This is an optimization exercise on Yosys and OpenROAD, whose aim is small area, a short achievable clock period and few clock cycles, not a production implementation. At most, simulation tests tie the RTL to the original design; equivalence was not proved. Not every run is shown, and edits may drop behaviour that the tests do not exercise. For runs 2 and 5 to 7, only the layout was checked, not whether the RTL still works.

### flow/design.v
`timescale 1ns / 1ns
module HLSM34 (Clk, Rst, Start, Done, a, b, c, d, zero, z);
	input Clk, Rst, Start;
	output reg Done;
	reg [3:0] State;
	input [63:0] a;
	input [63:0] b;
	input [63:0] c;
	input [63:0] d;
	input [63:0] zero;
	output reg [63:0] z;
	reg [63:0] e;
	reg [63:0] f;
	reg [63:0] g;
	reg gEQz;
	always @(posedge Clk) begin
		if (Rst) begin
			z <= 0; e <= 0; f <= 0; g <= 0; gEQz <= 0; 
			State <= 0; Done <= 0;
		end
		else begin
			Done <= 0;
			case (State)
				0 : begin if (Start) State <= 2; end
				1 : begin Done <= 1; State <= 0; end
				2 : begin
					f <= c / d;
					State <= State + 1;
				end
				3 : begin
					State <= State + 1;
				end
				4 : begin
					State <= State + 1;
				end
				5 : begin
					g <= a % b;
					State <= State + 1;
				end
				6 : begin
					e <= a / b;
					gEQz <= g == zero;
					State <= State + 1;
				end
				7 : begin
					z <= gEQz ? e : f;
					State <= 1;
				end
			endcase
		end
	end
endmodule
### flow/run.sh
#!/bin/bash
# synth_recipe.tcl (not shown) runs the flow's synth.tcl, then flattens the netlist and writes it again
# the make line also repeats each setting of config.mk as NAME=value (left out here)
make -C /OpenROAD-flow-scripts/flow DESIGN_CONFIG=/design/flow/config.mk WORK_HOME=/design/flow/orfs CLKGATE_MAP_FILE= SYNTH_SCRIPT=/design/flow/synth_recipe.tcl finish
### flow/config.mk
export PLATFORM = sky130hd
export DESIGN_NAME = HLSM34
export DESIGN_NICKNAME = HLSM34
export VERILOG_FILES = /design/flow/design.v
export SDC_FILE = /design/flow/constraint.sdc
export NUM_CORES = 8
export LEC_CHECK = 0
export CAP_MARGIN = 20
export CORE_MARGIN = 2
export CORE_UTILIZATION = 40
export SETUP_SLACK_MARGIN = 5
export SLEW_MARGIN = 20
### flow/constraint.sdc
create_clock -name core_clock -period 300.0 [get_ports {Clk}]
set_input_delay 60.0000 -clock core_clock [delete_from_list [all_inputs] [get_ports {Clk}]]
set_output_delay 60.0000 -clock core_clock [all_outputs]
set_load 0.01 [all_outputs]
==> run summary, run 1 <==
top cell type's share of synthesized area 20.51%; Std-Cell Rows ~300; yosys synthesis warning count 1; Top Family by Delay on Critical Path compound AO/OA/AOI/OAI gates; Register-to-Register Path Depth 7; mux cell area share after synthesis roughly 2.2%; Rel. slew slack 4.618%; via count roughly 330k; fmax 3.447 MHz; RR Startpoint State[0]; H-Tree Depth 2; Synth area leader ha_1; Max Buffers Root-to-Sink 3; CP max stage cell o31ai_1; Syn-to-layout area delta 10.96%; simple-gate share of the synthesized area 26.53%; die span in y 801.2 um; top-count cell post-synth nand2_1; main combinational cell family by area after synthesis compound AO/OA/AOI/OAI gates; grt ovf 0; Compound-Gate Fraction of Synth Area roughly 34%; Worst Setup Start Kind input port; Crit. End Element register; vias per inst between 6 and 7; total negative slack 0 ns; Hold Crit Start f[28]; Synth area leaders ha_1, a21oi_1, nand2_1, xnor2_1, nor2_1; Final #Nets roughly 44k; Reg clk slew, reported paths 0.06 ns; TritonCTS Buffers 36; Horiz. Die Dim approximately 800 um; synth unique cells between 90 and 100; xor/xnor share of the synthesized area a little over a tenth; status no timing/DRC/antenna violations; Critical R2R Capture f[38]; CP endpoint g[46]; Residual DRC 0; pre-CTS WS -4.165 ns; number of synthesized flops with an enable pin 0; Setup CP Type input port to register; Max Slew Vio Count 0; dpl hpwl about 1300000 um; Hold Slack around 0.45 ns; Synth Area in Adders 20.52%; Root Driver clkbuf_16; Initial Util about two fifths; initial DRC count 44.32k; share of layout cells above drive strength 1 approximately 8.3%; Primary FF master, synth dfxtp_1; pin count of the biggest net entering global routing 101; clock tree sinks between 200 and 300; CTS Hold Bufs 0; CTS tree done; Worst Path Required between 300 and 400 ns; Final Routed Wirelength roughly 1600000 um; most used cell, CP ha_1; Detail Route Antenna Nets 0; CP Depth 730; setup slack, reg-to-reg 295.35 ns; Worst Slack Setup Final ~9.9 ns; Post-Syn Instances between 30k and 40k; Max FO, Critical Path 69; die area about 640000 um^2; slew at the pin closest to its max-slew limit approximately 1.4 ns; register area share after synthesis slightly above 2%; core area about 630000 um^2; DRT Pass-1 Iters 9; first-pass GRT wire length 2170000 um; asr flop ratio synth 0%; final setup fails 0; CP startpoint b[37]; Worst EP arrival 290.60 ns; number of max-cap violations 0; largest incremental delay on the critical path between 0.9 and 1 ns; initial antenna violation count between 100 and 150; period utilization a little over nine tenths; Hold Crit Endpoint f[28]; post-layout min period 290.10 ns; GPL Wtd Cong about 1.1; Hold Path Cell Cnt 2; Mean Syn Cell Area 6.568 um^2; CP Buf/Inv Count 63; Post-synth top cells nand2_1, nor2_1, ha_1, a21oi_1, o21ai_0; Hold Fails Final Rpt 0; RSZ-0062 raised after global routing no; Hold Crit Class register to register; Post-Synthesis Cell Area 254200 um^2; DR WL/cell between 30 and 40 um; Tot GR Track Use between 40% and 50%; Synth Register Bits ~260; vias in the first global route a little over 300k
Testbench counts for the RTL of run 1, summed over its fixed seeds: cycles 64,000.
run 1: per-layer routing:
layer  share of wire [%]  GRT usage (%)  vias to the layer above
met5               0.038              0                        -
met4                 9.1          33.34                       88
met3                  12          12.60                     5433
met2                  40          66.62                    21480
met1                  39          56.29                   155000
li1                    -              -                   145500
run 1: cell usage in the layout (no fill, tap or decap), drive strengths merged, types with 158 or more instances in the layout:
cell type         n
a211oi          471
a21boi          158
a21o           1567
a21oi          3663
a31oi           635
and2            315
and3            312
buf            1949
clkdlybuf4s50   385
dfxtp           262
ha             4167
inv            1312
mux2            268
mux2i           261
nand2          4828
nand2b          412
nand3          1001
nand4           476
nor2           4389
nor2b           516
nor3           1043
nor4            256
o211ai          419
o21a            926
o21ai          2482
o21bai          435
o31ai           346
or2             297
or3             410
xnor2          1916
xor2           1253
run 1: cell type report:
type / count / area (um^2)
Timing Repair Buffer: 2335 / 18840
Fill cell: 66660 / 350700
Sequential cell: 262 / 5249
Clock inverter: 19 / 202.7
Inverter: 1330 / 5070
Clock buffer: 45 / 964.7
Tap cell: 8379 / 10480
Antenna cell: 87 / 217.7
Multi-Input combinational cell: 35780 / 241100
run 1: state kept, by name, summed over array words and instances (netlist names):
register and flops:
e 64, f 64, g 64, z 64, State 4, Done 1, gEQz 1
run 1: stage by stage:
step / area, um^2 / cells
finish: 282100 / 48240
floorplan: 254200 / 38710
CTS: 281200 / 48140
global placement: 279700 / 48060
global route: 281900 / 48180
detailed placement: 279900 / 48070
run 1: timing repair:
item | in CTS | in global routing
setup buffers | 5 | 9
setup endpoints to repair | 66 | 67
gates resized for setup | 48 | 129
pin swaps | 2 | 7
gates cloned | 0 | 2
run 1: logic make-up after synthesis:
group,Yosys count
AO/OA/AOI/OAI,13200
XOR/XNOR,3169
adder cells (fa/ha/maj),4168
buffers and inverters,2664
flip-flops,262
multiplexers,529
AND/OR/NAND/NOR,14720
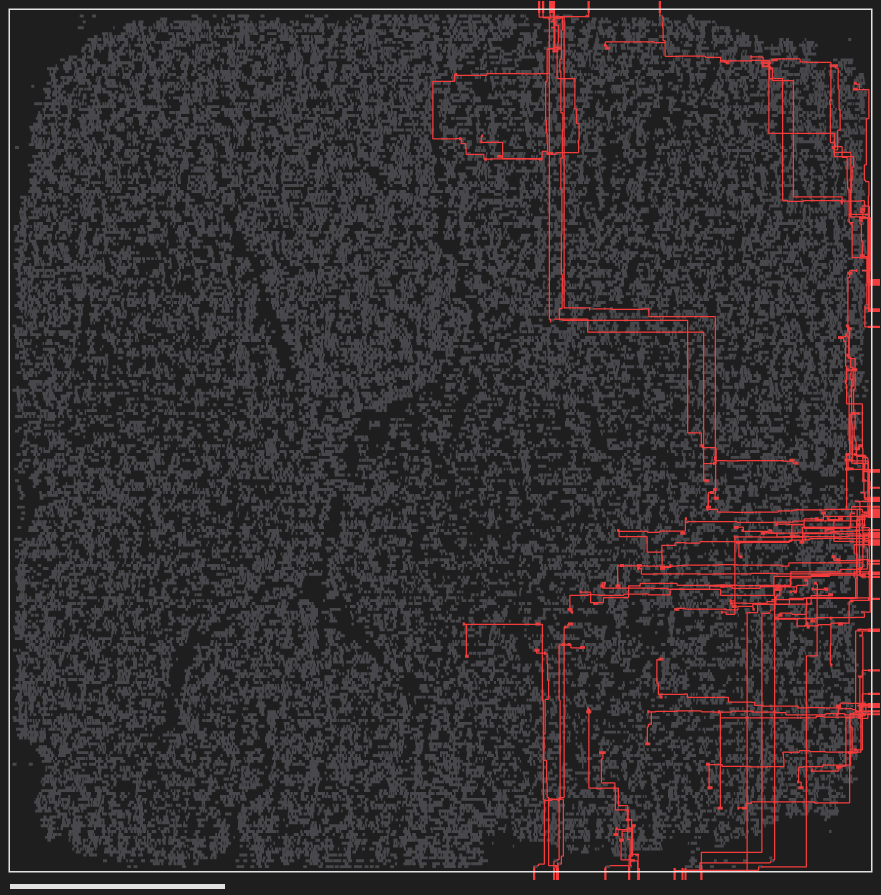
Fig. 1. Wires at chosen ports, followed through buffers (run 1).
The bar under the picture is 200 um long.
color	port	bits	direction	edge	end cells	wire
red	`a`	64	input	44 right, 12 bottom, 8 top	166	15200 um
I/O Buffers: 387
# IOs: 388

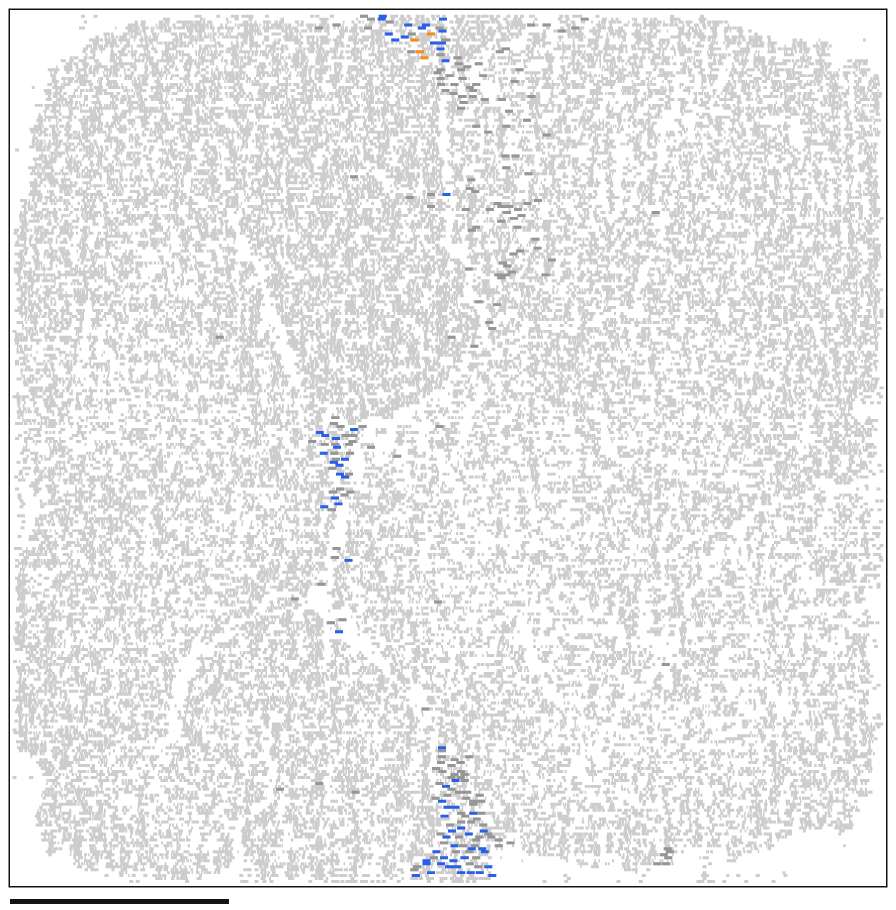
Fig. 2. Sequential cells grouped by signal name (run 1).
The bar under the picture is 200 um long. Other sequential cells in the stronger gray, the rest of the logic in the fainter gray.
color	signal	flops	where
orange	`State`	4	top center
blue	`z`	64	a column down the middle
not colored	194
Final Util: 44.58%
Storage cell area: 5249 um^2
Seq/total area: 1.861%

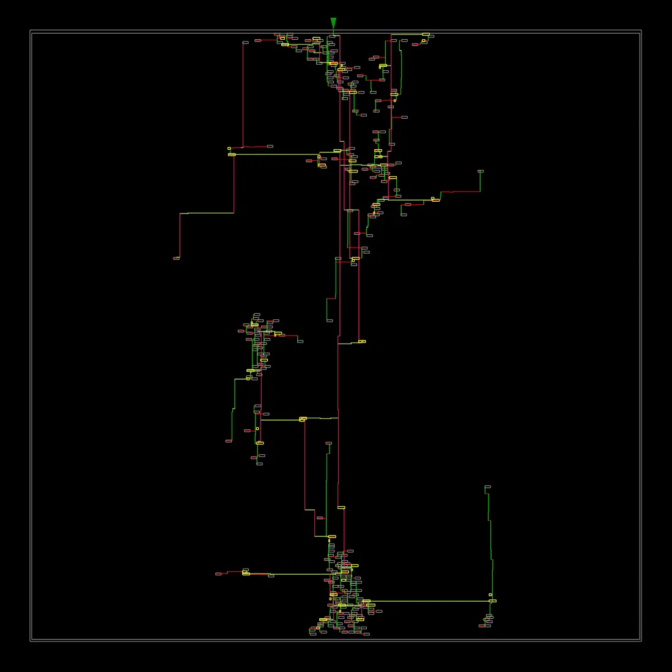
Fig. 3. Clock wiring as the flow saved it (run 1).
clock latency on the worst-skew pair: 0.71 ns

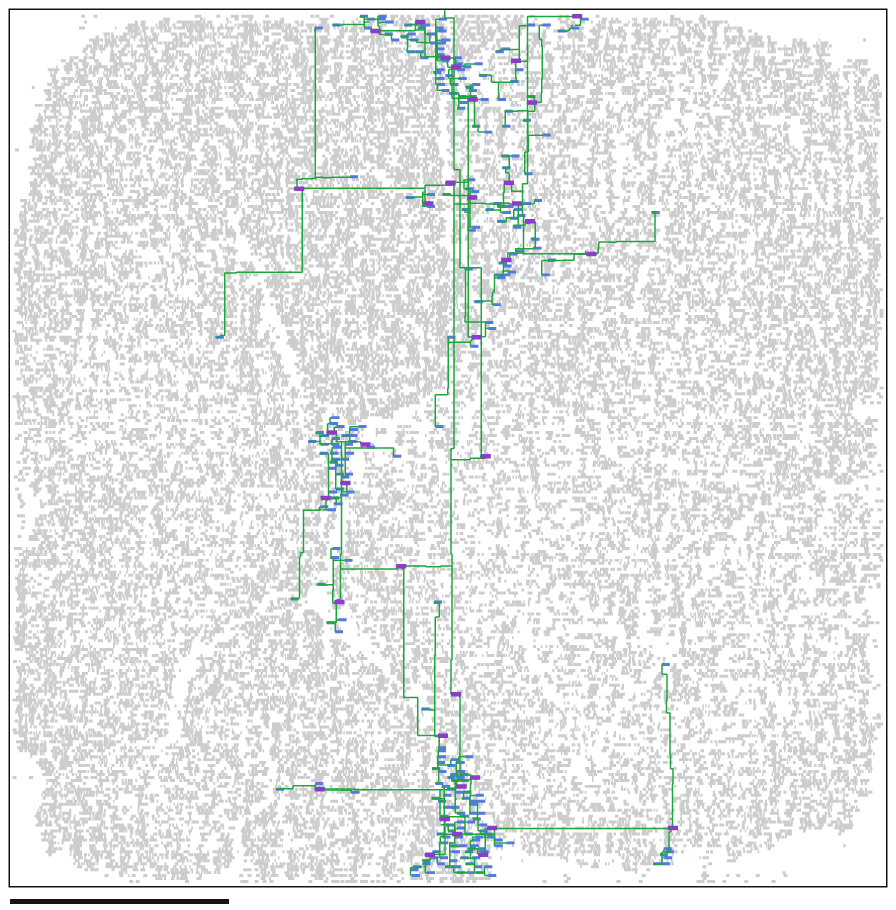
Fig. 4. Clock wires, drivers and flops (run 1).
The bar under the picture is 200 um long.
[green] clock wires | length: 7090 um
[blue] flip-flops | count: 262
[purple] clock-net drivers | count: 36
flops lie	a column down the middle
routed clock nets	37
Setup Skew: 0.06044 ns

==> run 2: a larger rewrite; changed files in full <==
==> flow/design.v <==
`timescale 1ns / 1ns
module HLSM34 (Clk, Rst, Start, Done, a, b, c, d, zero, z);
	input Clk, Rst, Start;
	output reg Done;
	input [63:0] a;
	input [63:0] b;
	input [63:0] c;
	input [63:0] d;
	input [63:0] zero;
	output [63:0] z;
	localparam M  = 8;               
	localparam QW = 64 + 2*M - 1;    
	localparam CW = 3;               
	localparam SW = $clog2(2*M);     
	reg          busy;               
	reg          ph;                 
	reg          first;              
	reg          okr;                
	reg [CW-1:0] cnt;                
	reg [SW-1:0] shr;                
	reg [67:0]   ws, wc;             
	reg [63:0]   B;                  
	reg [QW-1:0] Q;                  
	assign z = Q[63:0];
	reg [63:0] Bn;
	reg [5:0]  s;
	integer l;
	always @(*) begin
		Bn = B;
		for (l = 5; l >= 0; l = l - 1) begin
			s[l] = ~|(Bn >> (64 - (1 << l)));
			if (s[l]) Bn = Bn << (1 << l);
		end
	end
	wire [6:0]    nmin = ({1'b0, s} + 7'd3) >> 1;                 
	wire [CW-1:0] cf   = (nmin + M - 1) / M;               
	wire [7:0]    shf  = 2 * M * cf - 2 - s;
	wire [CW-1:0] cur  = first ? cf - 1'b1 : cnt;
	wire [SW-1:0] shc  = first ? shf[SW-1:0] : shr;
	wire          last = (cur == 0);
	reg ge1, lt2;
	reg cy1, cy2;
	integer k;
	always @(*) begin
		cy1 = 1'b1; cy2 = 1'b0;
		for (k = 1; k <= 64; k = k + 1) begin
			cy1 = (ws[k] & wc[k]) | (ws[k] & cy1) | (wc[k] & cy1);
			cy2 = (B[k-1] & wc[k]) | (B[k-1] & cy2) | (wc[k] & cy2);
		end
		ge1 = cy1;
		lt2 = cy2;
	end
	wire okc = ge1 & lt2;
	wire ok  = first ? okc : okr;
	wire [69:0] D1 = {3'b000, Bn, 3'b000};    
	wire [69:0] D2 = {2'b00, Bn, 4'b0000};    
	wire [2:0]  dh = Bn[62:60];
	wire [67:0] rs [0:M];
	wire [67:0] rc [0:M];
	wire [2*M-1:0] P, N;
	assign rs[0] = ws;
	assign rc[0] = wc;
	genvar i;
	generate
		for (i = 0; i < M; i = i + 1) begin : stage
			wire [69:0] ys = {rs[i], 2'b00};
			wire [69:0] yc = {rc[i], 2'b00};
			wire signed [6:0] est = ys[69:63] + yc[69:63];
			reg signed [6:0] m2, m1, m0, mn1;
			always @(*) begin
				case (dh)
					3'd0: begin m2 = 12; m1 = 4; m0 = -5; mn1 = -13; end
					3'd1: begin m2 = 14; m1 = 4; m0 = -5; mn1 = -15; end
					3'd2: begin m2 = 15; m1 = 4; m0 = -5; mn1 = -16; end
					3'd3: begin m2 = 16; m1 = 4; m0 = -5; mn1 = -17; end
					3'd4: begin m2 = 18; m1 = 6; m0 = -7; mn1 = -19; end
					3'd5: begin m2 = 19; m1 = 6; m0 = -7; mn1 = -20; end
					3'd6: begin m2 = 20; m1 = 6; m0 = -7; mn1 = -21; end
					default: begin m2 = 22; m1 = 6; m0 = -7; mn1 = -23; end
				endcase
			end
			wire g2  = est >= m2;
			wire g1  = est >= m1;
			wire g0  = est >= m0;
			wire gn1 = est >= mn1;
			wire pos = g1;                   
			wire neg = ~g0;                  
			wire two = g2 | ~gn1;            
			wire one = (g1 & ~g2) | (gn1 & ~g0);
			wire [69:0] mq = ({70{one}} & D1) | ({70{two}} & D2);
			wire [69:0] t  = mq ^ {70{pos}};
			wire [69:0] sm = ys ^ yc ^ t;
			wire [69:0] cr = {(ys[68:0] & yc[68:0]) | (ys[68:0] & t[68:0]) | (yc[68:0] & t[68:0]), pos};
			assign rs[i+1] = sm[67:0];
			assign rc[i+1] = cr[67:0];
			assign P[2*(M-1-i) +: 2] = {pos & two, pos & one};
			assign N[2*(M-1-i) +: 2] = {neg & two, neg & one};
		end
	endgenerate
	wire [67:0] fs = rs[M];
	wire [67:0] fc = rc[M];
	wire [67:0] fsum = fs + fc;
	wire        wneg = fsum[67];
	wire [67:0] zx = (fs ^ fc) ^ {fs[66:0] | fc[66:0], 1'b0};
	wire        wzero = ~|zx;
	wire          corr = last & wneg;
	wire [2*M:0]  V = {1'b0, P} - {1'b0, N} - corr;
	wire [QW-1:0] Qb  = first ? {QW{1'b0}} : Q;
	wire [QW-1:0] Qb1 = Qb - 1'b1;
	wire [QW-1:0] Qn  = {(V[2*M] ? Qb1[QW-1-2*M:0] : Qb[QW-1-2*M:0]), V[2*M-1:0]};
	wire [QW-1:0] Qs  = last ? (Qn >> shc) : Qn;
	wire [2*M-1:0] lowmask = ~({2*M{1'b1}} << shc);
	wire          lowz = ~|(V[2*M-1:0] & lowmask);
	wire          eq  = wzero & lowz & ok;
	wire skip = first & ~ph & ~okc;          
	wire tocd = ~ph & (skip | (last & ~eq));
	always @(posedge Clk) begin
		Q <= Qs;
		if (!busy) begin
			ws <= {3'b000, a, 1'b1};
			wc <= {3'b111, ~zero, 1'b1};
			B  <= b;
		end else if (tocd) begin
			ws <= {3'b000, c, 1'b0};
			wc <= 68'd0;
			B  <= d;
		end else begin
			ws <= rs[M];
			wc <= rc[M];
			B  <= Bn;
		end
		first <= !busy || tocd;
		cnt   <= cur - 1'b1;
		shr   <= shc;
		okr   <= ok;
	end
	always @(posedge Clk) begin
		if (Rst) begin
			busy <= 0; ph <= 0; Done <= 0;
		end else begin
			Done <= 0;
			if (!busy) begin
				if (Start) begin busy <= 1; ph <= 0; end
			end else if (tocd) begin
				ph <= 1;
			end else if (last) begin
				busy <= 0; Done <= 1;
			end
		end
	end
endmodule
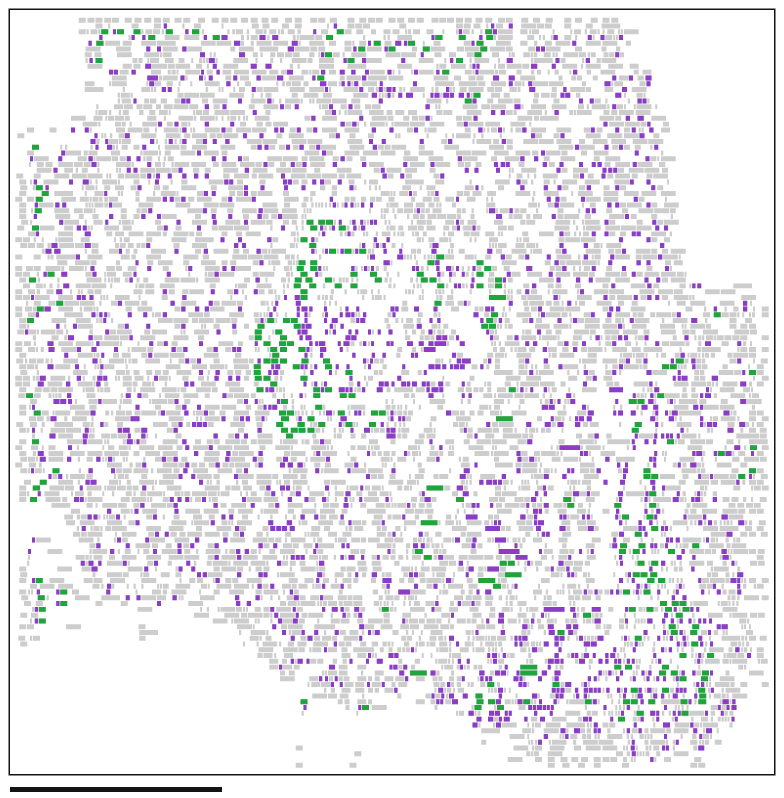
Fig. 5. Logic cells by family (run 2).
The bar under the picture is 100 um long.
color	family	cells	most used	where
purple	aoi and oai cells	1608	o22ai_1	widely spread
green	mux cells	261	mux2i_1	widely spread
most common cell after layout, fill and taps aside: xnor2_1
multi-input combinational area share: 71.81%
fin cells: 8143

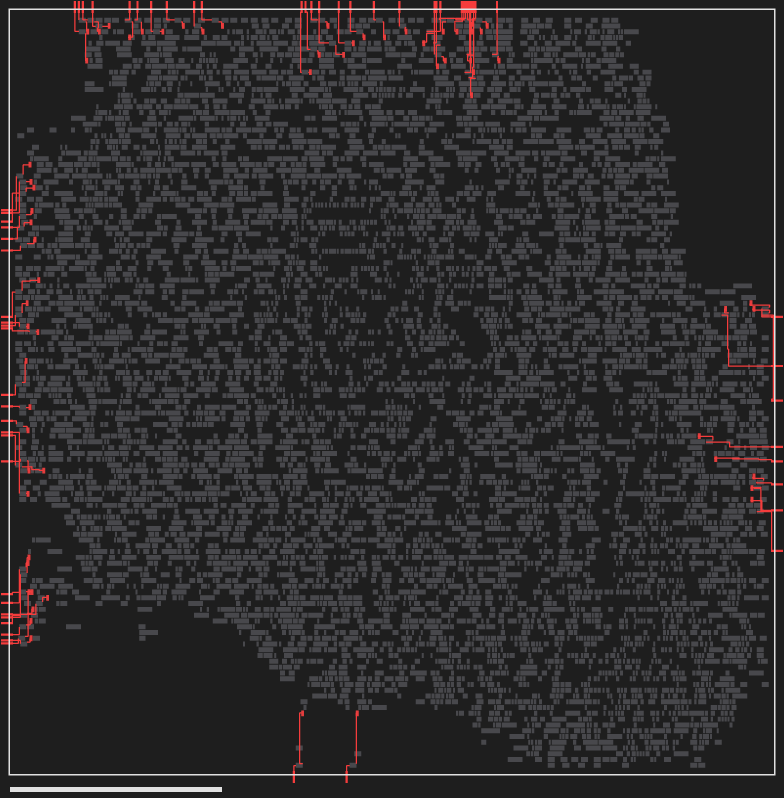
Fig. 6. Wires at chosen ports, followed through buffers (run 2).
The bar under the picture is 100 um long.
color	port	bits	direction	edge	end cells	wire
red	`a`	64	input	30 top, 24 left, 8 right, 2 bottom	64	1310 um

==> run 2 against run 1 <==
- wire length down 86%
- worst hold slack worse by 0.0035 ns
- setup slack better by 230 ns
- final area is 80% lower
- core utilization up 1.2 points
- still clean on timing, DRC and antenna
- flip-flop and latch count increased by 13
- area after synthesis is 80% lower
- highest routed layer unchanged
- critical path depth fell by 729
- die area decreased by 80%
==> run summary, run 2 <==
via count 50.23k (was 327.5k); Std-Cell Rows 130 (was 292); period utilization 20.62% (was 96.70%); DR WL/cell 27.00 um (was 32.23 um); Largest register FFs approximately 70; Most Crowded Layer GR met2 (unchanged); DRT Pass-1 Iters 6 (was 9); Syn-to-layout area delta 13.60% (was 10.96%); GPL Wtd Cong 1.044 (was 1.140); Synth area leaders fa_1, dfxtp_1, xnor2_1, ha_1, o22ai_1 (was ha_1, a21oi_1, nand2_1, xnor2_1, nor2_1); core area 125600 um^2 (was 632800 um^2); status no timing/DRC/antenna violations (unchanged); met2 global-route usage 48.20% (was 66.62%); number of max-cap violations 0 (unchanged); initial DRC count 6053 (was 44.32k); Final Util 45.79% (was 44.58%); initial antenna violation count 12 (was 141); Final #Nets 7671 (was 44.24k); Synth Register Bits 275 (was 262); I/O Buffers 387 (unchanged); total negative slack 0 ns (unchanged); fmax 16.17 MHz (was 3.447 MHz); Worst Path Required 240.00 ns (was 300.49 ns); postcts setup bufs 0 (was 5); pin count of the biggest net entering global routing 90 (was 101); number of synthesized flops with an enable pin 0 (unchanged); first-pass GRT wire length 321600 um (was 2170000 um); largest incremental delay on the critical path 0.66 ns (was 0.98 ns); Post-Syn Instances 6341 (was 38.71k); Worst EP arrival 1.85 ns (was 290.60 ns); largest reg by FF count wc; dpl hpwl 171300 um (was 1259000 um); asr flop ratio synth 0% (unchanged); die area 129400 um^2 (was 642000 um^2); Crit. End Element output pin (was register); top-count cell post-synth xnor2_1 (was nand2_1); Horiz. Die Dim 359.7 um (was 801.2 um); Hold Path Cell Cnt 1 (was 2); Tot GR Track Use 32.78% (was 45.31%); routing usage on met1 46.37% (was 56.29%); register area share after synthesis 10.88% (was 2.063%); Register-to-Register Path Depth 189 (was 7); met3 Use GR 7.383% (was 12.60%); post-CTS sizing 0 (was 48); Post-Synthesis Cell Area 50620 um^2 (was 254200 um^2); Mean Syn Cell Area 7.983 um^2 (was 6.568 um^2); Setup Skew 0.06569 ns (was 0.06044 ns); top cell type's share of synthesized area 20.09% (was 20.51%); Max Slew Vio Count 0 (unchanged); final setup fails 0 (unchanged); grt ovf 0 (unchanged); slew at the pin closest to its max-slew limit 1.280 ns (was 1.413 ns); Residual DRC 0 (unchanged); biggest regs wc (68), ws (67); H-Tree Depth 2 (unchanged); Synth area leader fa_1 (was ha_1); Initial Util 40.31% (was 40.18%); CTS Hold Bufs 0 (unchanged); vias in the first global route 47.94k (was 301.6k); CP Buf/Inv Count 1 (was 63); CP max stage cell clkdlybuf4s50_1 (was o31ai_1); Root Driver clkbuf_16 (unchanged); synth unique cells 102 (was 94); post-layout min period 61.85 ns (was 290.10 ns); share of layout cells above drive strength 1 5.547% (was 8.332%); Rel. slew slack 13.88% (was 4.618%); vias per inst 6.169 (was 6.789); Max Buffers Root-to-Sink 3 (unchanged); TritonCTS Buffers 37 (was 36); Post-synth top cells xnor2_1, o22ai_1, inv_1, fa_1, nor2_1 (was nand2_1, nor2_1, ha_1, a21oi_1, o21ai_0); Hold Fails Final Rpt 0 (unchanged); Top Family by Delay on Critical Path buffers and inverters (was compound AO/OA/AOI/OAI gates); commonest cells after routing, fill and taps aside xnor2_1, o22ai_1, inv_1 (was nand2_1, nor2_1, ha_1); Detail Route Antenna Nets 0 (unchanged); clock latency on the worst-skew pair 0.63 ns (was 0.71 ns); Primary FF master, synth dfxtp_1 (unchanged); clock tree sinks 275 (was 262); Hold Crit Class register to register (unchanged); die span in y 359.7 um (was 801.2 um); Worst Setup Start Kind register (was input port); Max FO, Critical Path 13 (was 69); Final Routed Wirelength 219900 um (was 1555000 um); yosys synthesis warning count 1 (unchanged); Cell Chain, Critical Path clkdlybuf4s50_1; RSZ-0062 raised after global routing no (unchanged); Setup CP Type register to output pin (was input port to register); CP Depth 1 (was 730); Reg clk slew, reported paths 0.06 ns (about the same); CTS tree done (unchanged); # IOs 388 (unchanged)
==> run 2: cells by family (layout without fill, tap and decap cells) <==
| group | count (synthesis) | after routing | synth area share [%] |
|---|---|---|---|
| fa+ha+maj | 894 | 894 | 29.60 |
| compound gates | 1749 | 1749 | 21.90 |
| other cells | 0 | 3 | 0 |
| xor+xnor | 651 | 651 | 11.38 |
| mux | 261 | 261 | 5.312 |
| simple gates | 1447 | 1447 | 12.83 |
| buf+inv | 1064 | 1213 | 8.108 |
| flops | 275 | 275 | 10.88 |
==> run 2: per-stage QoR <==
stage               cells  area (um^2)  setup WS (ns)  hold WS [ns]
floorplan            6341        50620         239.56        0.4144
global placement     8072        56220         238.83        0.4331
detailed placement   8072        56220         238.81        0.4396
CTS                  8140        57490         238.15        0.4484
global route         8140        57500         238.07        0.4829
finish               8143        57500         238.15        0.4488
==> run 2: final timing paths <==
path / end / slack, ns / start
setup / recovery: z[52] / 238.15 / Q[52]
setup reg to reg: Q[63] / 244.86 / B[47]
hold / removal: cnt[0] / 0.45 / cnt[0]
hold reg to reg: cnt[0] / 0.45 / cnt[0]
==> run 2: cell type report <==
class | instances | area (um^2)
clock buffers | 49 | 1041
diodes | 3 | 7.507
multi-input cells | 5002 | 41290
fillers | 12560 | 68070
inverters | 588 | 2211
repair buffers | 557 | 5150
clock inverters | 19 | 226.5
flip-flops and latches | 275 | 5513
well taps | 1650 | 2064
==> run 2: routing by layer <==
| layer | vias up | routed length [um] |
|---|---|---|
| met3 | 467 | 23990 |
| met1 | 24650 | 94250 |
| li1 | 22300 | - |
| met5 | - | 113 |
| met4 | 16 | 9452 |
| met2 | 2805 | 92060 |
==> run 3: changes to the inputs <==
--- a/flow/design.v
+++ b/flow/design.v
@@ -10,8 +10,8 @@
 	output [63:0] z;
 	localparam M  = 8;               
 	localparam QW = 64 + 2*M - 1;    
-	localparam CW = 3;               
-	localparam SW = $clog2(2*M);     
+	localparam CW = 3;  
+	localparam SW = 4;     
 	reg          busy;               
 	reg          ph;                 
 	reg          first;              
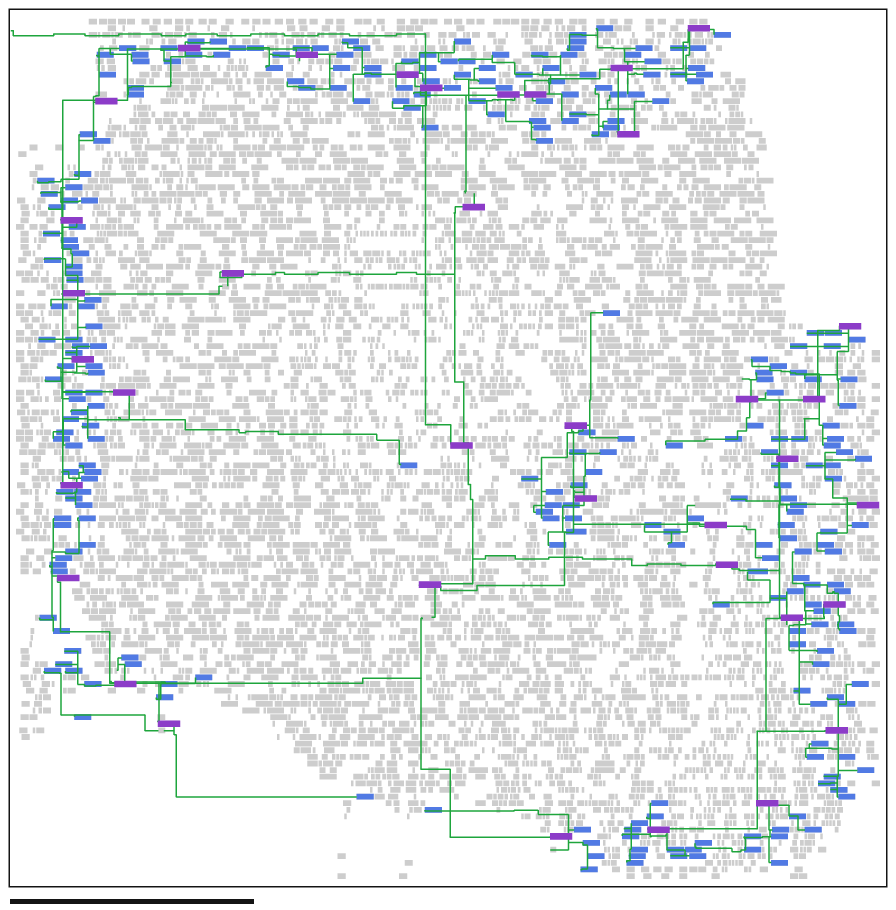
Fig. 7. Clock wires, drivers and flops (run 3).
The bar under the picture is 100 um long.
[green] clock wires | length: 5510 um
[purple] clock-net drivers | count: 37
[blue] flip-flops | count: 275
flops lie	widely spread
clock latency on the worst-skew pair: 0.63 ns
Setup Skew: 0.06569 ns

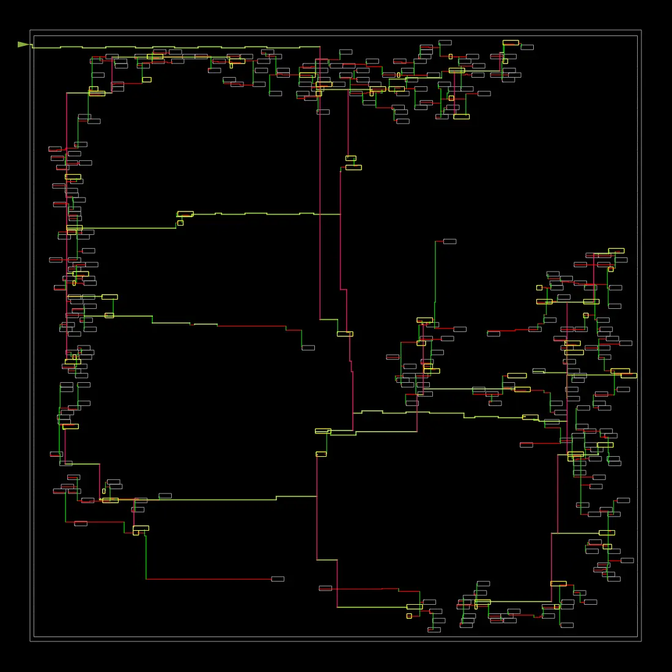
Fig. 8. Clock wiring as the flow saved it (run 3).
clock buffers: 49
clock tree sinks: 275
TritonCTS Buffers: 37

==> run 3 against run 2 <==
- still clean on timing, DRC and antenna
- register-to-register slack hardly changed
- first-iteration DRC count unchanged
- final cell count unchanged
- die area stayed put
- via count unchanged
- setup slack is the same
- clock skew is the same
- core utilization did not move
- critical path type unchanged
- highest routed layer unchanged
==> run summary, run 3 <==
Hold Slack 0.4488 ns (unchanged); Hold Path Cell Cnt 1 (unchanged); final setup fails 0 (unchanged); total negative slack 0 ns (unchanged); yosys synthesis warning count 1 (unchanged); first-pass GRT wire length 321600 um (unchanged); CP max stage cell clkdlybuf4s50_1 (unchanged); initial antenna violation count 12 (unchanged); Largest register FFs 68 (unchanged); largest reg by FF count wc (unchanged); Post-Synthesis Cell Area 50620 um^2 (unchanged); Setup CP Type register to output pin (unchanged); Initial Util 40.31% (unchanged); Worst Slack Setup Final 238.15 ns (unchanged); Horiz. Die Dim 359.7 um (unchanged); Worst Setup Start Kind register (unchanged); Final Routed Wirelength 219900 um (unchanged); largest incremental delay on the critical path 0.66 ns (about the same); Hold Crit Class register to register (unchanged); RSZ-0062 raised after global routing no (unchanged); Reg clk slew, reported paths 0.06 ns (about the same); status no timing/DRC/antenna violations (unchanged); I/O Buffers 387 (unchanged); Final Util 45.79% (unchanged); Root Driver clkbuf_16 (unchanged); Hold Crit Endpoint cnt[0] (unchanged); Hold Crit Start cnt[0] (unchanged); CP Buf/Inv Count 1 (unchanged); Max FO, Critical Path 13 (unchanged); Worst EP arrival 1.85 ns (about the same); GPL Wtd Cong 1.044 (unchanged); Synth Register Bits 275 (unchanged); Fillers 12.56k (unchanged); pin count of the biggest net entering global routing 90 (unchanged); Tot GR Track Use 32.78% (unchanged); Cell Chain, Critical Path clkdlybuf4s50_1 (unchanged); Top Family by Delay on Critical Path buffers and inverters (unchanged); pre-CTS WS 238.81 ns (unchanged); CP Depth 1 (unchanged); die area 129400 um^2 (unchanged); CTS Hold Bufs 0 (unchanged); period utilization 20.62% (unchanged); Worst Path Required 240.00 ns (about the same); biggest regs wc (68), ws (67) (unchanged); Syn-to-layout area delta 13.60% (unchanged); synth unique cells 102 (unchanged); Crit. End Element output pin (unchanged); CTS tree done (unchanged); DR WL/cell 27.00 um (unchanged); commonest cells after routing, fill and taps aside xnor2_1, o22ai_1, inv_1 (unchanged); Synth area leaders fa_1, dfxtp_1, xnor2_1, ha_1, o22ai_1 (unchanged); Post-Syn Instances 6341 (unchanged); Rel. slew slack 13.88% (unchanged); Std-Cell Rows 130 (unchanged); vias per inst 6.169 (unchanged); setup slack, reg-to-reg 244.86 ns (about the same); fmax 16.17 MHz (unchanged); DRT Pass-1 Iters 6 (unchanged); slew at the pin closest to its max-slew limit 1.280 ns (unchanged); number of max-cap violations 0 (unchanged); postcts setup bufs 0 (unchanged); Final #Nets 7671 (unchanged); register area share after synthesis 10.88% (unchanged); Post-synth top cells xnor2_1, o22ai_1, inv_1, fa_1, nor2_1 (unchanged); Max Slew Vio Count 0 (unchanged); Storage cell area 5513 um^2 (unchanged); core area 125600 um^2 (unchanged); most common cell after layout, fill and taps aside xnor2_1 (unchanged); # IOs 388 (unchanged); RR Startpoint B[47] (unchanged); die span in y 359.7 um (unchanged)
Testbench counts for the RTL of run 3, summed over its fixed seeds: cycles 36,716.
## run 3: logic make-up after synthesis
| kind of cell | after synthesis | share of synthesized area, % |
|---|---|---|
| buffers and inverters | 1064 | 8.108 |
| DFF | 275 | 10.88 |
| AOI/OAI and AO/OA | 1749 | 21.90 |
| and+or+nand+nor | 1447 | 12.83 |
| adders and majority gates | 894 | 29.60 |
| muxes | 261 | 5.312 |
| xor gates and xnor gates | 651 | 11.38 |
## run 3: final cells by class
cell class,count,area share (%)
sequential,275,9.587
clock inverter,19,0.3938
tap,1650,3.590
timing repair buffer,557,8.956
multi-input combinational,5002,71.81
inverter,588,3.845
antenna,3,0.01306
clock buffer,49,1.810
## run 3: worst max path at each step
| stage | slack, ns | end |
|---|---|---|
| floorplan | 239.56 | z[26] |
| global placement | 238.83 | z[52] |
| detailed placement | 238.81 | z[52] |
| CTS | 238.15 | z[52] |
| global route | 238.07 | z[52] |
| finish | 238.15 | z[52] |
## run 3: stage by stage
step	cell area (um^2)	std cells
detailed placement	56220	8072
floorplan	50620	6341
global placement	56220	8072
CTS	57490	8140
finish	57500	8143
global route	57500	8140
## run 3: layer usage
layer  routed length [um]  part of all wire [%]  GRT usage (%)
met1                94250                    43          46.37
met2                92060                    42          48.20
met3                23990                    11          7.383
met4                 9452                   4.3          12.65
met5                  113                 0.051              0
==> run 4: changes to the inputs <==
--- a/flow/design.v
+++ b/flow/design.v
@@ -9,7 +9,7 @@
 	input [63:0] zero;
 	output [63:0] z;
 	localparam M  = 8;               
-	localparam QW = 64 + 2*M - 1;    
+	localparam QW = 64 + 2*M;        
 	localparam CW = 3;  
 	localparam SW = 4;     
 	reg          busy;               
@@ -38,19 +38,14 @@
 	wire [CW-1:0] cur  = first ? cf - 1'b1 : cnt;
 	wire [SW-1:0] shc  = first ? shf[SW-1:0] : shr;
 	wire          last = (cur == 0);
-	reg ge1, lt2;
-	reg cy1, cy2;
+	reg lt2;
 	integer k;
 	always @(*) begin
-		cy1 = 1'b1; cy2 = 1'b0;
-		for (k = 1; k <= 64; k = k + 1) begin
-			cy1 = (ws[k] & wc[k]) | (ws[k] & cy1) | (wc[k] & cy1);
-			cy2 = (B[k-1] & wc[k]) | (B[k-1] & cy2) | (wc[k] & cy2);
-		end
-		ge1 = cy1;
-		lt2 = cy2;
+		lt2 = 1'b0;
+		for (k = 1; k <= 64; k = k + 1)
+			lt2 = (B[k-1] & wc[k]) | (B[k-1] & lt2) | (wc[k] & lt2);
 	end
-	wire okc = ge1 & lt2;
+	wire okc = lt2;
 	wire ok  = first ? okc : okr;
 	wire [69:0] D1 = {3'b000, Bn, 3'b000};    
 	wire [69:0] D2 = {2'b00, Bn, 4'b0000};    
@@ -89,29 +84,64 @@
 			wire one = (g1 & ~g2) | (gn1 & ~g0);
 			wire [69:0] mq = ({70{one}} & D1) | ({70{two}} & D2);
 			wire [69:0] t  = mq ^ {70{pos}};
-			wire [69:0] sm = ys ^ yc ^ t;
-			wire [69:0] cr = {(ys[68:0] & yc[68:0]) | (ys[68:0] & t[68:0]) | (yc[68:0] & t[68:0]), pos};
-			assign rs[i+1] = sm[67:0];
-			assign rc[i+1] = cr[67:0];
+			wire [67:0] sm, cr;
+			csa68 u_csa (.x(ys[67:0]), .y(yc[67:0]), .t(t[67:0]), .s(sm), .c(cr));
+			assign rs[i+1] = sm;
+			assign rc[i+1] = {cr[66:0], pos};
 			assign P[2*(M-1-i) +: 2] = {pos & two, pos & one};
 			assign N[2*(M-1-i) +: 2] = {neg & two, neg & one};
 		end
 	endgenerate
 	wire [67:0] fs = rs[M];
 	wire [67:0] fc = rc[M];
-	wire [67:0] fsum = fs + fc;
-	wire        wneg = fsum[67];
-	wire [67:0] zx = (fs ^ fc) ^ {fs[66:0] | fc[66:0], 1'b0};
-	wire        wzero = ~|zx;
+	wire [67:0] fg = fs & fc;
+	wire [67:0] fp = fs | fc;
+	wire [67:0] fx = fs ^ fc;
+	reg  [66:0] G, Pp, Gn, Pn;
+	integer lv, jj;
+	always @(*) begin
+		G = fg[66:0]; Pp = fp[66:0];
+		for (lv = 0; lv < 7; lv = lv + 1) begin
+			Gn = G; Pn = Pp;
+			for (jj = 0; jj < 67; jj = jj + 1)
+				if (jj >= (1 << lv)) begin
+					Gn[jj] = G[jj] | (Pp[jj] & G[jj - (1 << lv)]);
+					Pn[jj] = Pp[jj] & Pp[jj - (1 << lv)];
+				end
+			G = Gn; Pp = Pn;
+		end
+	end
+	wire        wneg  = fx[67] ^ G[66];
+	wire        wzero = ~|(fx ^ {fp[66:0], 1'b0});
 	wire          corr = last & wneg;
-	wire [2*M:0]  V = {1'b0, P} - {1'b0, N} - corr;
-	wire [QW-1:0] Qb  = first ? {QW{1'b0}} : Q;
-	wire [QW-1:0] Qb1 = Qb - 1'b1;
-	wire [QW-1:0] Qn  = {(V[2*M] ? Qb1[QW-1-2*M:0] : Qb[QW-1-2*M:0]), V[2*M-1:0]};
-	wire [QW-1:0] Qs  = last ? (Qn >> shc) : Qn;
+	reg [2*M-1:0] V;
+	reg           vc;
+	integer kk;
+	always @(*) begin
+		vc = ~corr;
+		for (kk = 0; kk < 2*M; kk = kk + 1) begin
+			V[kk] = P[kk] ^ ~N[kk] ^ vc;
+			vc    = (P[kk] & ~N[kk]) | (P[kk] & vc) | (~N[kk] & vc);
+		end
+	end
+	wire vneg = ~vc;
+	localparam HW = QW - 2*M;
+	wire [HW-1:0] Qb = Q[HW-1:0] & {HW{~first}};
+	reg  [HW:0]   az;                        
+	integer jz;
+	always @(*) begin
+		az[0] = 1'b1;
+		for (jz = 0; jz < HW; jz = jz + 1)
+			az[jz+1] = az[jz] & ~Qb[jz];
+	end
+	wire [HW-1:0] Qh = Qb ^ ({HW{vneg}} & az[HW-1:0]);
+	wire [QW-1:0] Qn = {Qh, V};
+	wire [SW-1:0] sa = last ? shc : {SW{1'b0}};
+	wire [QW-1:0] Qr = Qn >> sa;
+	wire [QW-1:0] Qs = {Qn[QW-1:64], Qr[63:0]};
 	wire [2*M-1:0] lowmask = ~({2*M{1'b1}} << shc);
-	wire          lowz = ~|(V[2*M-1:0] & lowmask);
-	wire          eq  = wzero & lowz & ok;
+	wire          lowz = ~|(V & lowmask);
+	wire          eq  = wzero & lowz & ok & ~Qh[HW-1];    
 	wire skip = first & ~ph & ~okc;          
 	wire tocd = ~ph & (skip | (last & ~eq));
 	always @(posedge Clk) begin
@@ -149,3 +179,9 @@
 		end
 	end
 endmodule
+module csa68 (x, y, t, s, c);
+	input  [67:0] x, y, t;
+	output [67:0] s, c;
+	assign s = x ^ y ^ t;
+	assign c = (x & y) | (x & t) | (y & t);
+endmodule
--- a/flow/config.mk
+++ b/flow/config.mk
@@ -10,3 +10,5 @@
 export CORE_UTILIZATION = 40
 export SETUP_SLACK_MARGIN = 5
 export SLEW_MARGIN = 20
+export SYNTH_HIERARCHICAL = 1
+export SYNTH_MINIMUM_KEEP_SIZE = 0
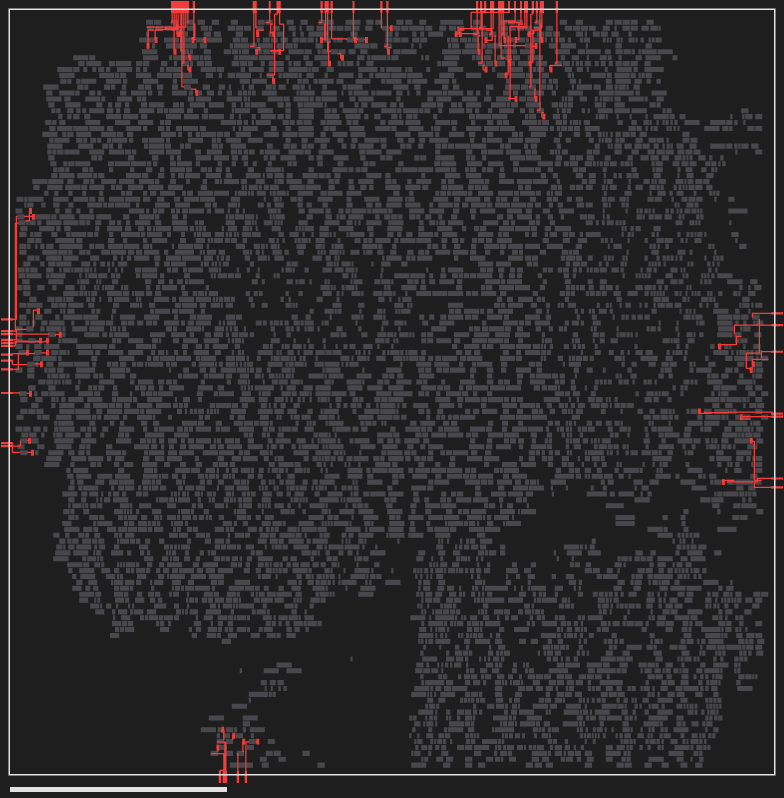
Fig. 9. Wires at chosen ports, followed through buffers (run 4).
The bar under the picture is 100 um long.
color	port	bits	direction	edge	end cells	wire
red	`a`	64	input	40 top, 12 left, 7 right, 5 bottom	64	1570 um

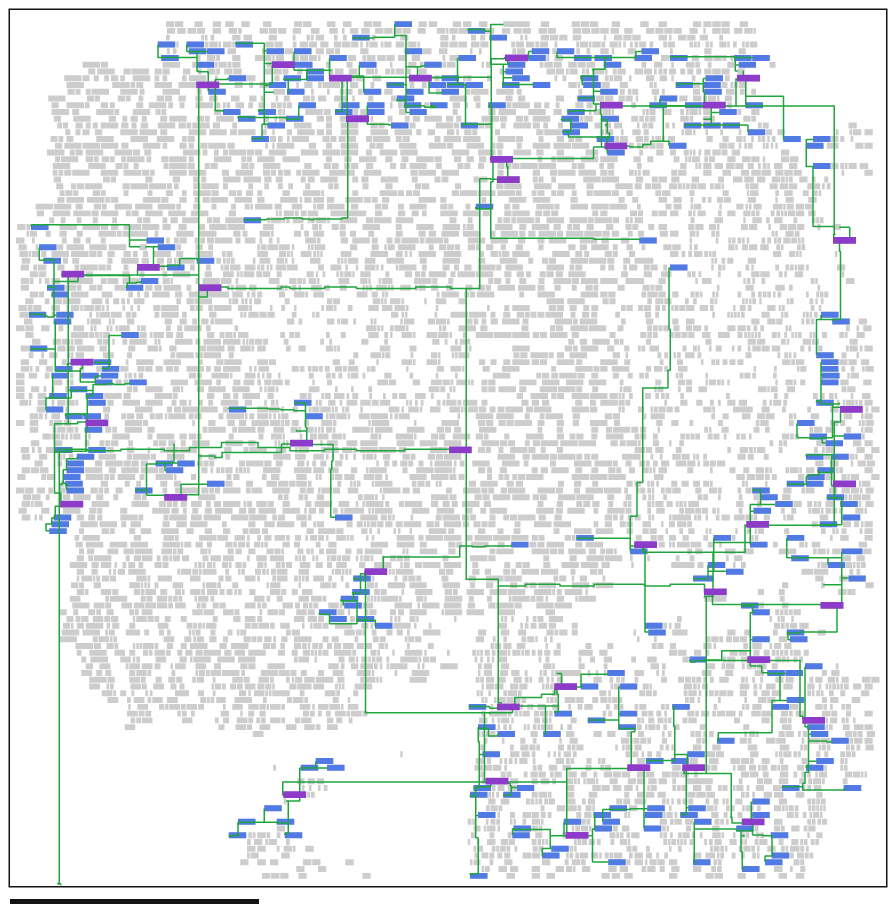
Fig. 10. Clock wires, drivers and flops (run 4).
The bar under the picture is 100 um long.
[green] clock wires | length: 5780 um
[blue] flip-flops | count: 276
[purple] clock-net drivers | count: 39
flops lie	widely spread
routed clock nets	40
Setup Skew: 0.03701 ns

==> run 4 against run 3 <==
- worst hold slack lost 0.00063 ns
- global-route usage increased by 1.5 points
- highest routed layer unchanged
- clock-buffer cell count up 2
- largest cell class unchanged
- still clean
- non-clock buffer count rose by 7
- maximum frequency barely moved
- final area decreased by 3.5%
- clock skew shrank 0.029 ns
- critical path depth unchanged
- core utilization rose by 0.40 points
- first-iteration DRC count is 11% lower
==> run summary, run 4 <==
Synth area leaders fa_1, dfxtp_1, xnor2_1, ha_1, mux2i_1 (was fa_1, dfxtp_1, xnor2_1, ha_1, o22ai_1); Final Routed Wirelength 218800 um (was 219900 um); top cell type's share of synthesized area 23.41% (was 20.09%); Worst Path Required 240.00 ns (about the same); mux cell area share after synthesis 7.444% (was 5.312%); Post-Synthesis Cell Area 48580 um^2 (was 50620 um^2); vias per inst 6.325 (was 6.169); H-Tree Depth 2 (unchanged); clock latency on the worst-skew pair 0.63 ns (about the same); Hold Crit Class register to register (unchanged); biggest regs wc (68), ws (68) (was wc (68), ws (67)); Post-synth top cells xnor2_1, fa_1, o22ai_1, nor2_1, nand2_1 (was xnor2_1, o22ai_1, inv_1, fa_1, nor2_1); RSZ-0062 raised after global routing no (unchanged); asr flop ratio synth 0% (unchanged); area taken by multi-input logic gates 40300 um^2 (was 41290 um^2); Reg clk slew, reported paths 0.06 ns (about the same); Tot GR Track Use 34.27% (was 32.78%); clock tree sinks 276 (was 275); Storage cell area 5533 um^2 (was 5513 um^2); Crit. End Element output pin (unchanged); TritonCTS Buffers 39 (was 37); Setup CP Type register to output pin (unchanged); slew at the pin closest to its max-slew limit 1.207 ns (was 1.280 ns); Final #Nets 7000 (was 7671); Worst Setup Start Kind register (unchanged); Max Buffers Root-to-Sink 3 (unchanged); Rel. slew slack 19.52% (was 13.88%); simple-gate share of the synthesized area 11.35% (was 12.83%); Post-Syn Instances 5658 (was 6341); top-count cell post-synth xnor2_1 (unchanged); postcts setup bufs 0 (unchanged); Std-Cell Rows 127 (was 130); final setup fails 0 (unchanged); pin count of the biggest net entering global routing 161 (was 90); CP Buf/Inv Count 1 (unchanged); CTS tree done (unchanged); Max FO, Critical Path 8 (was 13); CP Depth 1 (unchanged); CP max stage cell clkdlybuf4s50_1 (unchanged); share of layout cells above drive strength 1 6.506% (was 5.547%); Detail Route Antenna Nets 0 (unchanged); initial DRC count 5398 (was 6053); period utilization 20.63% (was 20.62%); Hold Path Cell Cnt 1 (unchanged); GPL Wtd Cong 1.044 (unchanged); number of max-cap violations 0 (unchanged); Primary FF master, synth dfxtp_1 (unchanged); most common cell after layout, fill and taps aside xnor2_1 (unchanged); register area share after synthesis 11.37% (was 10.88%); post-CTS sizing 0 (unchanged); Syn-to-layout area delta 14.23% (was 13.60%); Compound-Gate Fraction of Synth Area 21.71% (was 21.90%); grt ovf 0 (unchanged); total negative slack 0 ns (unchanged); yosys synthesis warning count 7 (was 1); Root Driver clkbuf_16 (unchanged); largest incremental delay on the critical path 0.70 ns (was 0.66 ns); die span in y 352.5 um (was 359.7 um); setup slack, reg-to-reg 244.07 ns (was 244.86 ns); Residual DRC 0 (unchanged); Synth Area in Adders 30.80% (was 29.60%); die area 124200 um^2 (was 129400 um^2); Worst EP arrival 1.90 ns (was 1.85 ns); Max Slew Vio Count 0 (unchanged); Synth Register Bits 276 (was 275); via count 47.26k (was 50.23k); status no timing/DRC/antenna violations (unchanged); Synth area leader fa_1 (unchanged); fmax 16.16 MHz (was 16.17 MHz); Register-to-Register Path Depth 198 (was 189); synth unique cells 95 (was 102); post-layout min period 61.90 ns (was 61.85 ns); Mean Syn Cell Area 8.585 um^2 (was 7.983 um^2); Fillers 11.94k (was 12.56k); Horiz. Die Dim 352.5 um (was 359.7 um); Initial Util 40.44% (was 40.31%); commonest cells after routing, fill and taps aside xnor2_1, fa_1, o22ai_1 (was xnor2_1, o22ai_1, inv_1); I/O Buffers 387 (unchanged); dpl hpwl 169900 um (was 171300 um); first-pass GRT wire length 317900 um (was 321600 um); Cell Chain, Critical Path clkdlybuf4s50_1 (unchanged); # IOs 388 (unchanged); core area 120100 um^2 (was 125600 um^2); DRT Pass-1 Iters 8 (was 6); xor/xnor share of the synthesized area 11.11% (was 11.38%); Hold Fails Final Rpt 0 (unchanged); main combinational cell family by area after synthesis adder cells (unchanged); initial antenna violation count 13 (was 12); Top Family by Delay on Critical Path buffers and inverters (unchanged); number of synthesized flops with an enable pin 0 (unchanged); DR WL/cell 29.28 um (was 27.00 um); CTS Hold Bufs 0 (unchanged); vias in the first global route 46.17k (was 47.94k)
Testbench counts for the RTL of run 4, summed over its fixed seeds: cycles 36,923.
==> run 4: logic make-up after synthesis <==
logic type / count (synthesis)
compound gates: 1605
simple gates: 1197
fa+ha+maj: 856
buf+inv: 752
xor+xnor: 616
mux: 355
flops: 276
other cells: 1
==> run 4: path summary, 6_finish.rpt <==
| check | startpoint | to |
|---|---|---|
| worst max-delay path | Q[58] | z[58] |
| worst min-delay path | cnt[0] | cnt[0] |
| worst max register to register | B[28] | ws[41] |
| worst min register to register | cnt[0] | cnt[0] |
==> run 4: routing by layer <==
metal  routed length [um]  vias up  track usage, %
met3                28230      504           12.37
met4                10130       18           13.92
li1                     -    20500               -
met1                88740    23430           45.72
met5                  291        -               0
met2                91370     2801           49.98
==> run 4: layout make-up <==
class                      instances  share of cell area, %
clock inverter                    19                 0.4397
antenna                            3                0.01353
timing repair buffer             564                  9.398
sequential                       276                  9.971
inverter                         285                  1.928
clock buffer                      51                  1.989
multi-input combinational       4661                  72.63
tap                             1612                  3.635
==> run 4: Yosys stat by module, one instance, submodules excluded <==
module | cells | cell area, um^2 | flops+latches
HLSM34 | 5114 | 37680 | 276
csa68 | 68 | 1361 | 0
==> run 4: per-stage QoR <==
stage,instances,worst slack [ns],hold slack (ns),utilization [%],cell area (um^2)
final,7471,238.10,0.4482,46.19,55490
after floorplan,5689,239.55,0.4144,-,48690
after CTS,7468,238.14,0.4522,46.18,55480
after global placement,7398,238.74,0.4287,45.06,54130
after global routing,7468,238.14,0.4810,46.18,55480
after detailed placement,7398,238.74,0.4428,45.06,54130
==> run 5: changes to the inputs <==
--- a/flow/design.v
+++ b/flow/design.v
@@ -114,17 +114,34 @@
 	wire        wneg  = fx[67] ^ G[66];
 	wire        wzero = ~|(fx ^ {fp[66:0], 1'b0});
 	wire          corr = last & wneg;
+	wire [M-1:0] dnz, dng;                   
+	genvar di;
+	generate
+		for (di = 0; di < M; di = di + 1) begin : dig
+			assign dnz[di] = |P[2*(M-1-di) +: 2] | |N[2*(M-1-di) +: 2];
+			assign dng[di] = |N[2*(M-1-di) +: 2];
+		end
+	endgenerate
+	reg [M:0]     bw;                        
+	reg [M-1:0]   hv, hs;                    
 	reg [2*M-1:0] V;
-	reg           vc;
 	integer kk;
 	always @(*) begin
-		vc = ~corr;
-		for (kk = 0; kk < 2*M; kk = kk + 1) begin
-			V[kk] = P[kk] ^ ~N[kk] ^ vc;
-			vc    = (P[kk] & ~N[kk]) | (P[kk] & vc) | (~N[kk] & vc);
-		end
-	end
-	wire vneg = ~vc;
+		hv[M-1] = 1'b0; hs[M-1] = 1'b0;
+		hv[M-2] = 1'b0; hs[M-2] = 1'b0;
+		for (kk = M - 3; kk >= 0; kk = kk - 1) begin
+			hv[kk] = hv[kk+1] | dnz[kk+1];
+			hs[kk] = dnz[kk+1] ? dng[kk+1] : hs[kk+1];
+		end
+		bw[M]   = corr;
+		bw[M-1] = corr;
+		bw[M-2] = dnz[M-1] ? dng[M-1] : corr;
+		for (kk = M - 3; kk >= 0; kk = kk - 1)
+			bw[kk] = hv[kk] ? hs[kk] : bw[M-2];
+		for (kk = 0; kk < M; kk = kk + 1)
+			V[2*(M-1-kk) +: 2] = P[2*(M-1-kk) +: 2] - N[2*(M-1-kk) +: 2] - bw[kk];
+	end
+	wire vneg = dnz[0] ? dng[0] : bw[0];
 	localparam HW = QW - 2*M;
 	wire [HW-1:0] Qb = Q[HW-1:0] & {HW{~first}};
 	reg  [HW:0]   az;                        
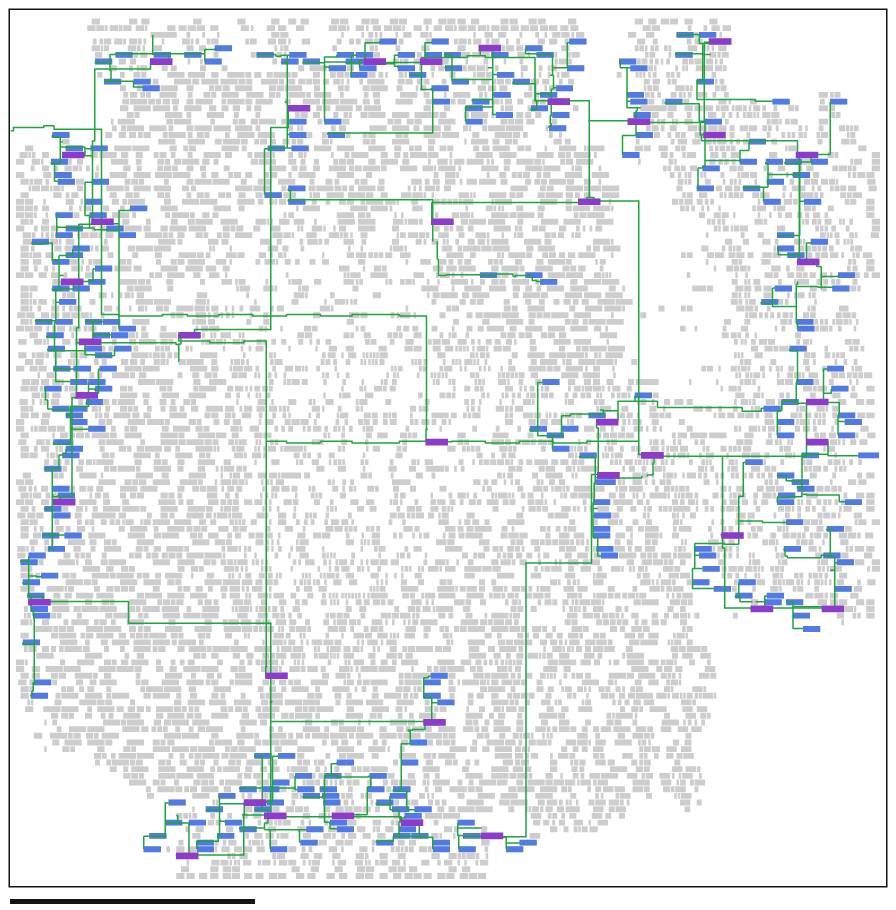
Fig. 11. Clock wires, drivers and flops (run 5).
The bar under the picture is 100 um long.
[blue] flip-flops | count: 276
[green] clock wires | length: 5430 um
[purple] clock-net drivers | count: 38
routed clock nets	39
Setup Skew: 0.02554 ns
clock latency on the worst-skew pair: 0.62 ns

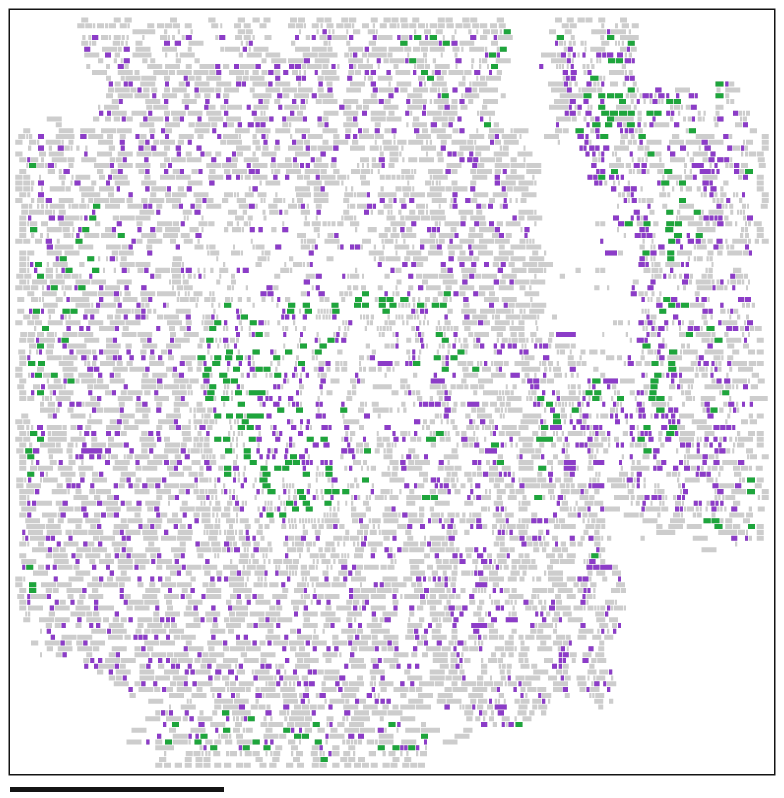
Fig. 12. Logic cells by family (run 5).
The bar under the picture is 100 um long.
color	family	cells	most used
green	mux cells	289	mux2i_1
purple	aoi and oai cells	1529	o22ai_1
most common cell after layout, fill and taps aside: fa_1
multi-input combinational area share: 73.11%

==> run 5 against run 4 <==
- still clean
- synthesized cell count is 4.6% higher
- die area increased by 2.5%
- core utilization decreased by 0.21 points
- first-iteration DRC count rose by 4.5%
- area after synthesis increased by 2.6%
- global-route usage grew 1.4 points
- worst hold slack better by 0.012 ns
- setup slack gained 0.11 ns
- maximum frequency increased by 0.17%
==> run summary, run 5 <==
die span in y 356.9 um (was 352.5 um); postcts setup bufs 0 (unchanged); asr flop ratio synth 0% (unchanged); Hold Fails Final Rpt 0 (unchanged); pin count of the biggest net entering global routing 164 (was 161); Max Slew Vio Count 0 (unchanged); Detail Route Antenna Nets 0 (unchanged); vias in the first global route 48.49k (was 46.17k); largest incremental delay on the critical path 0.62 ns (was 0.70 ns); CTS Hold Bufs 0 (unchanged); Setup CP Type register to output pin (unchanged); status no timing/DRC/antenna violations (unchanged); Root Driver clkbuf_16 (unchanged); clock tree sinks 276 (unchanged); Post-Synthesis Cell Area 49820 um^2 (was 48580 um^2); slew at the pin closest to its max-slew limit 1.210 ns (was 1.207 ns); biggest regs wc (68), ws (68) (unchanged); top-count cell post-synth fa_1 (was xnor2_1); Synth Register Bits 276 (unchanged); setup slack, reg-to-reg 247.93 ns (was 244.07 ns); period utilization 20.60% (was 20.63%); Mean Syn Cell Area 8.416 um^2 (was 8.585 um^2); Rel. slew slack 19.34% (was 19.52%); Post-Syn Instances 5920 (was 5658); Post-synth top cells fa_1, xnor2_1, o22ai_1, nor2_1, nand2_1 (was xnor2_1, fa_1, o22ai_1, nor2_1, nand2_1); Worst EP arrival 1.79 ns (was 1.90 ns); I/O Buffers 387 (unchanged); Worst Slack Setup Final 238.21 ns (was 238.10 ns); CP max stage cell clkdlybuf4s50_1 (unchanged); Primary FF master, synth dfxtp_1 (unchanged); first-pass GRT wire length 335800 um (was 317900 um); CTS tree done (unchanged); top cell type's share of synthesized area 22.50% (was 23.41%); RSZ-0062 raised after global routing no (unchanged); TritonCTS Buffers 38 (was 39); number of max-cap violations 0 (unchanged); Horiz. Die Dim 356.9 um (was 352.5 um); Worst Path Required 240.00 ns (about the same); DRT Pass-1 Iters 7 (was 8); Initial Util 40.30% (was 40.44%); synth unique cells 97 (was 95); initial antenna violation count 13 (unchanged); Synth area leader fa_1 (unchanged); DR WL/cell 30.12 um (was 29.28 um); core area 123600 um^2 (was 120100 um^2); post-layout min period 61.79 ns (was 61.90 ns); register area share after synthesis 11.09% (was 11.37%); Std-Cell Rows 129 (was 127); fmax 16.18 MHz (was 16.16 MHz); die area 127400 um^2 (was 124200 um^2); Tot GR Track Use 35.62% (was 34.27%); number of synthesized flops with an enable pin 0 (unchanged); CP Buf/Inv Count 1 (unchanged); GPL Wtd Cong 1.028 (was 1.044); H-Tree Depth 2 (unchanged); Syn-to-layout area delta 14.10% (was 14.23%); Cell Chain, Critical Path clkdlybuf4s50_1 (unchanged); Fillers 12.24k (was 11.94k); post-CTS sizing 0 (unchanged); fin area 56850 um^2 (was 55490 um^2); vias per inst 6.465 (was 6.325); initial DRC count 5643 (was 5398); share of layout cells above drive strength 1 6.854% (was 6.506%); Reg clk slew, reported paths 0.06 ns (about the same); grt ovf 0 (unchanged); total negative slack 0 ns (unchanged); Placed Area 55550 um^2 (was 54130 um^2); Residual DRC 0 (unchanged); Crit. End Element output pin (unchanged); pre-CTS WS 238.83 ns (was 238.74 ns); Final #Nets 7251 (was 7000); # IOs 388 (unchanged)
==> run 5: modules after synthesis, one instance, submodules excluded <==
module / copies in the design / cell area, um^2 / cells
HLSM34: 1 / 38930 / 5376
csa68: 8 / 1361 / 68
==> run 5: per-layer routing <==
layer,track usage (%),routed length [um],share of wire [%]
met4,23.81,18530,7.9
met3,8.653,23930,10
met2,55.99,103800,44
met5,0,171,0.073
met1,43.31,87140,37
==> run 5: layout make-up <==
type / count / area, um^2 / share of cell area [%]
clock inverters: 18 / 186.4 / 0.3280
inverters: 289 / 1085 / 1.908
flip-flops and latches: 276 / 5533 / 9.733
diodes: 6 / 15.01 / 0.02641
multi-input cells: 4900 / 41560 / 73.11
well taps: 1637 / 2048 / 3.603
clock buffers: 49 / 1062 / 1.869
repair buffers: 581 / 5355 / 9.420
==> run 5: logic make-up (layout without fill, tap and decap cells) <==
logic type | count (synthesis) | in the layout | synth area share [%]
AO/OA/AOI/OAI | 1710 | 1710 | 22.89
AND/OR/NAND/NOR | 1405 | 1405 | 13.17
adder cells (fa/ha/maj) | 847 | 847 | 29.68
buffers and inverters | 775 | 937 | 6.318
XOR/XNOR | 617 | 617 | 10.85
multiplexers | 289 | 289 | 5.987
flip-flops | 276 | 276 | 11.09
other | 1 | 38 | 0.007527
==> run 5: path summary, 6_finish.rpt <==
check / start / endpoint / cells past startpoint
setup / recovery: Q[58] / z[58] / 1
hold / removal: cnt[0] / cnt[0] / 1
setup reg to reg: B[58] / ws[36] / 141
hold reg to reg: cnt[0] / cnt[0] / 1
==> run 5: through the flow <==
stage	hold WS (ns)	instances	util (%)
6_report	0.4607	7756	45.98
5_1_grt	0.4794	7750	45.97
4_1_cts	0.4511	7749	45.94
3_5_place_dp	0.4394	7682	44.93
3_3_place_gp	0.4355	7682	44.93
2_1_floorplan	0.4144	5951	-
==> run 5: worst reg2reg max path, delay by kind of cell, from the launching register on <==
kind,cells,cell delay (ns)
compound gates,50,15.24
fa+ha+maj,22,9.20
flops,1,0.73
xor+xnor,12,3.69
buf+inv,20,9.34
simple gates,33,11.57
mux,4,2.16
==> run 6: changes to the inputs <==
==> flow/flow/run.sh (new file) <==
#!/bin/bash
# Layout flow: the standard flow, except that
#  - synthesis maps the logic with an area-oriented ABC script
#    (flow/abc_area.script) instead of ORFS's delay-oriented one;
#    everything else in synthesis (registers included) is unchanged;
#  - the port buffers are buf_2 cells.
# Each step's full output goes to its own log file in this folder.
set -euo pipefail
rm -rf scripts
mkdir scripts
cp -r "$FLOW_HOME/scripts/." scripts/
cp flow/abc_area.script scripts/abc_speed.script
bash standard.sh SCRIPTS_DIR="$PWD/scripts" synth > synth.log 2>&1
bash standard.sh "BUFFER_PORTS_ARGS=-buffer_cell sky130_fd_sc_hd__buf_2" finish > layout.log 2>&1
==> flow/flow/abc_area.script (new file) <==
&get -n
&st
&dch
&nf -a
&put
buffer -c
topo
stime -c
upsize -c
dnsize -c
==> flow/standard.sh (new file) <==
#!/bin/bash
# synth_recipe.tcl (not shown) runs the flow's synth.tcl, then flattens the netlist and writes it again
# the make line also repeats each setting of config.mk as NAME=value (left out here)
make -C /OpenROAD-flow-scripts/flow DESIGN_CONFIG=/design/flow/config.mk WORK_HOME=/design/flow/orfs CLKGATE_MAP_FILE= SYNTH_SCRIPT=/design/flow/synth_recipe.tcl "${@:-finish}"
removed: flow/run.sh
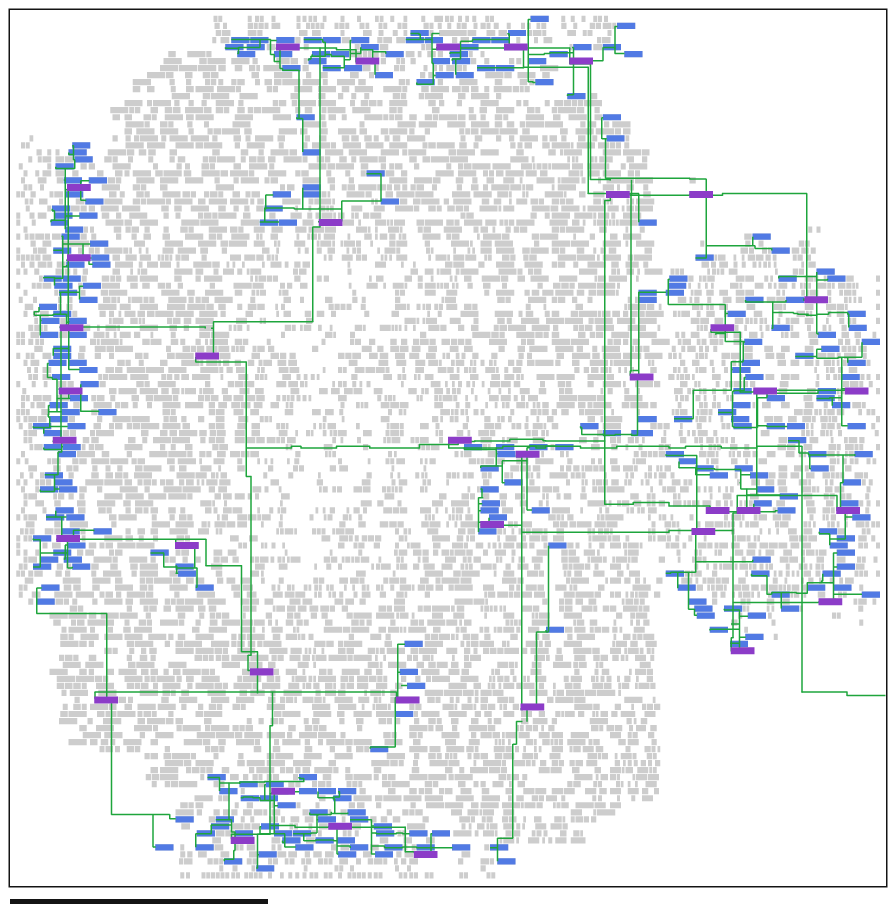
Fig. 13. Clock wires, drivers and flops (run 6).
The bar under the picture is 100 um long.
[blue] flip-flops | count: 276
[green] clock wires | length: 5290 um
[purple] clock-net drivers | count: 38
routed clock nets	39
clock latency on the worst-skew pair: 0.64 ns
Setup Skew: 0.04675 ns

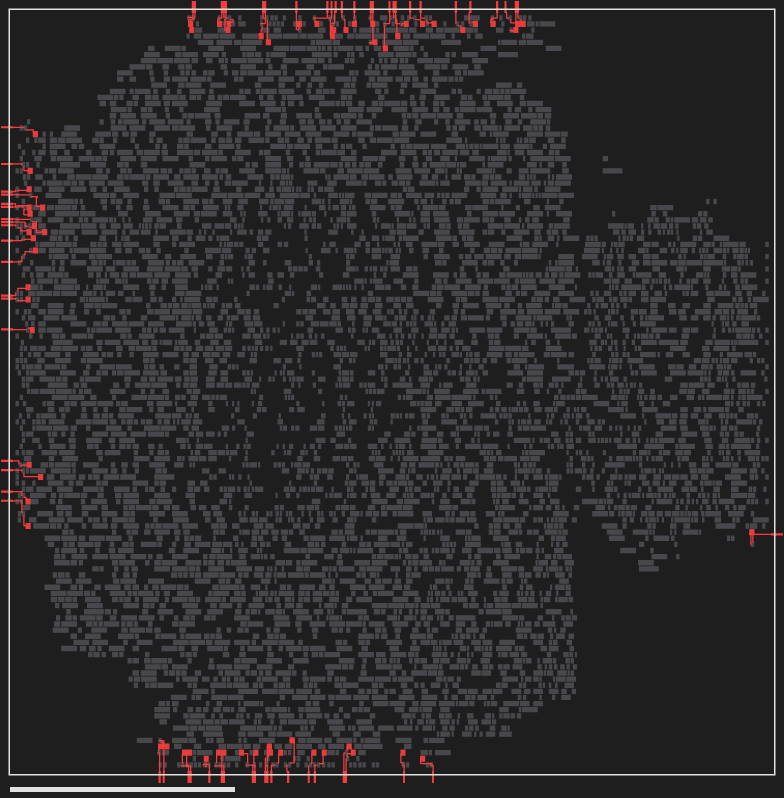
Fig. 14. Wires at chosen ports, followed through buffers (run 6).
The bar under the picture is 100 um long.
color	port	bits	direction	edge	end cells	wire
red	`a`	64	input	26 top, 19 bottom, 18 left, 1 right	64	703 um

==> run 6 against run 5 <==
- critical endpoint is now z[0]
- clock-buffer cell count did not move
- highest routed layer unchanged
- critical path type unchanged
- setup slack improved by 0.56 ns
- synthesized cell count fell by 16%
- flip-flop and latch count did not move
- via count fell by 17%
==> run summary, run 6 <==
status no timing/DRC/antenna violations (unchanged); Residual DRC 0 (unchanged); GPL Wtd Cong 1.002 (was 1.028); Root Driver clkbuf_16 (unchanged); Post-Syn Instances 4999 (was 5920); Max Buffers Root-to-Sink 3 (unchanged); Synth Register Bits 276 (unchanged); final setup fails 0 (unchanged); period utilization 20.41% (was 20.60%); # IOs 388 (unchanged); Hold Crit Start cnt[0] (unchanged); CP startpoint Q[0] (was Q[58]); yosys synthesis warning count 7 (unchanged); grt ovf 0 (unchanged); vias in the first global route 41.30k (was 48.49k); Worst EP arrival 1.23 ns (was 1.79 ns); register area share after synthesis 12.28% (was 11.09%); Max FO, Critical Path 3 (was 12); postcts setup bufs 0 (unchanged); commonest cells after routing, fill and taps aside o22ai_1, xnor2_1, fa_1 (was fa_1, xnor2_1, o22ai_1); Worst Path Required 240.00 ns (about the same); top-count cell post-synth o22ai_1 (was fa_1); Tot GR Track Use 32.04% (was 35.62%); Synth area leader fa_1 (unchanged); I/O Buffers 387 (unchanged); Hold Crit Class register to register (unchanged); synth unique cells 64 (was 97); Detail Route Antenna Nets 0 (unchanged); Std-Cell Rows 123 (was 129); post-layout min period 61.23 ns (was 61.79 ns); total negative slack 0 ns (unchanged); CTS Hold Bufs 0 (unchanged); die span in y 339.4 um (was 356.9 um); Synth area leaders fa_1, dfxtp_1, xnor2_1, o22ai_1, ha_1 (was fa_1, dfxtp_1, xnor2_1, ha_1, o22ai_1); Hold Fails Final Rpt 0 (unchanged); clock tree sinks 276 (unchanged); Reg clk slew, reported paths 0.06 ns (about the same); Crit. End Element output pin (unchanged); dpl hpwl 145900 um (was 177700 um); Post-synth top cells o22ai_1, xnor2_1, fa_1, clkbuf_1, ha_1 (was fa_1, xnor2_1, o22ai_1, nor2_1, nand2_1); fin cells 6711 (was 7756); RR Startpoint B[59] (was B[58]); largest incremental delay on the critical path 0.42 ns (was 0.62 ns); slew at the pin closest to its max-slew limit 1.124 ns (was 1.210 ns); Rel. slew slack 24.93% (was 19.34%); Cell Chain, Critical Path buf_2 (was clkdlybuf4s50_1); CP Buf/Inv Count 1 (unchanged); DRT Pass-1 Iters 6 (was 7); RSZ-0062 raised after global routing no (unchanged); Horiz. Die Dim 339.4 um (was 356.9 um); CTS tree done (unchanged); Syn-to-layout area delta 10.84% (was 14.10%); fmax 16.33 MHz (was 16.18 MHz); Worst Setup Start Kind register (unchanged); biggest regs wc (68), ws (68) (unchanged); number of max-cap violations 0 (unchanged); core area 112000 um^2 (was 123600 um^2); Initial Util 40.16% (was 40.30%); die area 115200 um^2 (was 127400 um^2); vias per inst 6.210 (was 6.465); post-CTS sizing 0 (unchanged); placed cells 6642 (was 7682); DR WL/cell 28.12 um (was 30.12 um); via count 41.67k (was 50.14k); most common cell after layout, fill and taps aside o22ai_1 (was fa_1); initial antenna violation count 6 (was 13); Top Family by Delay on Critical Path flip-flops (was buffers and inverters); Final #Nets 6347 (was 7251); Post-Synthesis Cell Area 44990 um^2 (was 49820 um^2); first-pass GRT wire length 278500 um (was 335800 um); H-Tree Depth 2 (unchanged); CP max stage cell dfxtp_1 (was clkdlybuf4s50_1); Final Routed Wirelength 188700 um (was 233600 um); initial DRC count 4282 (was 5643); Primary FF master, synth dfxtp_1 (unchanged); TritonCTS Buffers 38 (unchanged); top cell type's share of synthesized area 24.92% (was 22.50%); Max Slew Vio Count 0 (unchanged); Fillers 11.21k (was 12.24k); Mean Syn Cell Area 9.001 um^2 (was 8.416 um^2); Setup CP Type register to output pin (unchanged); Hold Slack 0.4593 ns (was 0.4607 ns); share of layout cells above drive strength 1 13.47% (was 6.854%); pin count of the biggest net entering global routing 88 (was 164); asr flop ratio synth 0% (unchanged); number of synthesized flops with an enable pin 0 (unchanged)
run 6: kinds of logic (layout without fill, tap and decap cells):
logic type	after synthesis	count (layout)	share of synthesized area (%)
AOI/OAI and AO/OA	1371	1371	19.61
and+or+nand+nor	895	895	9.699
muxes	327	327	7.450
adders and majority gates	842	842	32.76
DFF	276	276	12.28
xor gates and xnor gates	659	659	12.83
buffers and inverters	628	808	5.367
other	1	33	0.008334
run 6: modules after synthesis (local to each module, per instance):
module,flip-flops and latches,cells inside,copies in the design,area (um^2)
HLSM34,276,4455,1,34100
csa68,0,68,8,1361
run 6: metrics by stage:
| step | util, % | cell area [um^2] | setup slack [ns] |
|---|---|---|---|
| final | 44.51 | 49870 | 238.77 |
| after global placement | 43.36 | 48580 | 239.39 |
| after floorplan | - | 45110 | 239.53 |
| after global routing | 44.51 | 49870 | 238.76 |
| after detailed placement | 43.38 | 48600 | 239.37 |
| after CTS | 44.51 | 49870 | 238.76 |
run 6: final timing paths:
| check | endpoint | slack (ns) | cells after the start |
|---|---|---|---|
| max | z[0] | 238.77 | 1 |
| min reg2reg | cnt[0] | 0.46 | 1 |
| max reg2reg | ws[29] | 247.10 | 179 |
| min | cnt[0] | 0.46 | 1 |
run 6: final cells by class:
cell class,instances,area (um^2),area share (%)
Multi-Input combinational cell,4126,37420,75.04
Clock buffer,49,1042,2.090
Timing Repair Buffer,518,2933,5.881
Inverter,222,843.3,1.691
Tap cell,1500,1877,3.763
Sequential cell,276,5530,11.09
Antenna cell,1,2.502,0.005018
Clock inverter,19,221.5,0.4441
run 6: per-layer routing:
layer	routed length [um]	global-route usage (%)	part of all wire (%)
met1	75580	41.65	40
met2	84810	50.88	45
met3	16540	5.791	8.8
met4	11770	16.65	6.2
met5	28	0	0.015
==> run 7: changes to the inputs <==
--- a/flow/design.v
+++ b/flow/design.v
@@ -161,16 +161,18 @@
 	wire          eq  = wzero & lowz & ok & ~Qh[HW-1];    
 	wire skip = first & ~ph & ~okc;          
 	wire tocd = ~ph & (skip | (last & ~eq));
+	wire early = (|zero[63:60]) & ~(|b[63:60]);
+	wire ldcd  = busy ? tocd : early;
 	always @(posedge Clk) begin
 		Q <= Qs;
-		if (!busy) begin
+		if (ldcd) begin
+			ws <= {3'b000, c, 1'b0};
+			wc <= 68'd0;
+			B  <= d;
+		end else if (!busy) begin
 			ws <= {3'b000, a, 1'b1};
 			wc <= {3'b111, ~zero, 1'b1};
 			B  <= b;
-		end else if (tocd) begin
-			ws <= {3'b000, c, 1'b0};
-			wc <= 68'd0;
-			B  <= d;
 		end else begin
 			ws <= rs[M];
 			wc <= rc[M];
@@ -187,7 +189,7 @@
 		end else begin
 			Done <= 0;
 			if (!busy) begin
-				if (Start) begin busy <= 1; ph <= 0; end
+				if (Start) begin busy <= 1; ph <= early; end
 			end else if (tocd) begin
 				ph <= 1;
 			end else if (last) begin
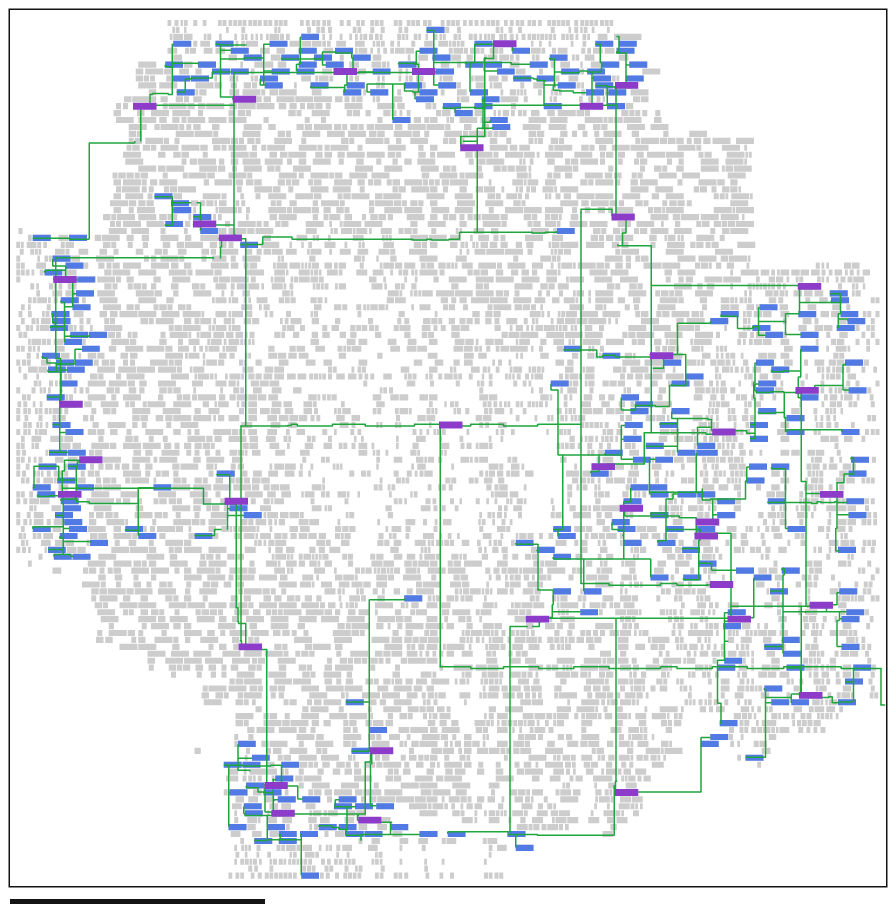
Fig. 15. Clock wires, drivers and flops (run 7).
The bar under the picture is 100 um long.
[green] clock wires | length: 5660 um
[purple] clock-net drivers | count: 37
[blue] flip-flops | count: 276
flops lie	widely spread
routed clock nets	38
Setup Skew: 0.02842 ns

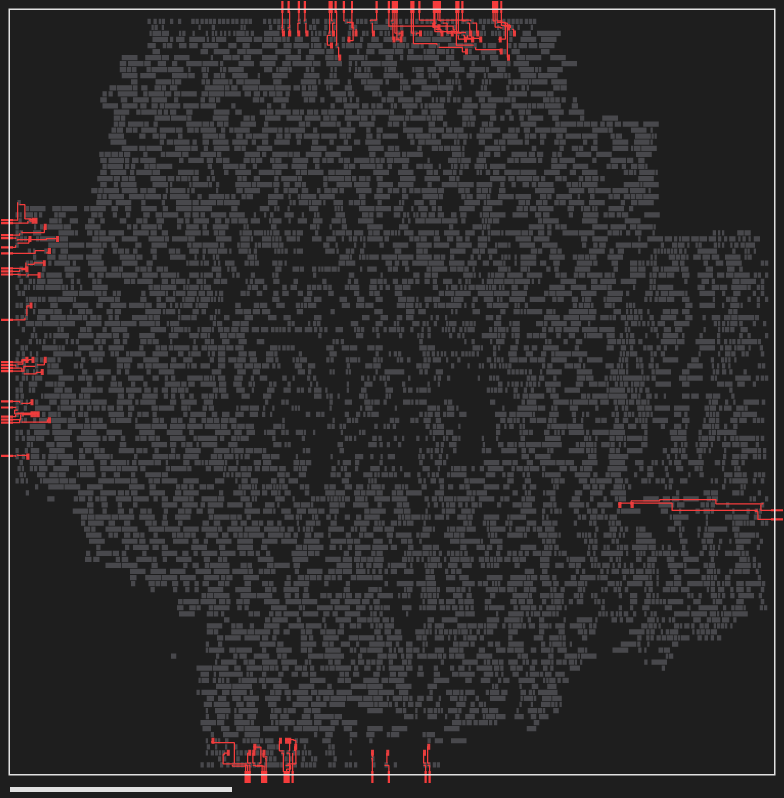
Fig. 16. Wires at chosen ports, followed through buffers (run 7).
The bar under the picture is 100 um long.
color	port	bits	direction	edge	end cells	wire
red	`a`	64	input	28 top, 20 left, 14 bottom, 2 right	64	1150 um

==> run 7 against run 6 <==
- critical path depth up 6
- still clean on timing, DRC and antenna
- clock-buffer cell count down 5
- worst hold slack worse by 0.011 ns
- area after synthesis up 2.6%
==> run summary, run 7 <==
dpl hpwl 144900 um (was 145900 um); via count 42.05k (was 41.67k); most common cell after layout, fill and taps aside fa_1 (was o22ai_1); Max FO, Critical Path 51 (was 3); Tot GR Track Use 30.69% (was 32.04%); placed cells 6934 (was 6642); fmax 16.12 MHz (was 16.33 MHz); first-pass GRT wire length 273400 um (was 278500 um); Final #Nets 6628 (was 6347); Std-Cell Rows 124 (was 123); die area 118200 um^2 (was 115200 um^2); Root Driver clkbuf_16 (unchanged); initial antenna violation count 4 (was 6); Setup CP Type input port to register (was register to output pin); period utilization 20.68% (was 20.41%); Post-synth top cells fa_1, o22ai_1, xnor2_1, nor2_1, a21oi_1 (was o22ai_1, xnor2_1, fa_1, clkbuf_1, ha_1); total negative slack 0 ns (unchanged); vias per inst 6.002 (was 6.210); register area share after synthesis 11.97% (was 12.28%); slew at the pin closest to its max-slew limit 1.131 ns (was 1.124 ns); initial DRC count 4344 (was 4282); Residual DRC 0 (unchanged); Post-Synthesis Cell Area 46170 um^2 (was 44990 um^2); vias in the first global route 41.54k (was 41.30k); Worst Setup Start Kind input port (was register); Worst Path Required 300.51 ns (was 240.00 ns); H-Tree Depth 2 (unchanged); TritonCTS Buffers 37 (was 38); # IOs 388 (unchanged); number of synthesized flops with an enable pin 0 (unchanged); Synth area leader fa_1 (unchanged); Hold Fails Final Rpt 0 (unchanged); status no timing/DRC/antenna violations (unchanged); CTS Hold Bufs 0 (unchanged); grt ovf 0 (unchanged); Max Buffers Root-to-Sink 3 (unchanged); DR WL/cell 26.28 um (was 28.12 um); Synth area leaders fa_1, dfxtp_1, xnor2_1, ha_1, o22ai_1 (was fa_1, dfxtp_1, xnor2_1, o22ai_1, ha_1); Syn-to-layout area delta 10.59% (was 10.84%); post-CTS sizing 0 (unchanged); final setup fails 0 (unchanged); Post-Syn Instances 5280 (was 4999); Primary FF master, synth dfxtp_1 (unchanged); biggest regs wc (68), ws (68) (unchanged); share of layout cells above drive strength 1 14.87% (was 13.47%); fin cells 7006 (was 6711); clock latency on the worst-skew pair 0.64 ns (about the same); RSZ-0062 raised after global routing no (unchanged); Worst EP arrival 62.55 ns (was 1.23 ns); I/O Buffers 387 (unchanged); Horiz. Die Dim 343.7 um (was 339.4 um); Detail Route Antenna Nets 0 (unchanged); Crit. End Element register (was output pin); die span in y 343.7 um (was 339.4 um); post-layout min period 62.04 ns (was 61.23 ns); core area 114300 um^2 (was 112000 um^2); Max Slew Vio Count 0 (unchanged); DRT Pass-1 Iters 8 (was 6); Mean Syn Cell Area 8.744 um^2 (was 9.001 um^2); top-count cell post-synth fa_1 (was o22ai_1); pin count of the biggest net entering global routing 91 (was 88); number of max-cap violations 0 (unchanged); Final Routed Wirelength 184100 um (was 188700 um); synth unique cells 69 (was 64); postcts setup bufs 0 (unchanged); Synth Register Bits 276 (unchanged)
[run 7: changes by cell type after synthesis, moves of 99 or more]
cell     before  now
mux2_2       63  184
xor2_1       60  182
a221o_1     130    4
xnor2_1     599  468
nor2_1      227  454
a21oi_1     272  371
[run 7: cells by family after synthesis]
group,after synthesis,synth area share (%)
compound gates,1321,17.07
simple gates,1008,9.705
fa+ha+maj,842,31.92
buf+inv,683,5.664
xor+xnor,650,12.33
mux,499,11.34
flops,276,11.97
other cells,1,0.008122
[run 7: layout make-up]
class,instances,area [um^2]
Inverter,277,1047
Sequential cell,276,5530
Multi-Input combinational cell,4352,38380
Clock inverter,21,234.0
Timing Repair Buffer,519,2960
Fill cell,11270,63290
Antenna cell,5,12.51
Tap cell,1512,1892
Clock buffer,44,1002
[run 7: metrics by stage]
| step | hold slack [ns] | cell area (um^2) | setup WS, ns | utilization [%] |
|---|---|---|---|---|
| final | 0.4484 | 51060 | 237.96 | 44.65 |
| after global routing | 0.4657 | 51040 | 237.86 | 44.64 |
| after CTS | 0.4497 | 51000 | 238.03 | 44.60 |
| after detailed placement | 0.4408 | 49760 | 237.40 | 43.52 |
| after global placement | 0.4278 | 49750 | 237.38 | 43.51 |
| after floorplan | 0.4144 | 46290 | 238.45 | - |
[run 7: path summary, 6_finish.rpt]
check        startpoint  slack, ns  depth (start not counted)  endpoint
min              cnt[0]       0.45                          1    cnt[0]
min reg2reg      cnt[0]       0.45                          1    cnt[0]
max reg2reg       B[58]     247.25                        171    ws[31]
max               b[60]     237.96                          7    ws[31]
[run 7: critical path, stage by stage]
cell	delay [ns]
buf_2	0.11
nor4_1	0.28
a21oi_1	0.23
a21oi_4	0.19
buf_4	0.58
buf_4	0.64
mux2_2	0.41
[run 7: Yosys stat by module (local to each module, per instance)]
module | flip-flops and latches | area (um^2) | cells inside
HLSM34 | 276 | 35280 | 4736
csa68 | 0 | 1361 | 68
[run 7: metal layers]
metal / wire length [um] / track usage (%)
met1: 76740 / 41.41
met2: 82420 / 48.12
met3: 15820 / 5.283
met4: 9091 / 13.60
met5: 27 / 0
==> run 8: changes to the inputs <==
--- a/flow/design.v
+++ b/flow/design.v
@@ -162,22 +162,31 @@
 	wire skip = first & ~ph & ~okc;          
 	wire tocd = ~ph & (skip | (last & ~eq));
 	wire early = (|zero[63:60]) & ~(|b[63:60]);
-	wire ldcd  = busy ? tocd : early;
+	wire [7:0] ldg;
+	genvar gi;
+	generate
+		for (gi = 0; gi < 8; gi = gi + 1) begin : ldsel
+			ld_sel u_ld (.zhi(zero[63:60]), .bhi(b[63:60]), .busy(busy), .tocd(tocd), .ldcd(ldg[gi]));
+		end
+	endgenerate
+	wire [67:0] ldw;                         
+	wire [63:0] ldb;
+	generate
+		for (gi = 0; gi < 68; gi = gi + 1) begin : ldw_b
+			assign ldw[gi] = ldg[gi / 17];
+		end
+		for (gi = 0; gi < 64; gi = gi + 1) begin : ldb_b
+			assign ldb[gi] = ldg[4 + gi / 16];
+		end
+	endgenerate
+	wire [67:0] ws_n = busy ? rs[M] : {3'b000, a, 1'b1};
+	wire [67:0] wc_n = busy ? rc[M] : {3'b111, ~zero, 1'b1};
+	wire [63:0] B_n  = busy ? Bn : b;
 	always @(posedge Clk) begin
 		Q <= Qs;
-		if (ldcd) begin
-			ws <= {3'b000, c, 1'b0};
-			wc <= 68'd0;
-			B  <= d;
-		end else if (!busy) begin
-			ws <= {3'b000, a, 1'b1};
-			wc <= {3'b111, ~zero, 1'b1};
-			B  <= b;
-		end else begin
-			ws <= rs[M];
-			wc <= rc[M];
-			B  <= Bn;
-		end
+		ws <= (ldw & {3'b000, c, 1'b0}) | (~ldw & ws_n);
+		wc <= ~ldw & wc_n;
+		B  <= (ldb & d) | (~ldb & B_n);
 		first <= !busy || tocd;
 		cnt   <= cur - 1'b1;
 		shr   <= shc;
@@ -204,3 +213,9 @@
 	assign s = x ^ y ^ t;
 	assign c = (x & y) | (x & t) | (y & t);
 endmodule
+module ld_sel (zhi, bhi, busy, tocd, ldcd);
+	input  [3:0] zhi, bhi;
+	input        busy, tocd;
+	output       ldcd;
+	assign ldcd = busy ? tocd : ((|zhi) & ~(|bhi));
+endmodule
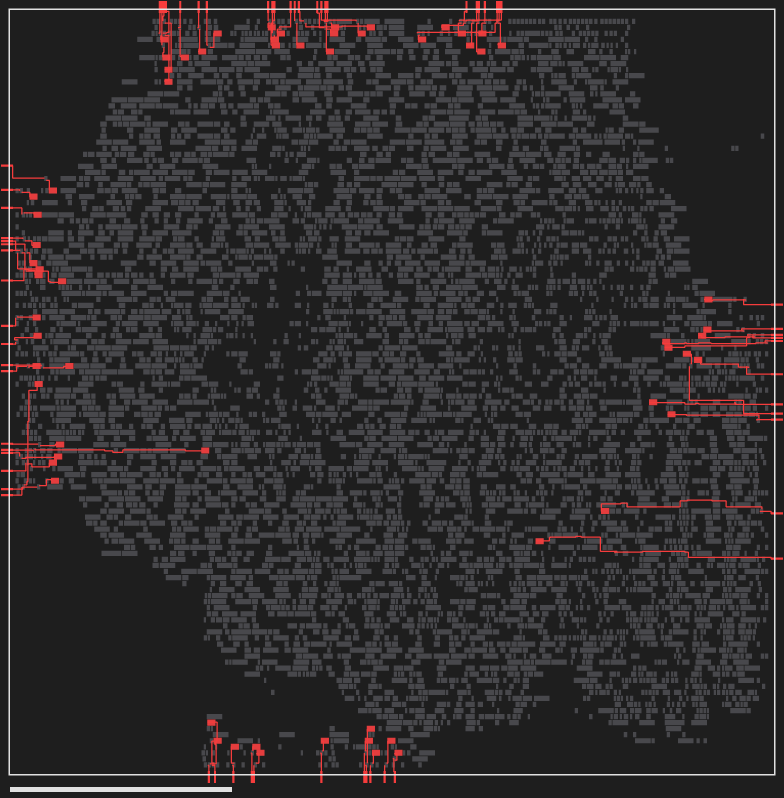
Fig. 17. Wires at chosen ports, followed through buffers (run 8).
The bar under the picture is 100 um long.
color	port	bits	direction	edge	end cells	wire
red	`a`	64	input	24 top, 18 left, 11 right, 11 bottom	64	1770 um

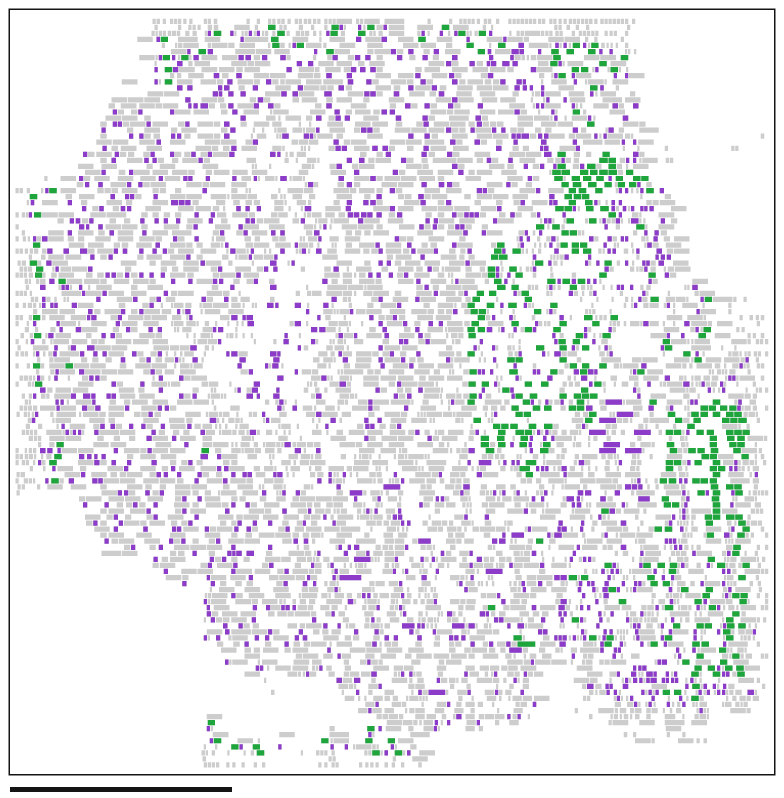
Fig. 18. Logic cells by family (run 8).
The bar under the picture is 100 um long.
color	family	cells	most used
purple	aoi and oai cells	1339	o22ai_1
green	mux cells	381	mux2i_1
fin cells: 7034
multi-input combinational area share: 75.77%

==> run 8 against run 7 <==
- register-to-register slack worse by 1.4 ns
- largest cell class unchanged
- wire length increased by 7.8%
- die area about the same
- setup slack improved by 0.67 ns
- synthesized cell count is 0.68% higher
- critical path depth down 2
- core utilization grew 0.074 points
- maximum frequency increased by 1.1%
- flip-flop and latch count unchanged
- highest routed layer unchanged
==> run summary, run 8 <==
Worst Slack Setup Final 238.63 ns (was 237.96 ns); share of layout cells above drive strength 1 12.41% (was 14.87%); GPL Wtd Cong 1.003 (was 0.9851); Synth Area in Adders 31.93% (was 31.92%); H-Tree Depth 2 (unchanged); vias per inst 6.104 (was 6.002); Syn-to-layout area delta 10.78% (was 10.59%); most common cell after layout, fill and taps aside fa_1 (unchanged); Primary FF master, synth dfxtp_1 (unchanged); clock latency on the worst-skew pair 0.66 ns (was 0.64 ns); Worst Path Required 300.49 ns (was 300.51 ns); first-pass GRT wire length 288200 um (was 273400 um); core area 114300 um^2 (unchanged); Std-Cell Rows 124 (unchanged); register area share after synthesis 11.97% (about the same); fmax 16.29 MHz (was 16.12 MHz); Root Driver clkbuf_16 (unchanged); TritonCTS Buffers 40 (was 37); Detail Route Antenna Nets 0 (unchanged); CTS tree done (unchanged); Final #Nets 6640 (was 6628); via count 42.94k (was 42.05k); pre-CTS WS 238.05 ns (was 237.40 ns); Synth area leaders fa_1, dfxtp_1, ha_1, xnor2_1, mux2i_1 (was fa_1, dfxtp_1, xnor2_1, ha_1, o22ai_1); Max FO, Critical Path 51 (unchanged); CTS Hold Bufs 0 (unchanged); DRT Pass-1 Iters 8 (unchanged); post-CTS sizing 0 (unchanged); grt ovf 0 (unchanged); Fillers 11.26k (was 11.27k); Synth area leader fa_1 (unchanged); postcts setup bufs 0 (unchanged); Initial Util 40.38% (about the same); Mean Syn Cell Area 8.684 um^2 (was 8.744 um^2); Reg clk slew, reported paths 0.06 ns (about the same); Max Buffers Root-to-Sink 3 (unchanged); clock tree sinks 276 (unchanged); pin count of the biggest net entering global routing 159 (was 91); Worst EP arrival 61.86 ns (was 62.55 ns); die area 118200 um^2 (about the same); vias in the first global route 42.03k (was 41.54k); # IOs 388 (unchanged); Max Slew Vio Count 0 (unchanged); period utilization 20.46% (was 20.68%); Worst Setup Start Kind input port (unchanged); main combinational cell family by area after synthesis adder cells (unchanged); number of max-cap violations 0 (unchanged); Tot GR Track Use 33.08% (was 30.69%); Setup Skew 0.05614 ns (was 0.02842 ns); simple-gate share of the synthesized area 10.78% (was 9.705%); status no timing/DRC/antenna violations (unchanged); final setup fails 0 (unchanged); mux cell area share after synthesis 8.374% (was 11.34%); biggest regs wc (68), ws (68) (unchanged); top-count cell post-synth fa_1 (unchanged); Setup CP Type input port to register (unchanged); Horiz. Die Dim 343.7 um (about the same); asr flop ratio synth 0% (unchanged); Synth Register Bits 276 (unchanged); slew at the pin closest to its max-slew limit 1.238 ns (was 1.131 ns); Compound-Gate Fraction of Synth Area 19.49% (was 17.07%); post-layout min period 61.37 ns (was 62.04 ns); yosys synthesis warning count 7 (unchanged); Final Routed Wirelength 198400 um (was 184100 um); Rel. slew slack 17.43% (was 24.62%); dpl hpwl 158100 um (was 144900 um); die span in y 343.7 um (about the same); Residual DRC 0 (unchanged); Hold Fails Final Rpt 0 (unchanged); Post-Synthesis Cell Area 46170 um^2 (about the same); I/O Buffers 387 (unchanged); Crit. End Element register (unchanged); number of synthesized flops with an enable pin 0 (unchanged); top cell type's share of synthesized area 24.28% (about the same); DR WL/cell 28.21 um (was 26.28 um); Post-synth top cells fa_1, nand2_1, o22ai_1, xnor2_1, clkbuf_1 (was fa_1, o22ai_1, xnor2_1, nor2_1, a21oi_1); Post-Syn Instances 5316 (was 5280); initial DRC count 4637 (was 4344); total negative slack 0 ns (unchanged); initial antenna violation count 18 (was 4); synth unique cells 75 (was 69); commonest cells after routing, fill and taps aside fa_1, nand2_1, o22ai_1 (was fa_1, o22ai_1, xnor2_1); RSZ-0062 raised after global routing no (unchanged); Hold Crit Class register to register (unchanged); xor/xnor share of the synthesized area 12.33% (about the same)
Testbench counts for the RTL of run 8, summed over its fixed seeds: cycles 35,184.
==> run 8: cell type report <==
cell class	instances	area (um^2)	share of cell area [%]
Multi-Input combinational cell	4442	38750	75.77
Inverter	217	814.5	1.593
Clock inverter	21	231.5	0.4526
Tap cell	1512	1892	3.699
Clock buffer	49	1095	2.141
Timing Repair Buffer	498	2783	5.441
Antenna cell	19	47.55	0.09297
Sequential cell	276	5530	10.81
==> run 8: layer usage <==
metal	share of wire [%]	track usage [%]
met3	12	10.65
met2	43	50.01
met4	5.1	14.93
met1	40	42.98
met5	0.080	0
==> run 8: modules after synthesis, one instance, submodules excluded <==
module,cell area (um^2),times used,flops+latches,cells inside
HLSM34,35040,1,276,4740
csa68,1361,8,0,68
ld_sel,30.03,8,0,4
==> run 8: critical path: stages <==
cell     delay (ns)
buf_2          0.15
or4_1          0.59
o31ai_4        0.32
buf_4          0.53
o21ai_0        0.21
==> run 8: through the flow <==
stage / hold WS, ns / instances / area (um^2) / utilization (%)
6_report: 0.4634 / 7034 / 51140 / 44.73
2_1_floorplan: 0.4144 / 5347 / 46280 / -
5_1_grt: 0.4923 / 7015 / 51090 / 44.68
3_5_place_dp: 0.4385 / 6945 / 49770 / 43.52
4_1_cts: 0.4570 / 7015 / 51090 / 44.68
3_3_place_gp: 0.4302 / 6945 / 49770 / 43.52
==> run 8: final timing paths <==
| kind | slack, ns | cells after the start | endpoint | start |
|---|---|---|---|---|
| hold reg to reg | 0.46 | 1 | cnt[0] | cnt[0] |
| hold / removal | 0.46 | 1 | cnt[0] | cnt[0] |
| setup / recovery | 238.63 | 5 | ws[39] | b[61] |
| setup reg to reg | 245.87 | 187 | ws[39] | B[45] |
==> run 8: cell families (layout without fill, tap and decap cells) <==
family	after synthesis	after routing
mux	381	381
fa+ha+maj	842	842
simple gates	1093	1093
flops	276	276
xor+xnor	650	650
compound gates	1444	1444
other cells	1	51
buf+inv	629	785
==> run 9: changes to the inputs <==
==> flow/flow/run.sh (replaced) <==
#!/bin/bash
# Layout flow: the standard flow, except that
#  - synthesis maps the logic with an area-oriented ABC script
#    (flow/abc_area.script) instead of ORFS's delay-oriented one;
#    everything else in synthesis (registers included) is unchanged;
#  - the port buffers are buf_1 cells.
# Each step's full output goes to its own log file in this folder.
set -euo pipefail
rm -rf scripts
mkdir scripts
cp -r "$FLOW_HOME/scripts/." scripts/
cp flow/abc_area.script scripts/abc_speed.script
bash standard.sh SCRIPTS_DIR="$PWD/scripts" synth > synth.log 2>&1
bash standard.sh "BUFFER_PORTS_ARGS=-buffer_cell sky130_fd_sc_hd__buf_1" finish > layout.log 2>&1
--- a/flow/config.mk
+++ b/flow/config.mk
@@ -8,6 +8,7 @@
 export CAP_MARGIN = 20
 export CORE_MARGIN = 2
 export CORE_UTILIZATION = 40
+export CTS_BUF_LIST = sky130_fd_sc_hd__clkbuf_8
 export SETUP_SLACK_MARGIN = 5
 export SLEW_MARGIN = 20
 export SYNTH_HIERARCHICAL = 1
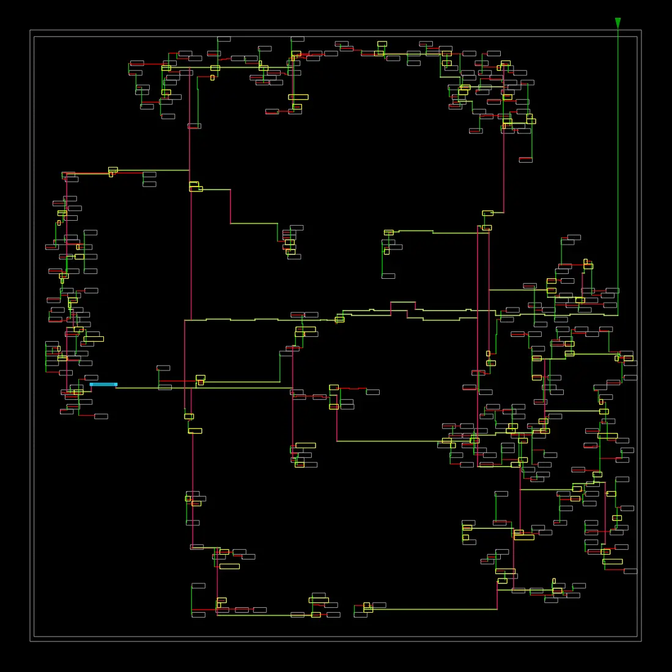
Fig. 19. Clock wiring as the flow saved it (run 9).
clock latency on the worst-skew pair: 0.84 ns
clock buffers: 71

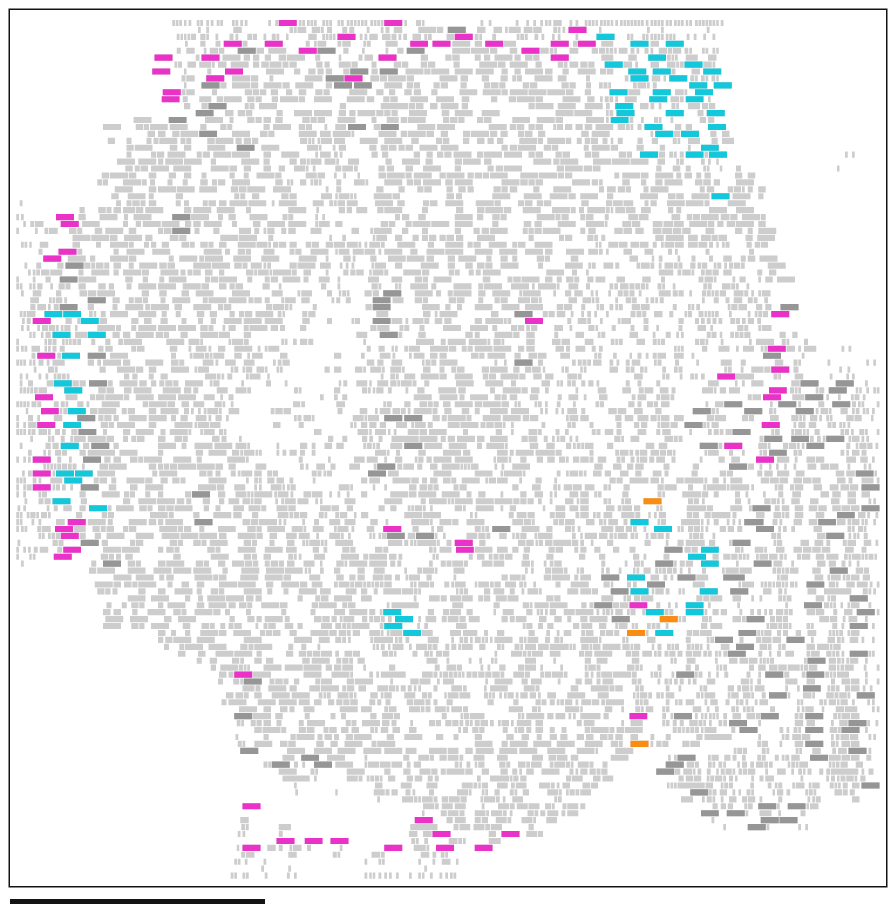
Fig. 20. Sequential cells grouped by signal name (run 9).
The bar under the picture is 100 um long. Other sequential cells in the stronger gray, the rest of the logic in the fainter gray.
color	signal	flops
magenta	`ws`	68
orange	`shr`	4
cyan	`B`	64
not colored	140
Final Util: 44.45%
Storage cell area: 5530 um^2
Seq/total area: 10.88%

==> run 9 against run 8 <==
- synthesized cell count unchanged
- critical path type is now register to output pin
- clock-buffer cell count increased by 22
- highest routed layer unchanged
- clock skew increased by 0.021 ns
- non-clock buffer count rose by 6
- worst hold slack got worse by 0.0016 ns
- critical endpoint is now z[4]
==> run summary, run 9 <==
status no timing/DRC/antenna violations (unchanged); Primary FF master, synth dfxtp_1 (unchanged); die area 118200 um^2 (unchanged); Register-to-Register Path Depth 184 (was 187); yosys synthesis warning count 7 (unchanged); commonest cells after routing, fill and taps aside fa_1, nand2_1, o22ai_1 (unchanged); Final Routed Wirelength 198100 um (was 198400 um); most common cell after layout, fill and taps aside fa_1 (unchanged); CP max stage cell dfxtp_1 (was or4_1); H-Tree Depth 2 (unchanged); number of max-cap violations 0 (unchanged); Top Family by Delay on Critical Path flip-flops (was buffers and inverters); postcts setup bufs 0 (unchanged); Synth area leaders fa_1, dfxtp_1, ha_1, xnor2_1, mux2i_1 (unchanged); die span in y 343.7 um (unchanged); Post-Syn Instances 5316 (unchanged); Worst Path Required 240.00 ns (was 300.49 ns); Fillers 11.33k (was 11.26k); first-pass GRT wire length 286900 um (was 288200 um); Hold Fails Final Rpt 0 (unchanged); Post-synth top cells fa_1, nand2_1, o22ai_1, xnor2_1, clkbuf_1 (unchanged); period utilization 20.48% (was 20.46%); Residual DRC 0 (unchanged); Synth area leader fa_1 (unchanged); synth unique cells 75 (unchanged); fmax 16.27 MHz (was 16.29 MHz); post-CTS sizing 0 (unchanged); grt ovf 0 (unchanged); Max Slew Vio Count 0 (unchanged); Tot GR Track Use 32.88% (was 33.08%); slew at the pin closest to its max-slew limit 1.167 ns (was 1.238 ns); CTS tree done (unchanged); Setup Skew 0.07707 ns (was 0.05614 ns); Horiz. Die Dim 343.7 um (unchanged); Critical R2R Capture ws[37] (was ws[39]); Hold Crit Class register to register (unchanged); top-count cell post-synth fa_1 (unchanged); Worst EP arrival 1.45 ns (was 61.86 ns); total negative slack 0 ns (unchanged); initial DRC count 4580 (was 4637); share of layout cells above drive strength 1 6.003% (was 12.41%); Worst Setup Start Kind register (was input port); Max Buffers Root-to-Sink 3 (unchanged); number of synthesized flops with an enable pin 0 (unchanged); Mean Syn Cell Area 8.684 um^2 (unchanged); # IOs 388 (unchanged); core area 114300 um^2 (unchanged); vias per inst 6.127 (was 6.104); pin count of the biggest net entering global routing 87 (was 159); Final #Nets 6664 (was 6640); CP Buf/Inv Count 1 (was 2); RR Startpoint B[60] (was B[45]); Detail Route Antenna Nets 0 (unchanged); DRT Pass-1 Iters 8 (unchanged); TritonCTS Buffers 58 (was 40); largest incremental delay on the critical path 0.35 ns (was 0.59 ns); vias in the first global route 41.95k (was 42.03k); Crit. End Element output pin (was register); Hold Crit Endpoint cnt[0] (unchanged); register area share after synthesis 11.97% (unchanged); initial antenna violation count 16 (was 18); Std-Cell Rows 124 (unchanged); setup slack, reg-to-reg 246.52 ns (was 245.87 ns); CP startpoint Q[4] (was b[61]); clock tree sinks 276 (unchanged); fin area 50820 um^2 (was 51140 um^2); biggest regs wc (68), ws (68) (unchanged); Syn-to-layout area delta 10.08% (was 10.78%); Synth Register Bits 276 (unchanged); Cell Chain, Critical Path buf_1 (was buf_2 > or4_1 > o31ai_4 > buf_4 > o21ai_0); dpl hpwl 158000 um (was 158100 um); GPL Wtd Cong 1.001 (was 1.003); Root Driver clkbuf_8 (was clkbuf_16); Hold Slack 0.4619 ns (was 0.4634 ns); RSZ-0062 raised after global routing no (unchanged); via count 43.34k (was 42.94k); Hold Crit Start cnt[0] (unchanged); Placed Area 49310 um^2 (was 49770 um^2); CTS Hold Bufs 0 (unchanged); DR WL/cell 28.00 um (was 28.21 um); I/O Buffers 387 (unchanged); Initial Util 40.38% (unchanged); Max FO, Critical Path 2 (was 51); Reg clk slew, reported paths 0.06 ns (about the same); Rel. slew slack 22.23% (was 17.43%); post-layout min period 61.45 ns (was 61.37 ns); final setup fails 0 (unchanged); Post-Synthesis Cell Area 46170 um^2 (unchanged); Hold Path Cell Cnt 1 (unchanged); asr flop ratio synth 0% (unchanged); Setup CP Type register to output pin (was input port to register)
-- run 9: cell counts after synthesis --
Identical to the previous run, type by type.
-- run 9: worst max path at each step --
stage	end	slack (ns)	depth (start not counted)
final	z[4]	238.55	1
after global routing	z[4]	238.50	1
after CTS	z[1]	238.50	1
after detailed placement	ws[37]	237.95	5
after global placement	ws[34]	238.05	5
after floorplan	wc[51]	238.51	5
-- run 9: cell type report --
class / instances / area (um^2) / share of cell area (%)
diodes: 14 / 35.03 / 0.06894
clock buffers: 71 / 977.2 / 1.923
clock inverters: 37 / 486.7 / 0.9577
inverters: 217 / 814.5 / 1.603
multi-input cells: 4442 / 38750 / 76.26
flip-flops and latches: 276 / 5530 / 10.88
well taps: 1512 / 1892 / 3.722
repair buffers: 504 / 2331 / 4.587
-- run 9: cell families (layout without fill, tap and decap cells) --
group,count (synthesis),after routing,synth area share [%]
buffers and inverters,629,829,5.128
adder cells (fa/ha/maj),842,842,31.93
AND/OR/NAND/NOR,1093,1093,10.78
multiplexers,381,381,8.374
flip-flops,276,276,11.97
other,1,46,0.008123
AO/OA/AOI/OAI,1444,1444,19.49
XOR/XNOR,650,650,12.33
-- run 9: through the flow --
step / utilization (%) / cells / setup slack [ns]
4_1_cts: 44.41 / 7059 / 238.50
5_1_grt: 44.42 / 7062 / 238.50
3_3_place_gp: 43.13 / 6951 / 238.05
3_5_place_dp: 43.13 / 6951 / 237.95
2_1_floorplan: - / 5347 / 238.51
6_report: 44.45 / 7073 / 238.55
-- run 9: modules after synthesis (local to each module, per instance) --
module / area [um^2] / times used / flops+latches
HLSM34: 35040 / 1 / 276
csa68: 1361 / 8 / 0
ld_sel: 30.03 / 8 / 0
-- run 9: worst reg2reg max path, delay by kind of cell, from the launching register on --
family / cells / cell delay [ns]
AO/OA/AOI/OAI: 55 / 14.21
XOR/XNOR: 15 / 3.78
adder cells (fa/ha/maj): 29 / 11.30
buffers and inverters: 27 / 10.46
flip-flops: 1 / 0.38
multiplexers: 4 / 1.60
AND/OR/NAND/NOR: 54 / 11.55
-- run 9: routing by layer --
| metal | vias to the layer above | routed length [um] | global-route usage (%) |
|---|---|---|---|
| met5 | - | 85 | 0 |
| met4 | 14 | 10780 | 15.48 |
| met3 | 496 | 22120 | 9.765 |
| met2 | 2445 | 85000 | 49.31 |
| met1 | 21340 | 80080 | 43.33 |
| li1 | 19050 | - | - |

re-timing with driven ports:
No port has a modelled driver above. Below, the same layouts with a new extraction and two added sets of constraints.
Step 1 assumes that a clkbuf_16 drives the clock port and a buf_2 every other input.
Step 2, shift: input delay + t, output delay - t, t = (earliest + latest rising clock arrival at the registers) / 2. This alone moves slack from input paths to output paths.
Slacks: ideal ports / drivers / drivers and shift; pairs: ideal ports / drivers.
run | t (ns) | setup slack, ns | worst setup path at the end | clock arrival spread, ns | cell pins on the clock port's net
run 1 | 0.768 | 9.898 / 9.971 / 9.203 | input to register | 0.084 / 0.084 | 1
run 2 | 0.687 | 238.151 / 238.066 / 238.753 | register to output | 0.065 / 0.066 | 1
run 3 | 0.687 | 238.151 / 238.066 / 238.753 | register to output | 0.065 / 0.066 | 1
run 4 | 0.692 | 238.104 / 238.024 / 238.642 | input to register | 0.037 / 0.037 | 1
run 5 | 0.689 | 238.212 / 238.135 / 238.824 | register to output | 0.026 / 0.025 | 1
run 6 | 0.682 | 238.774 / 238.704 / 239.352 | input to register | 0.046 / 0.046 | 1
run 7 | 0.699 | 237.958 / 238.015 / 237.316 | input to register | 0.028 / 0.028 | 1
run 8 | 0.715 | 238.629 / 238.654 / 237.939 | input to register | 0.056 / 0.056 | 1
run 9 | 0.873 | 238.547 / 238.479 / 237.856 | input to register | 0.077 / 0.077 | 1
After both steps every run listed still meets setup and hold. The setup slack of run 1, which loses most, moves by +0.073 ns with the drivers and by -0.695 ns with both steps.
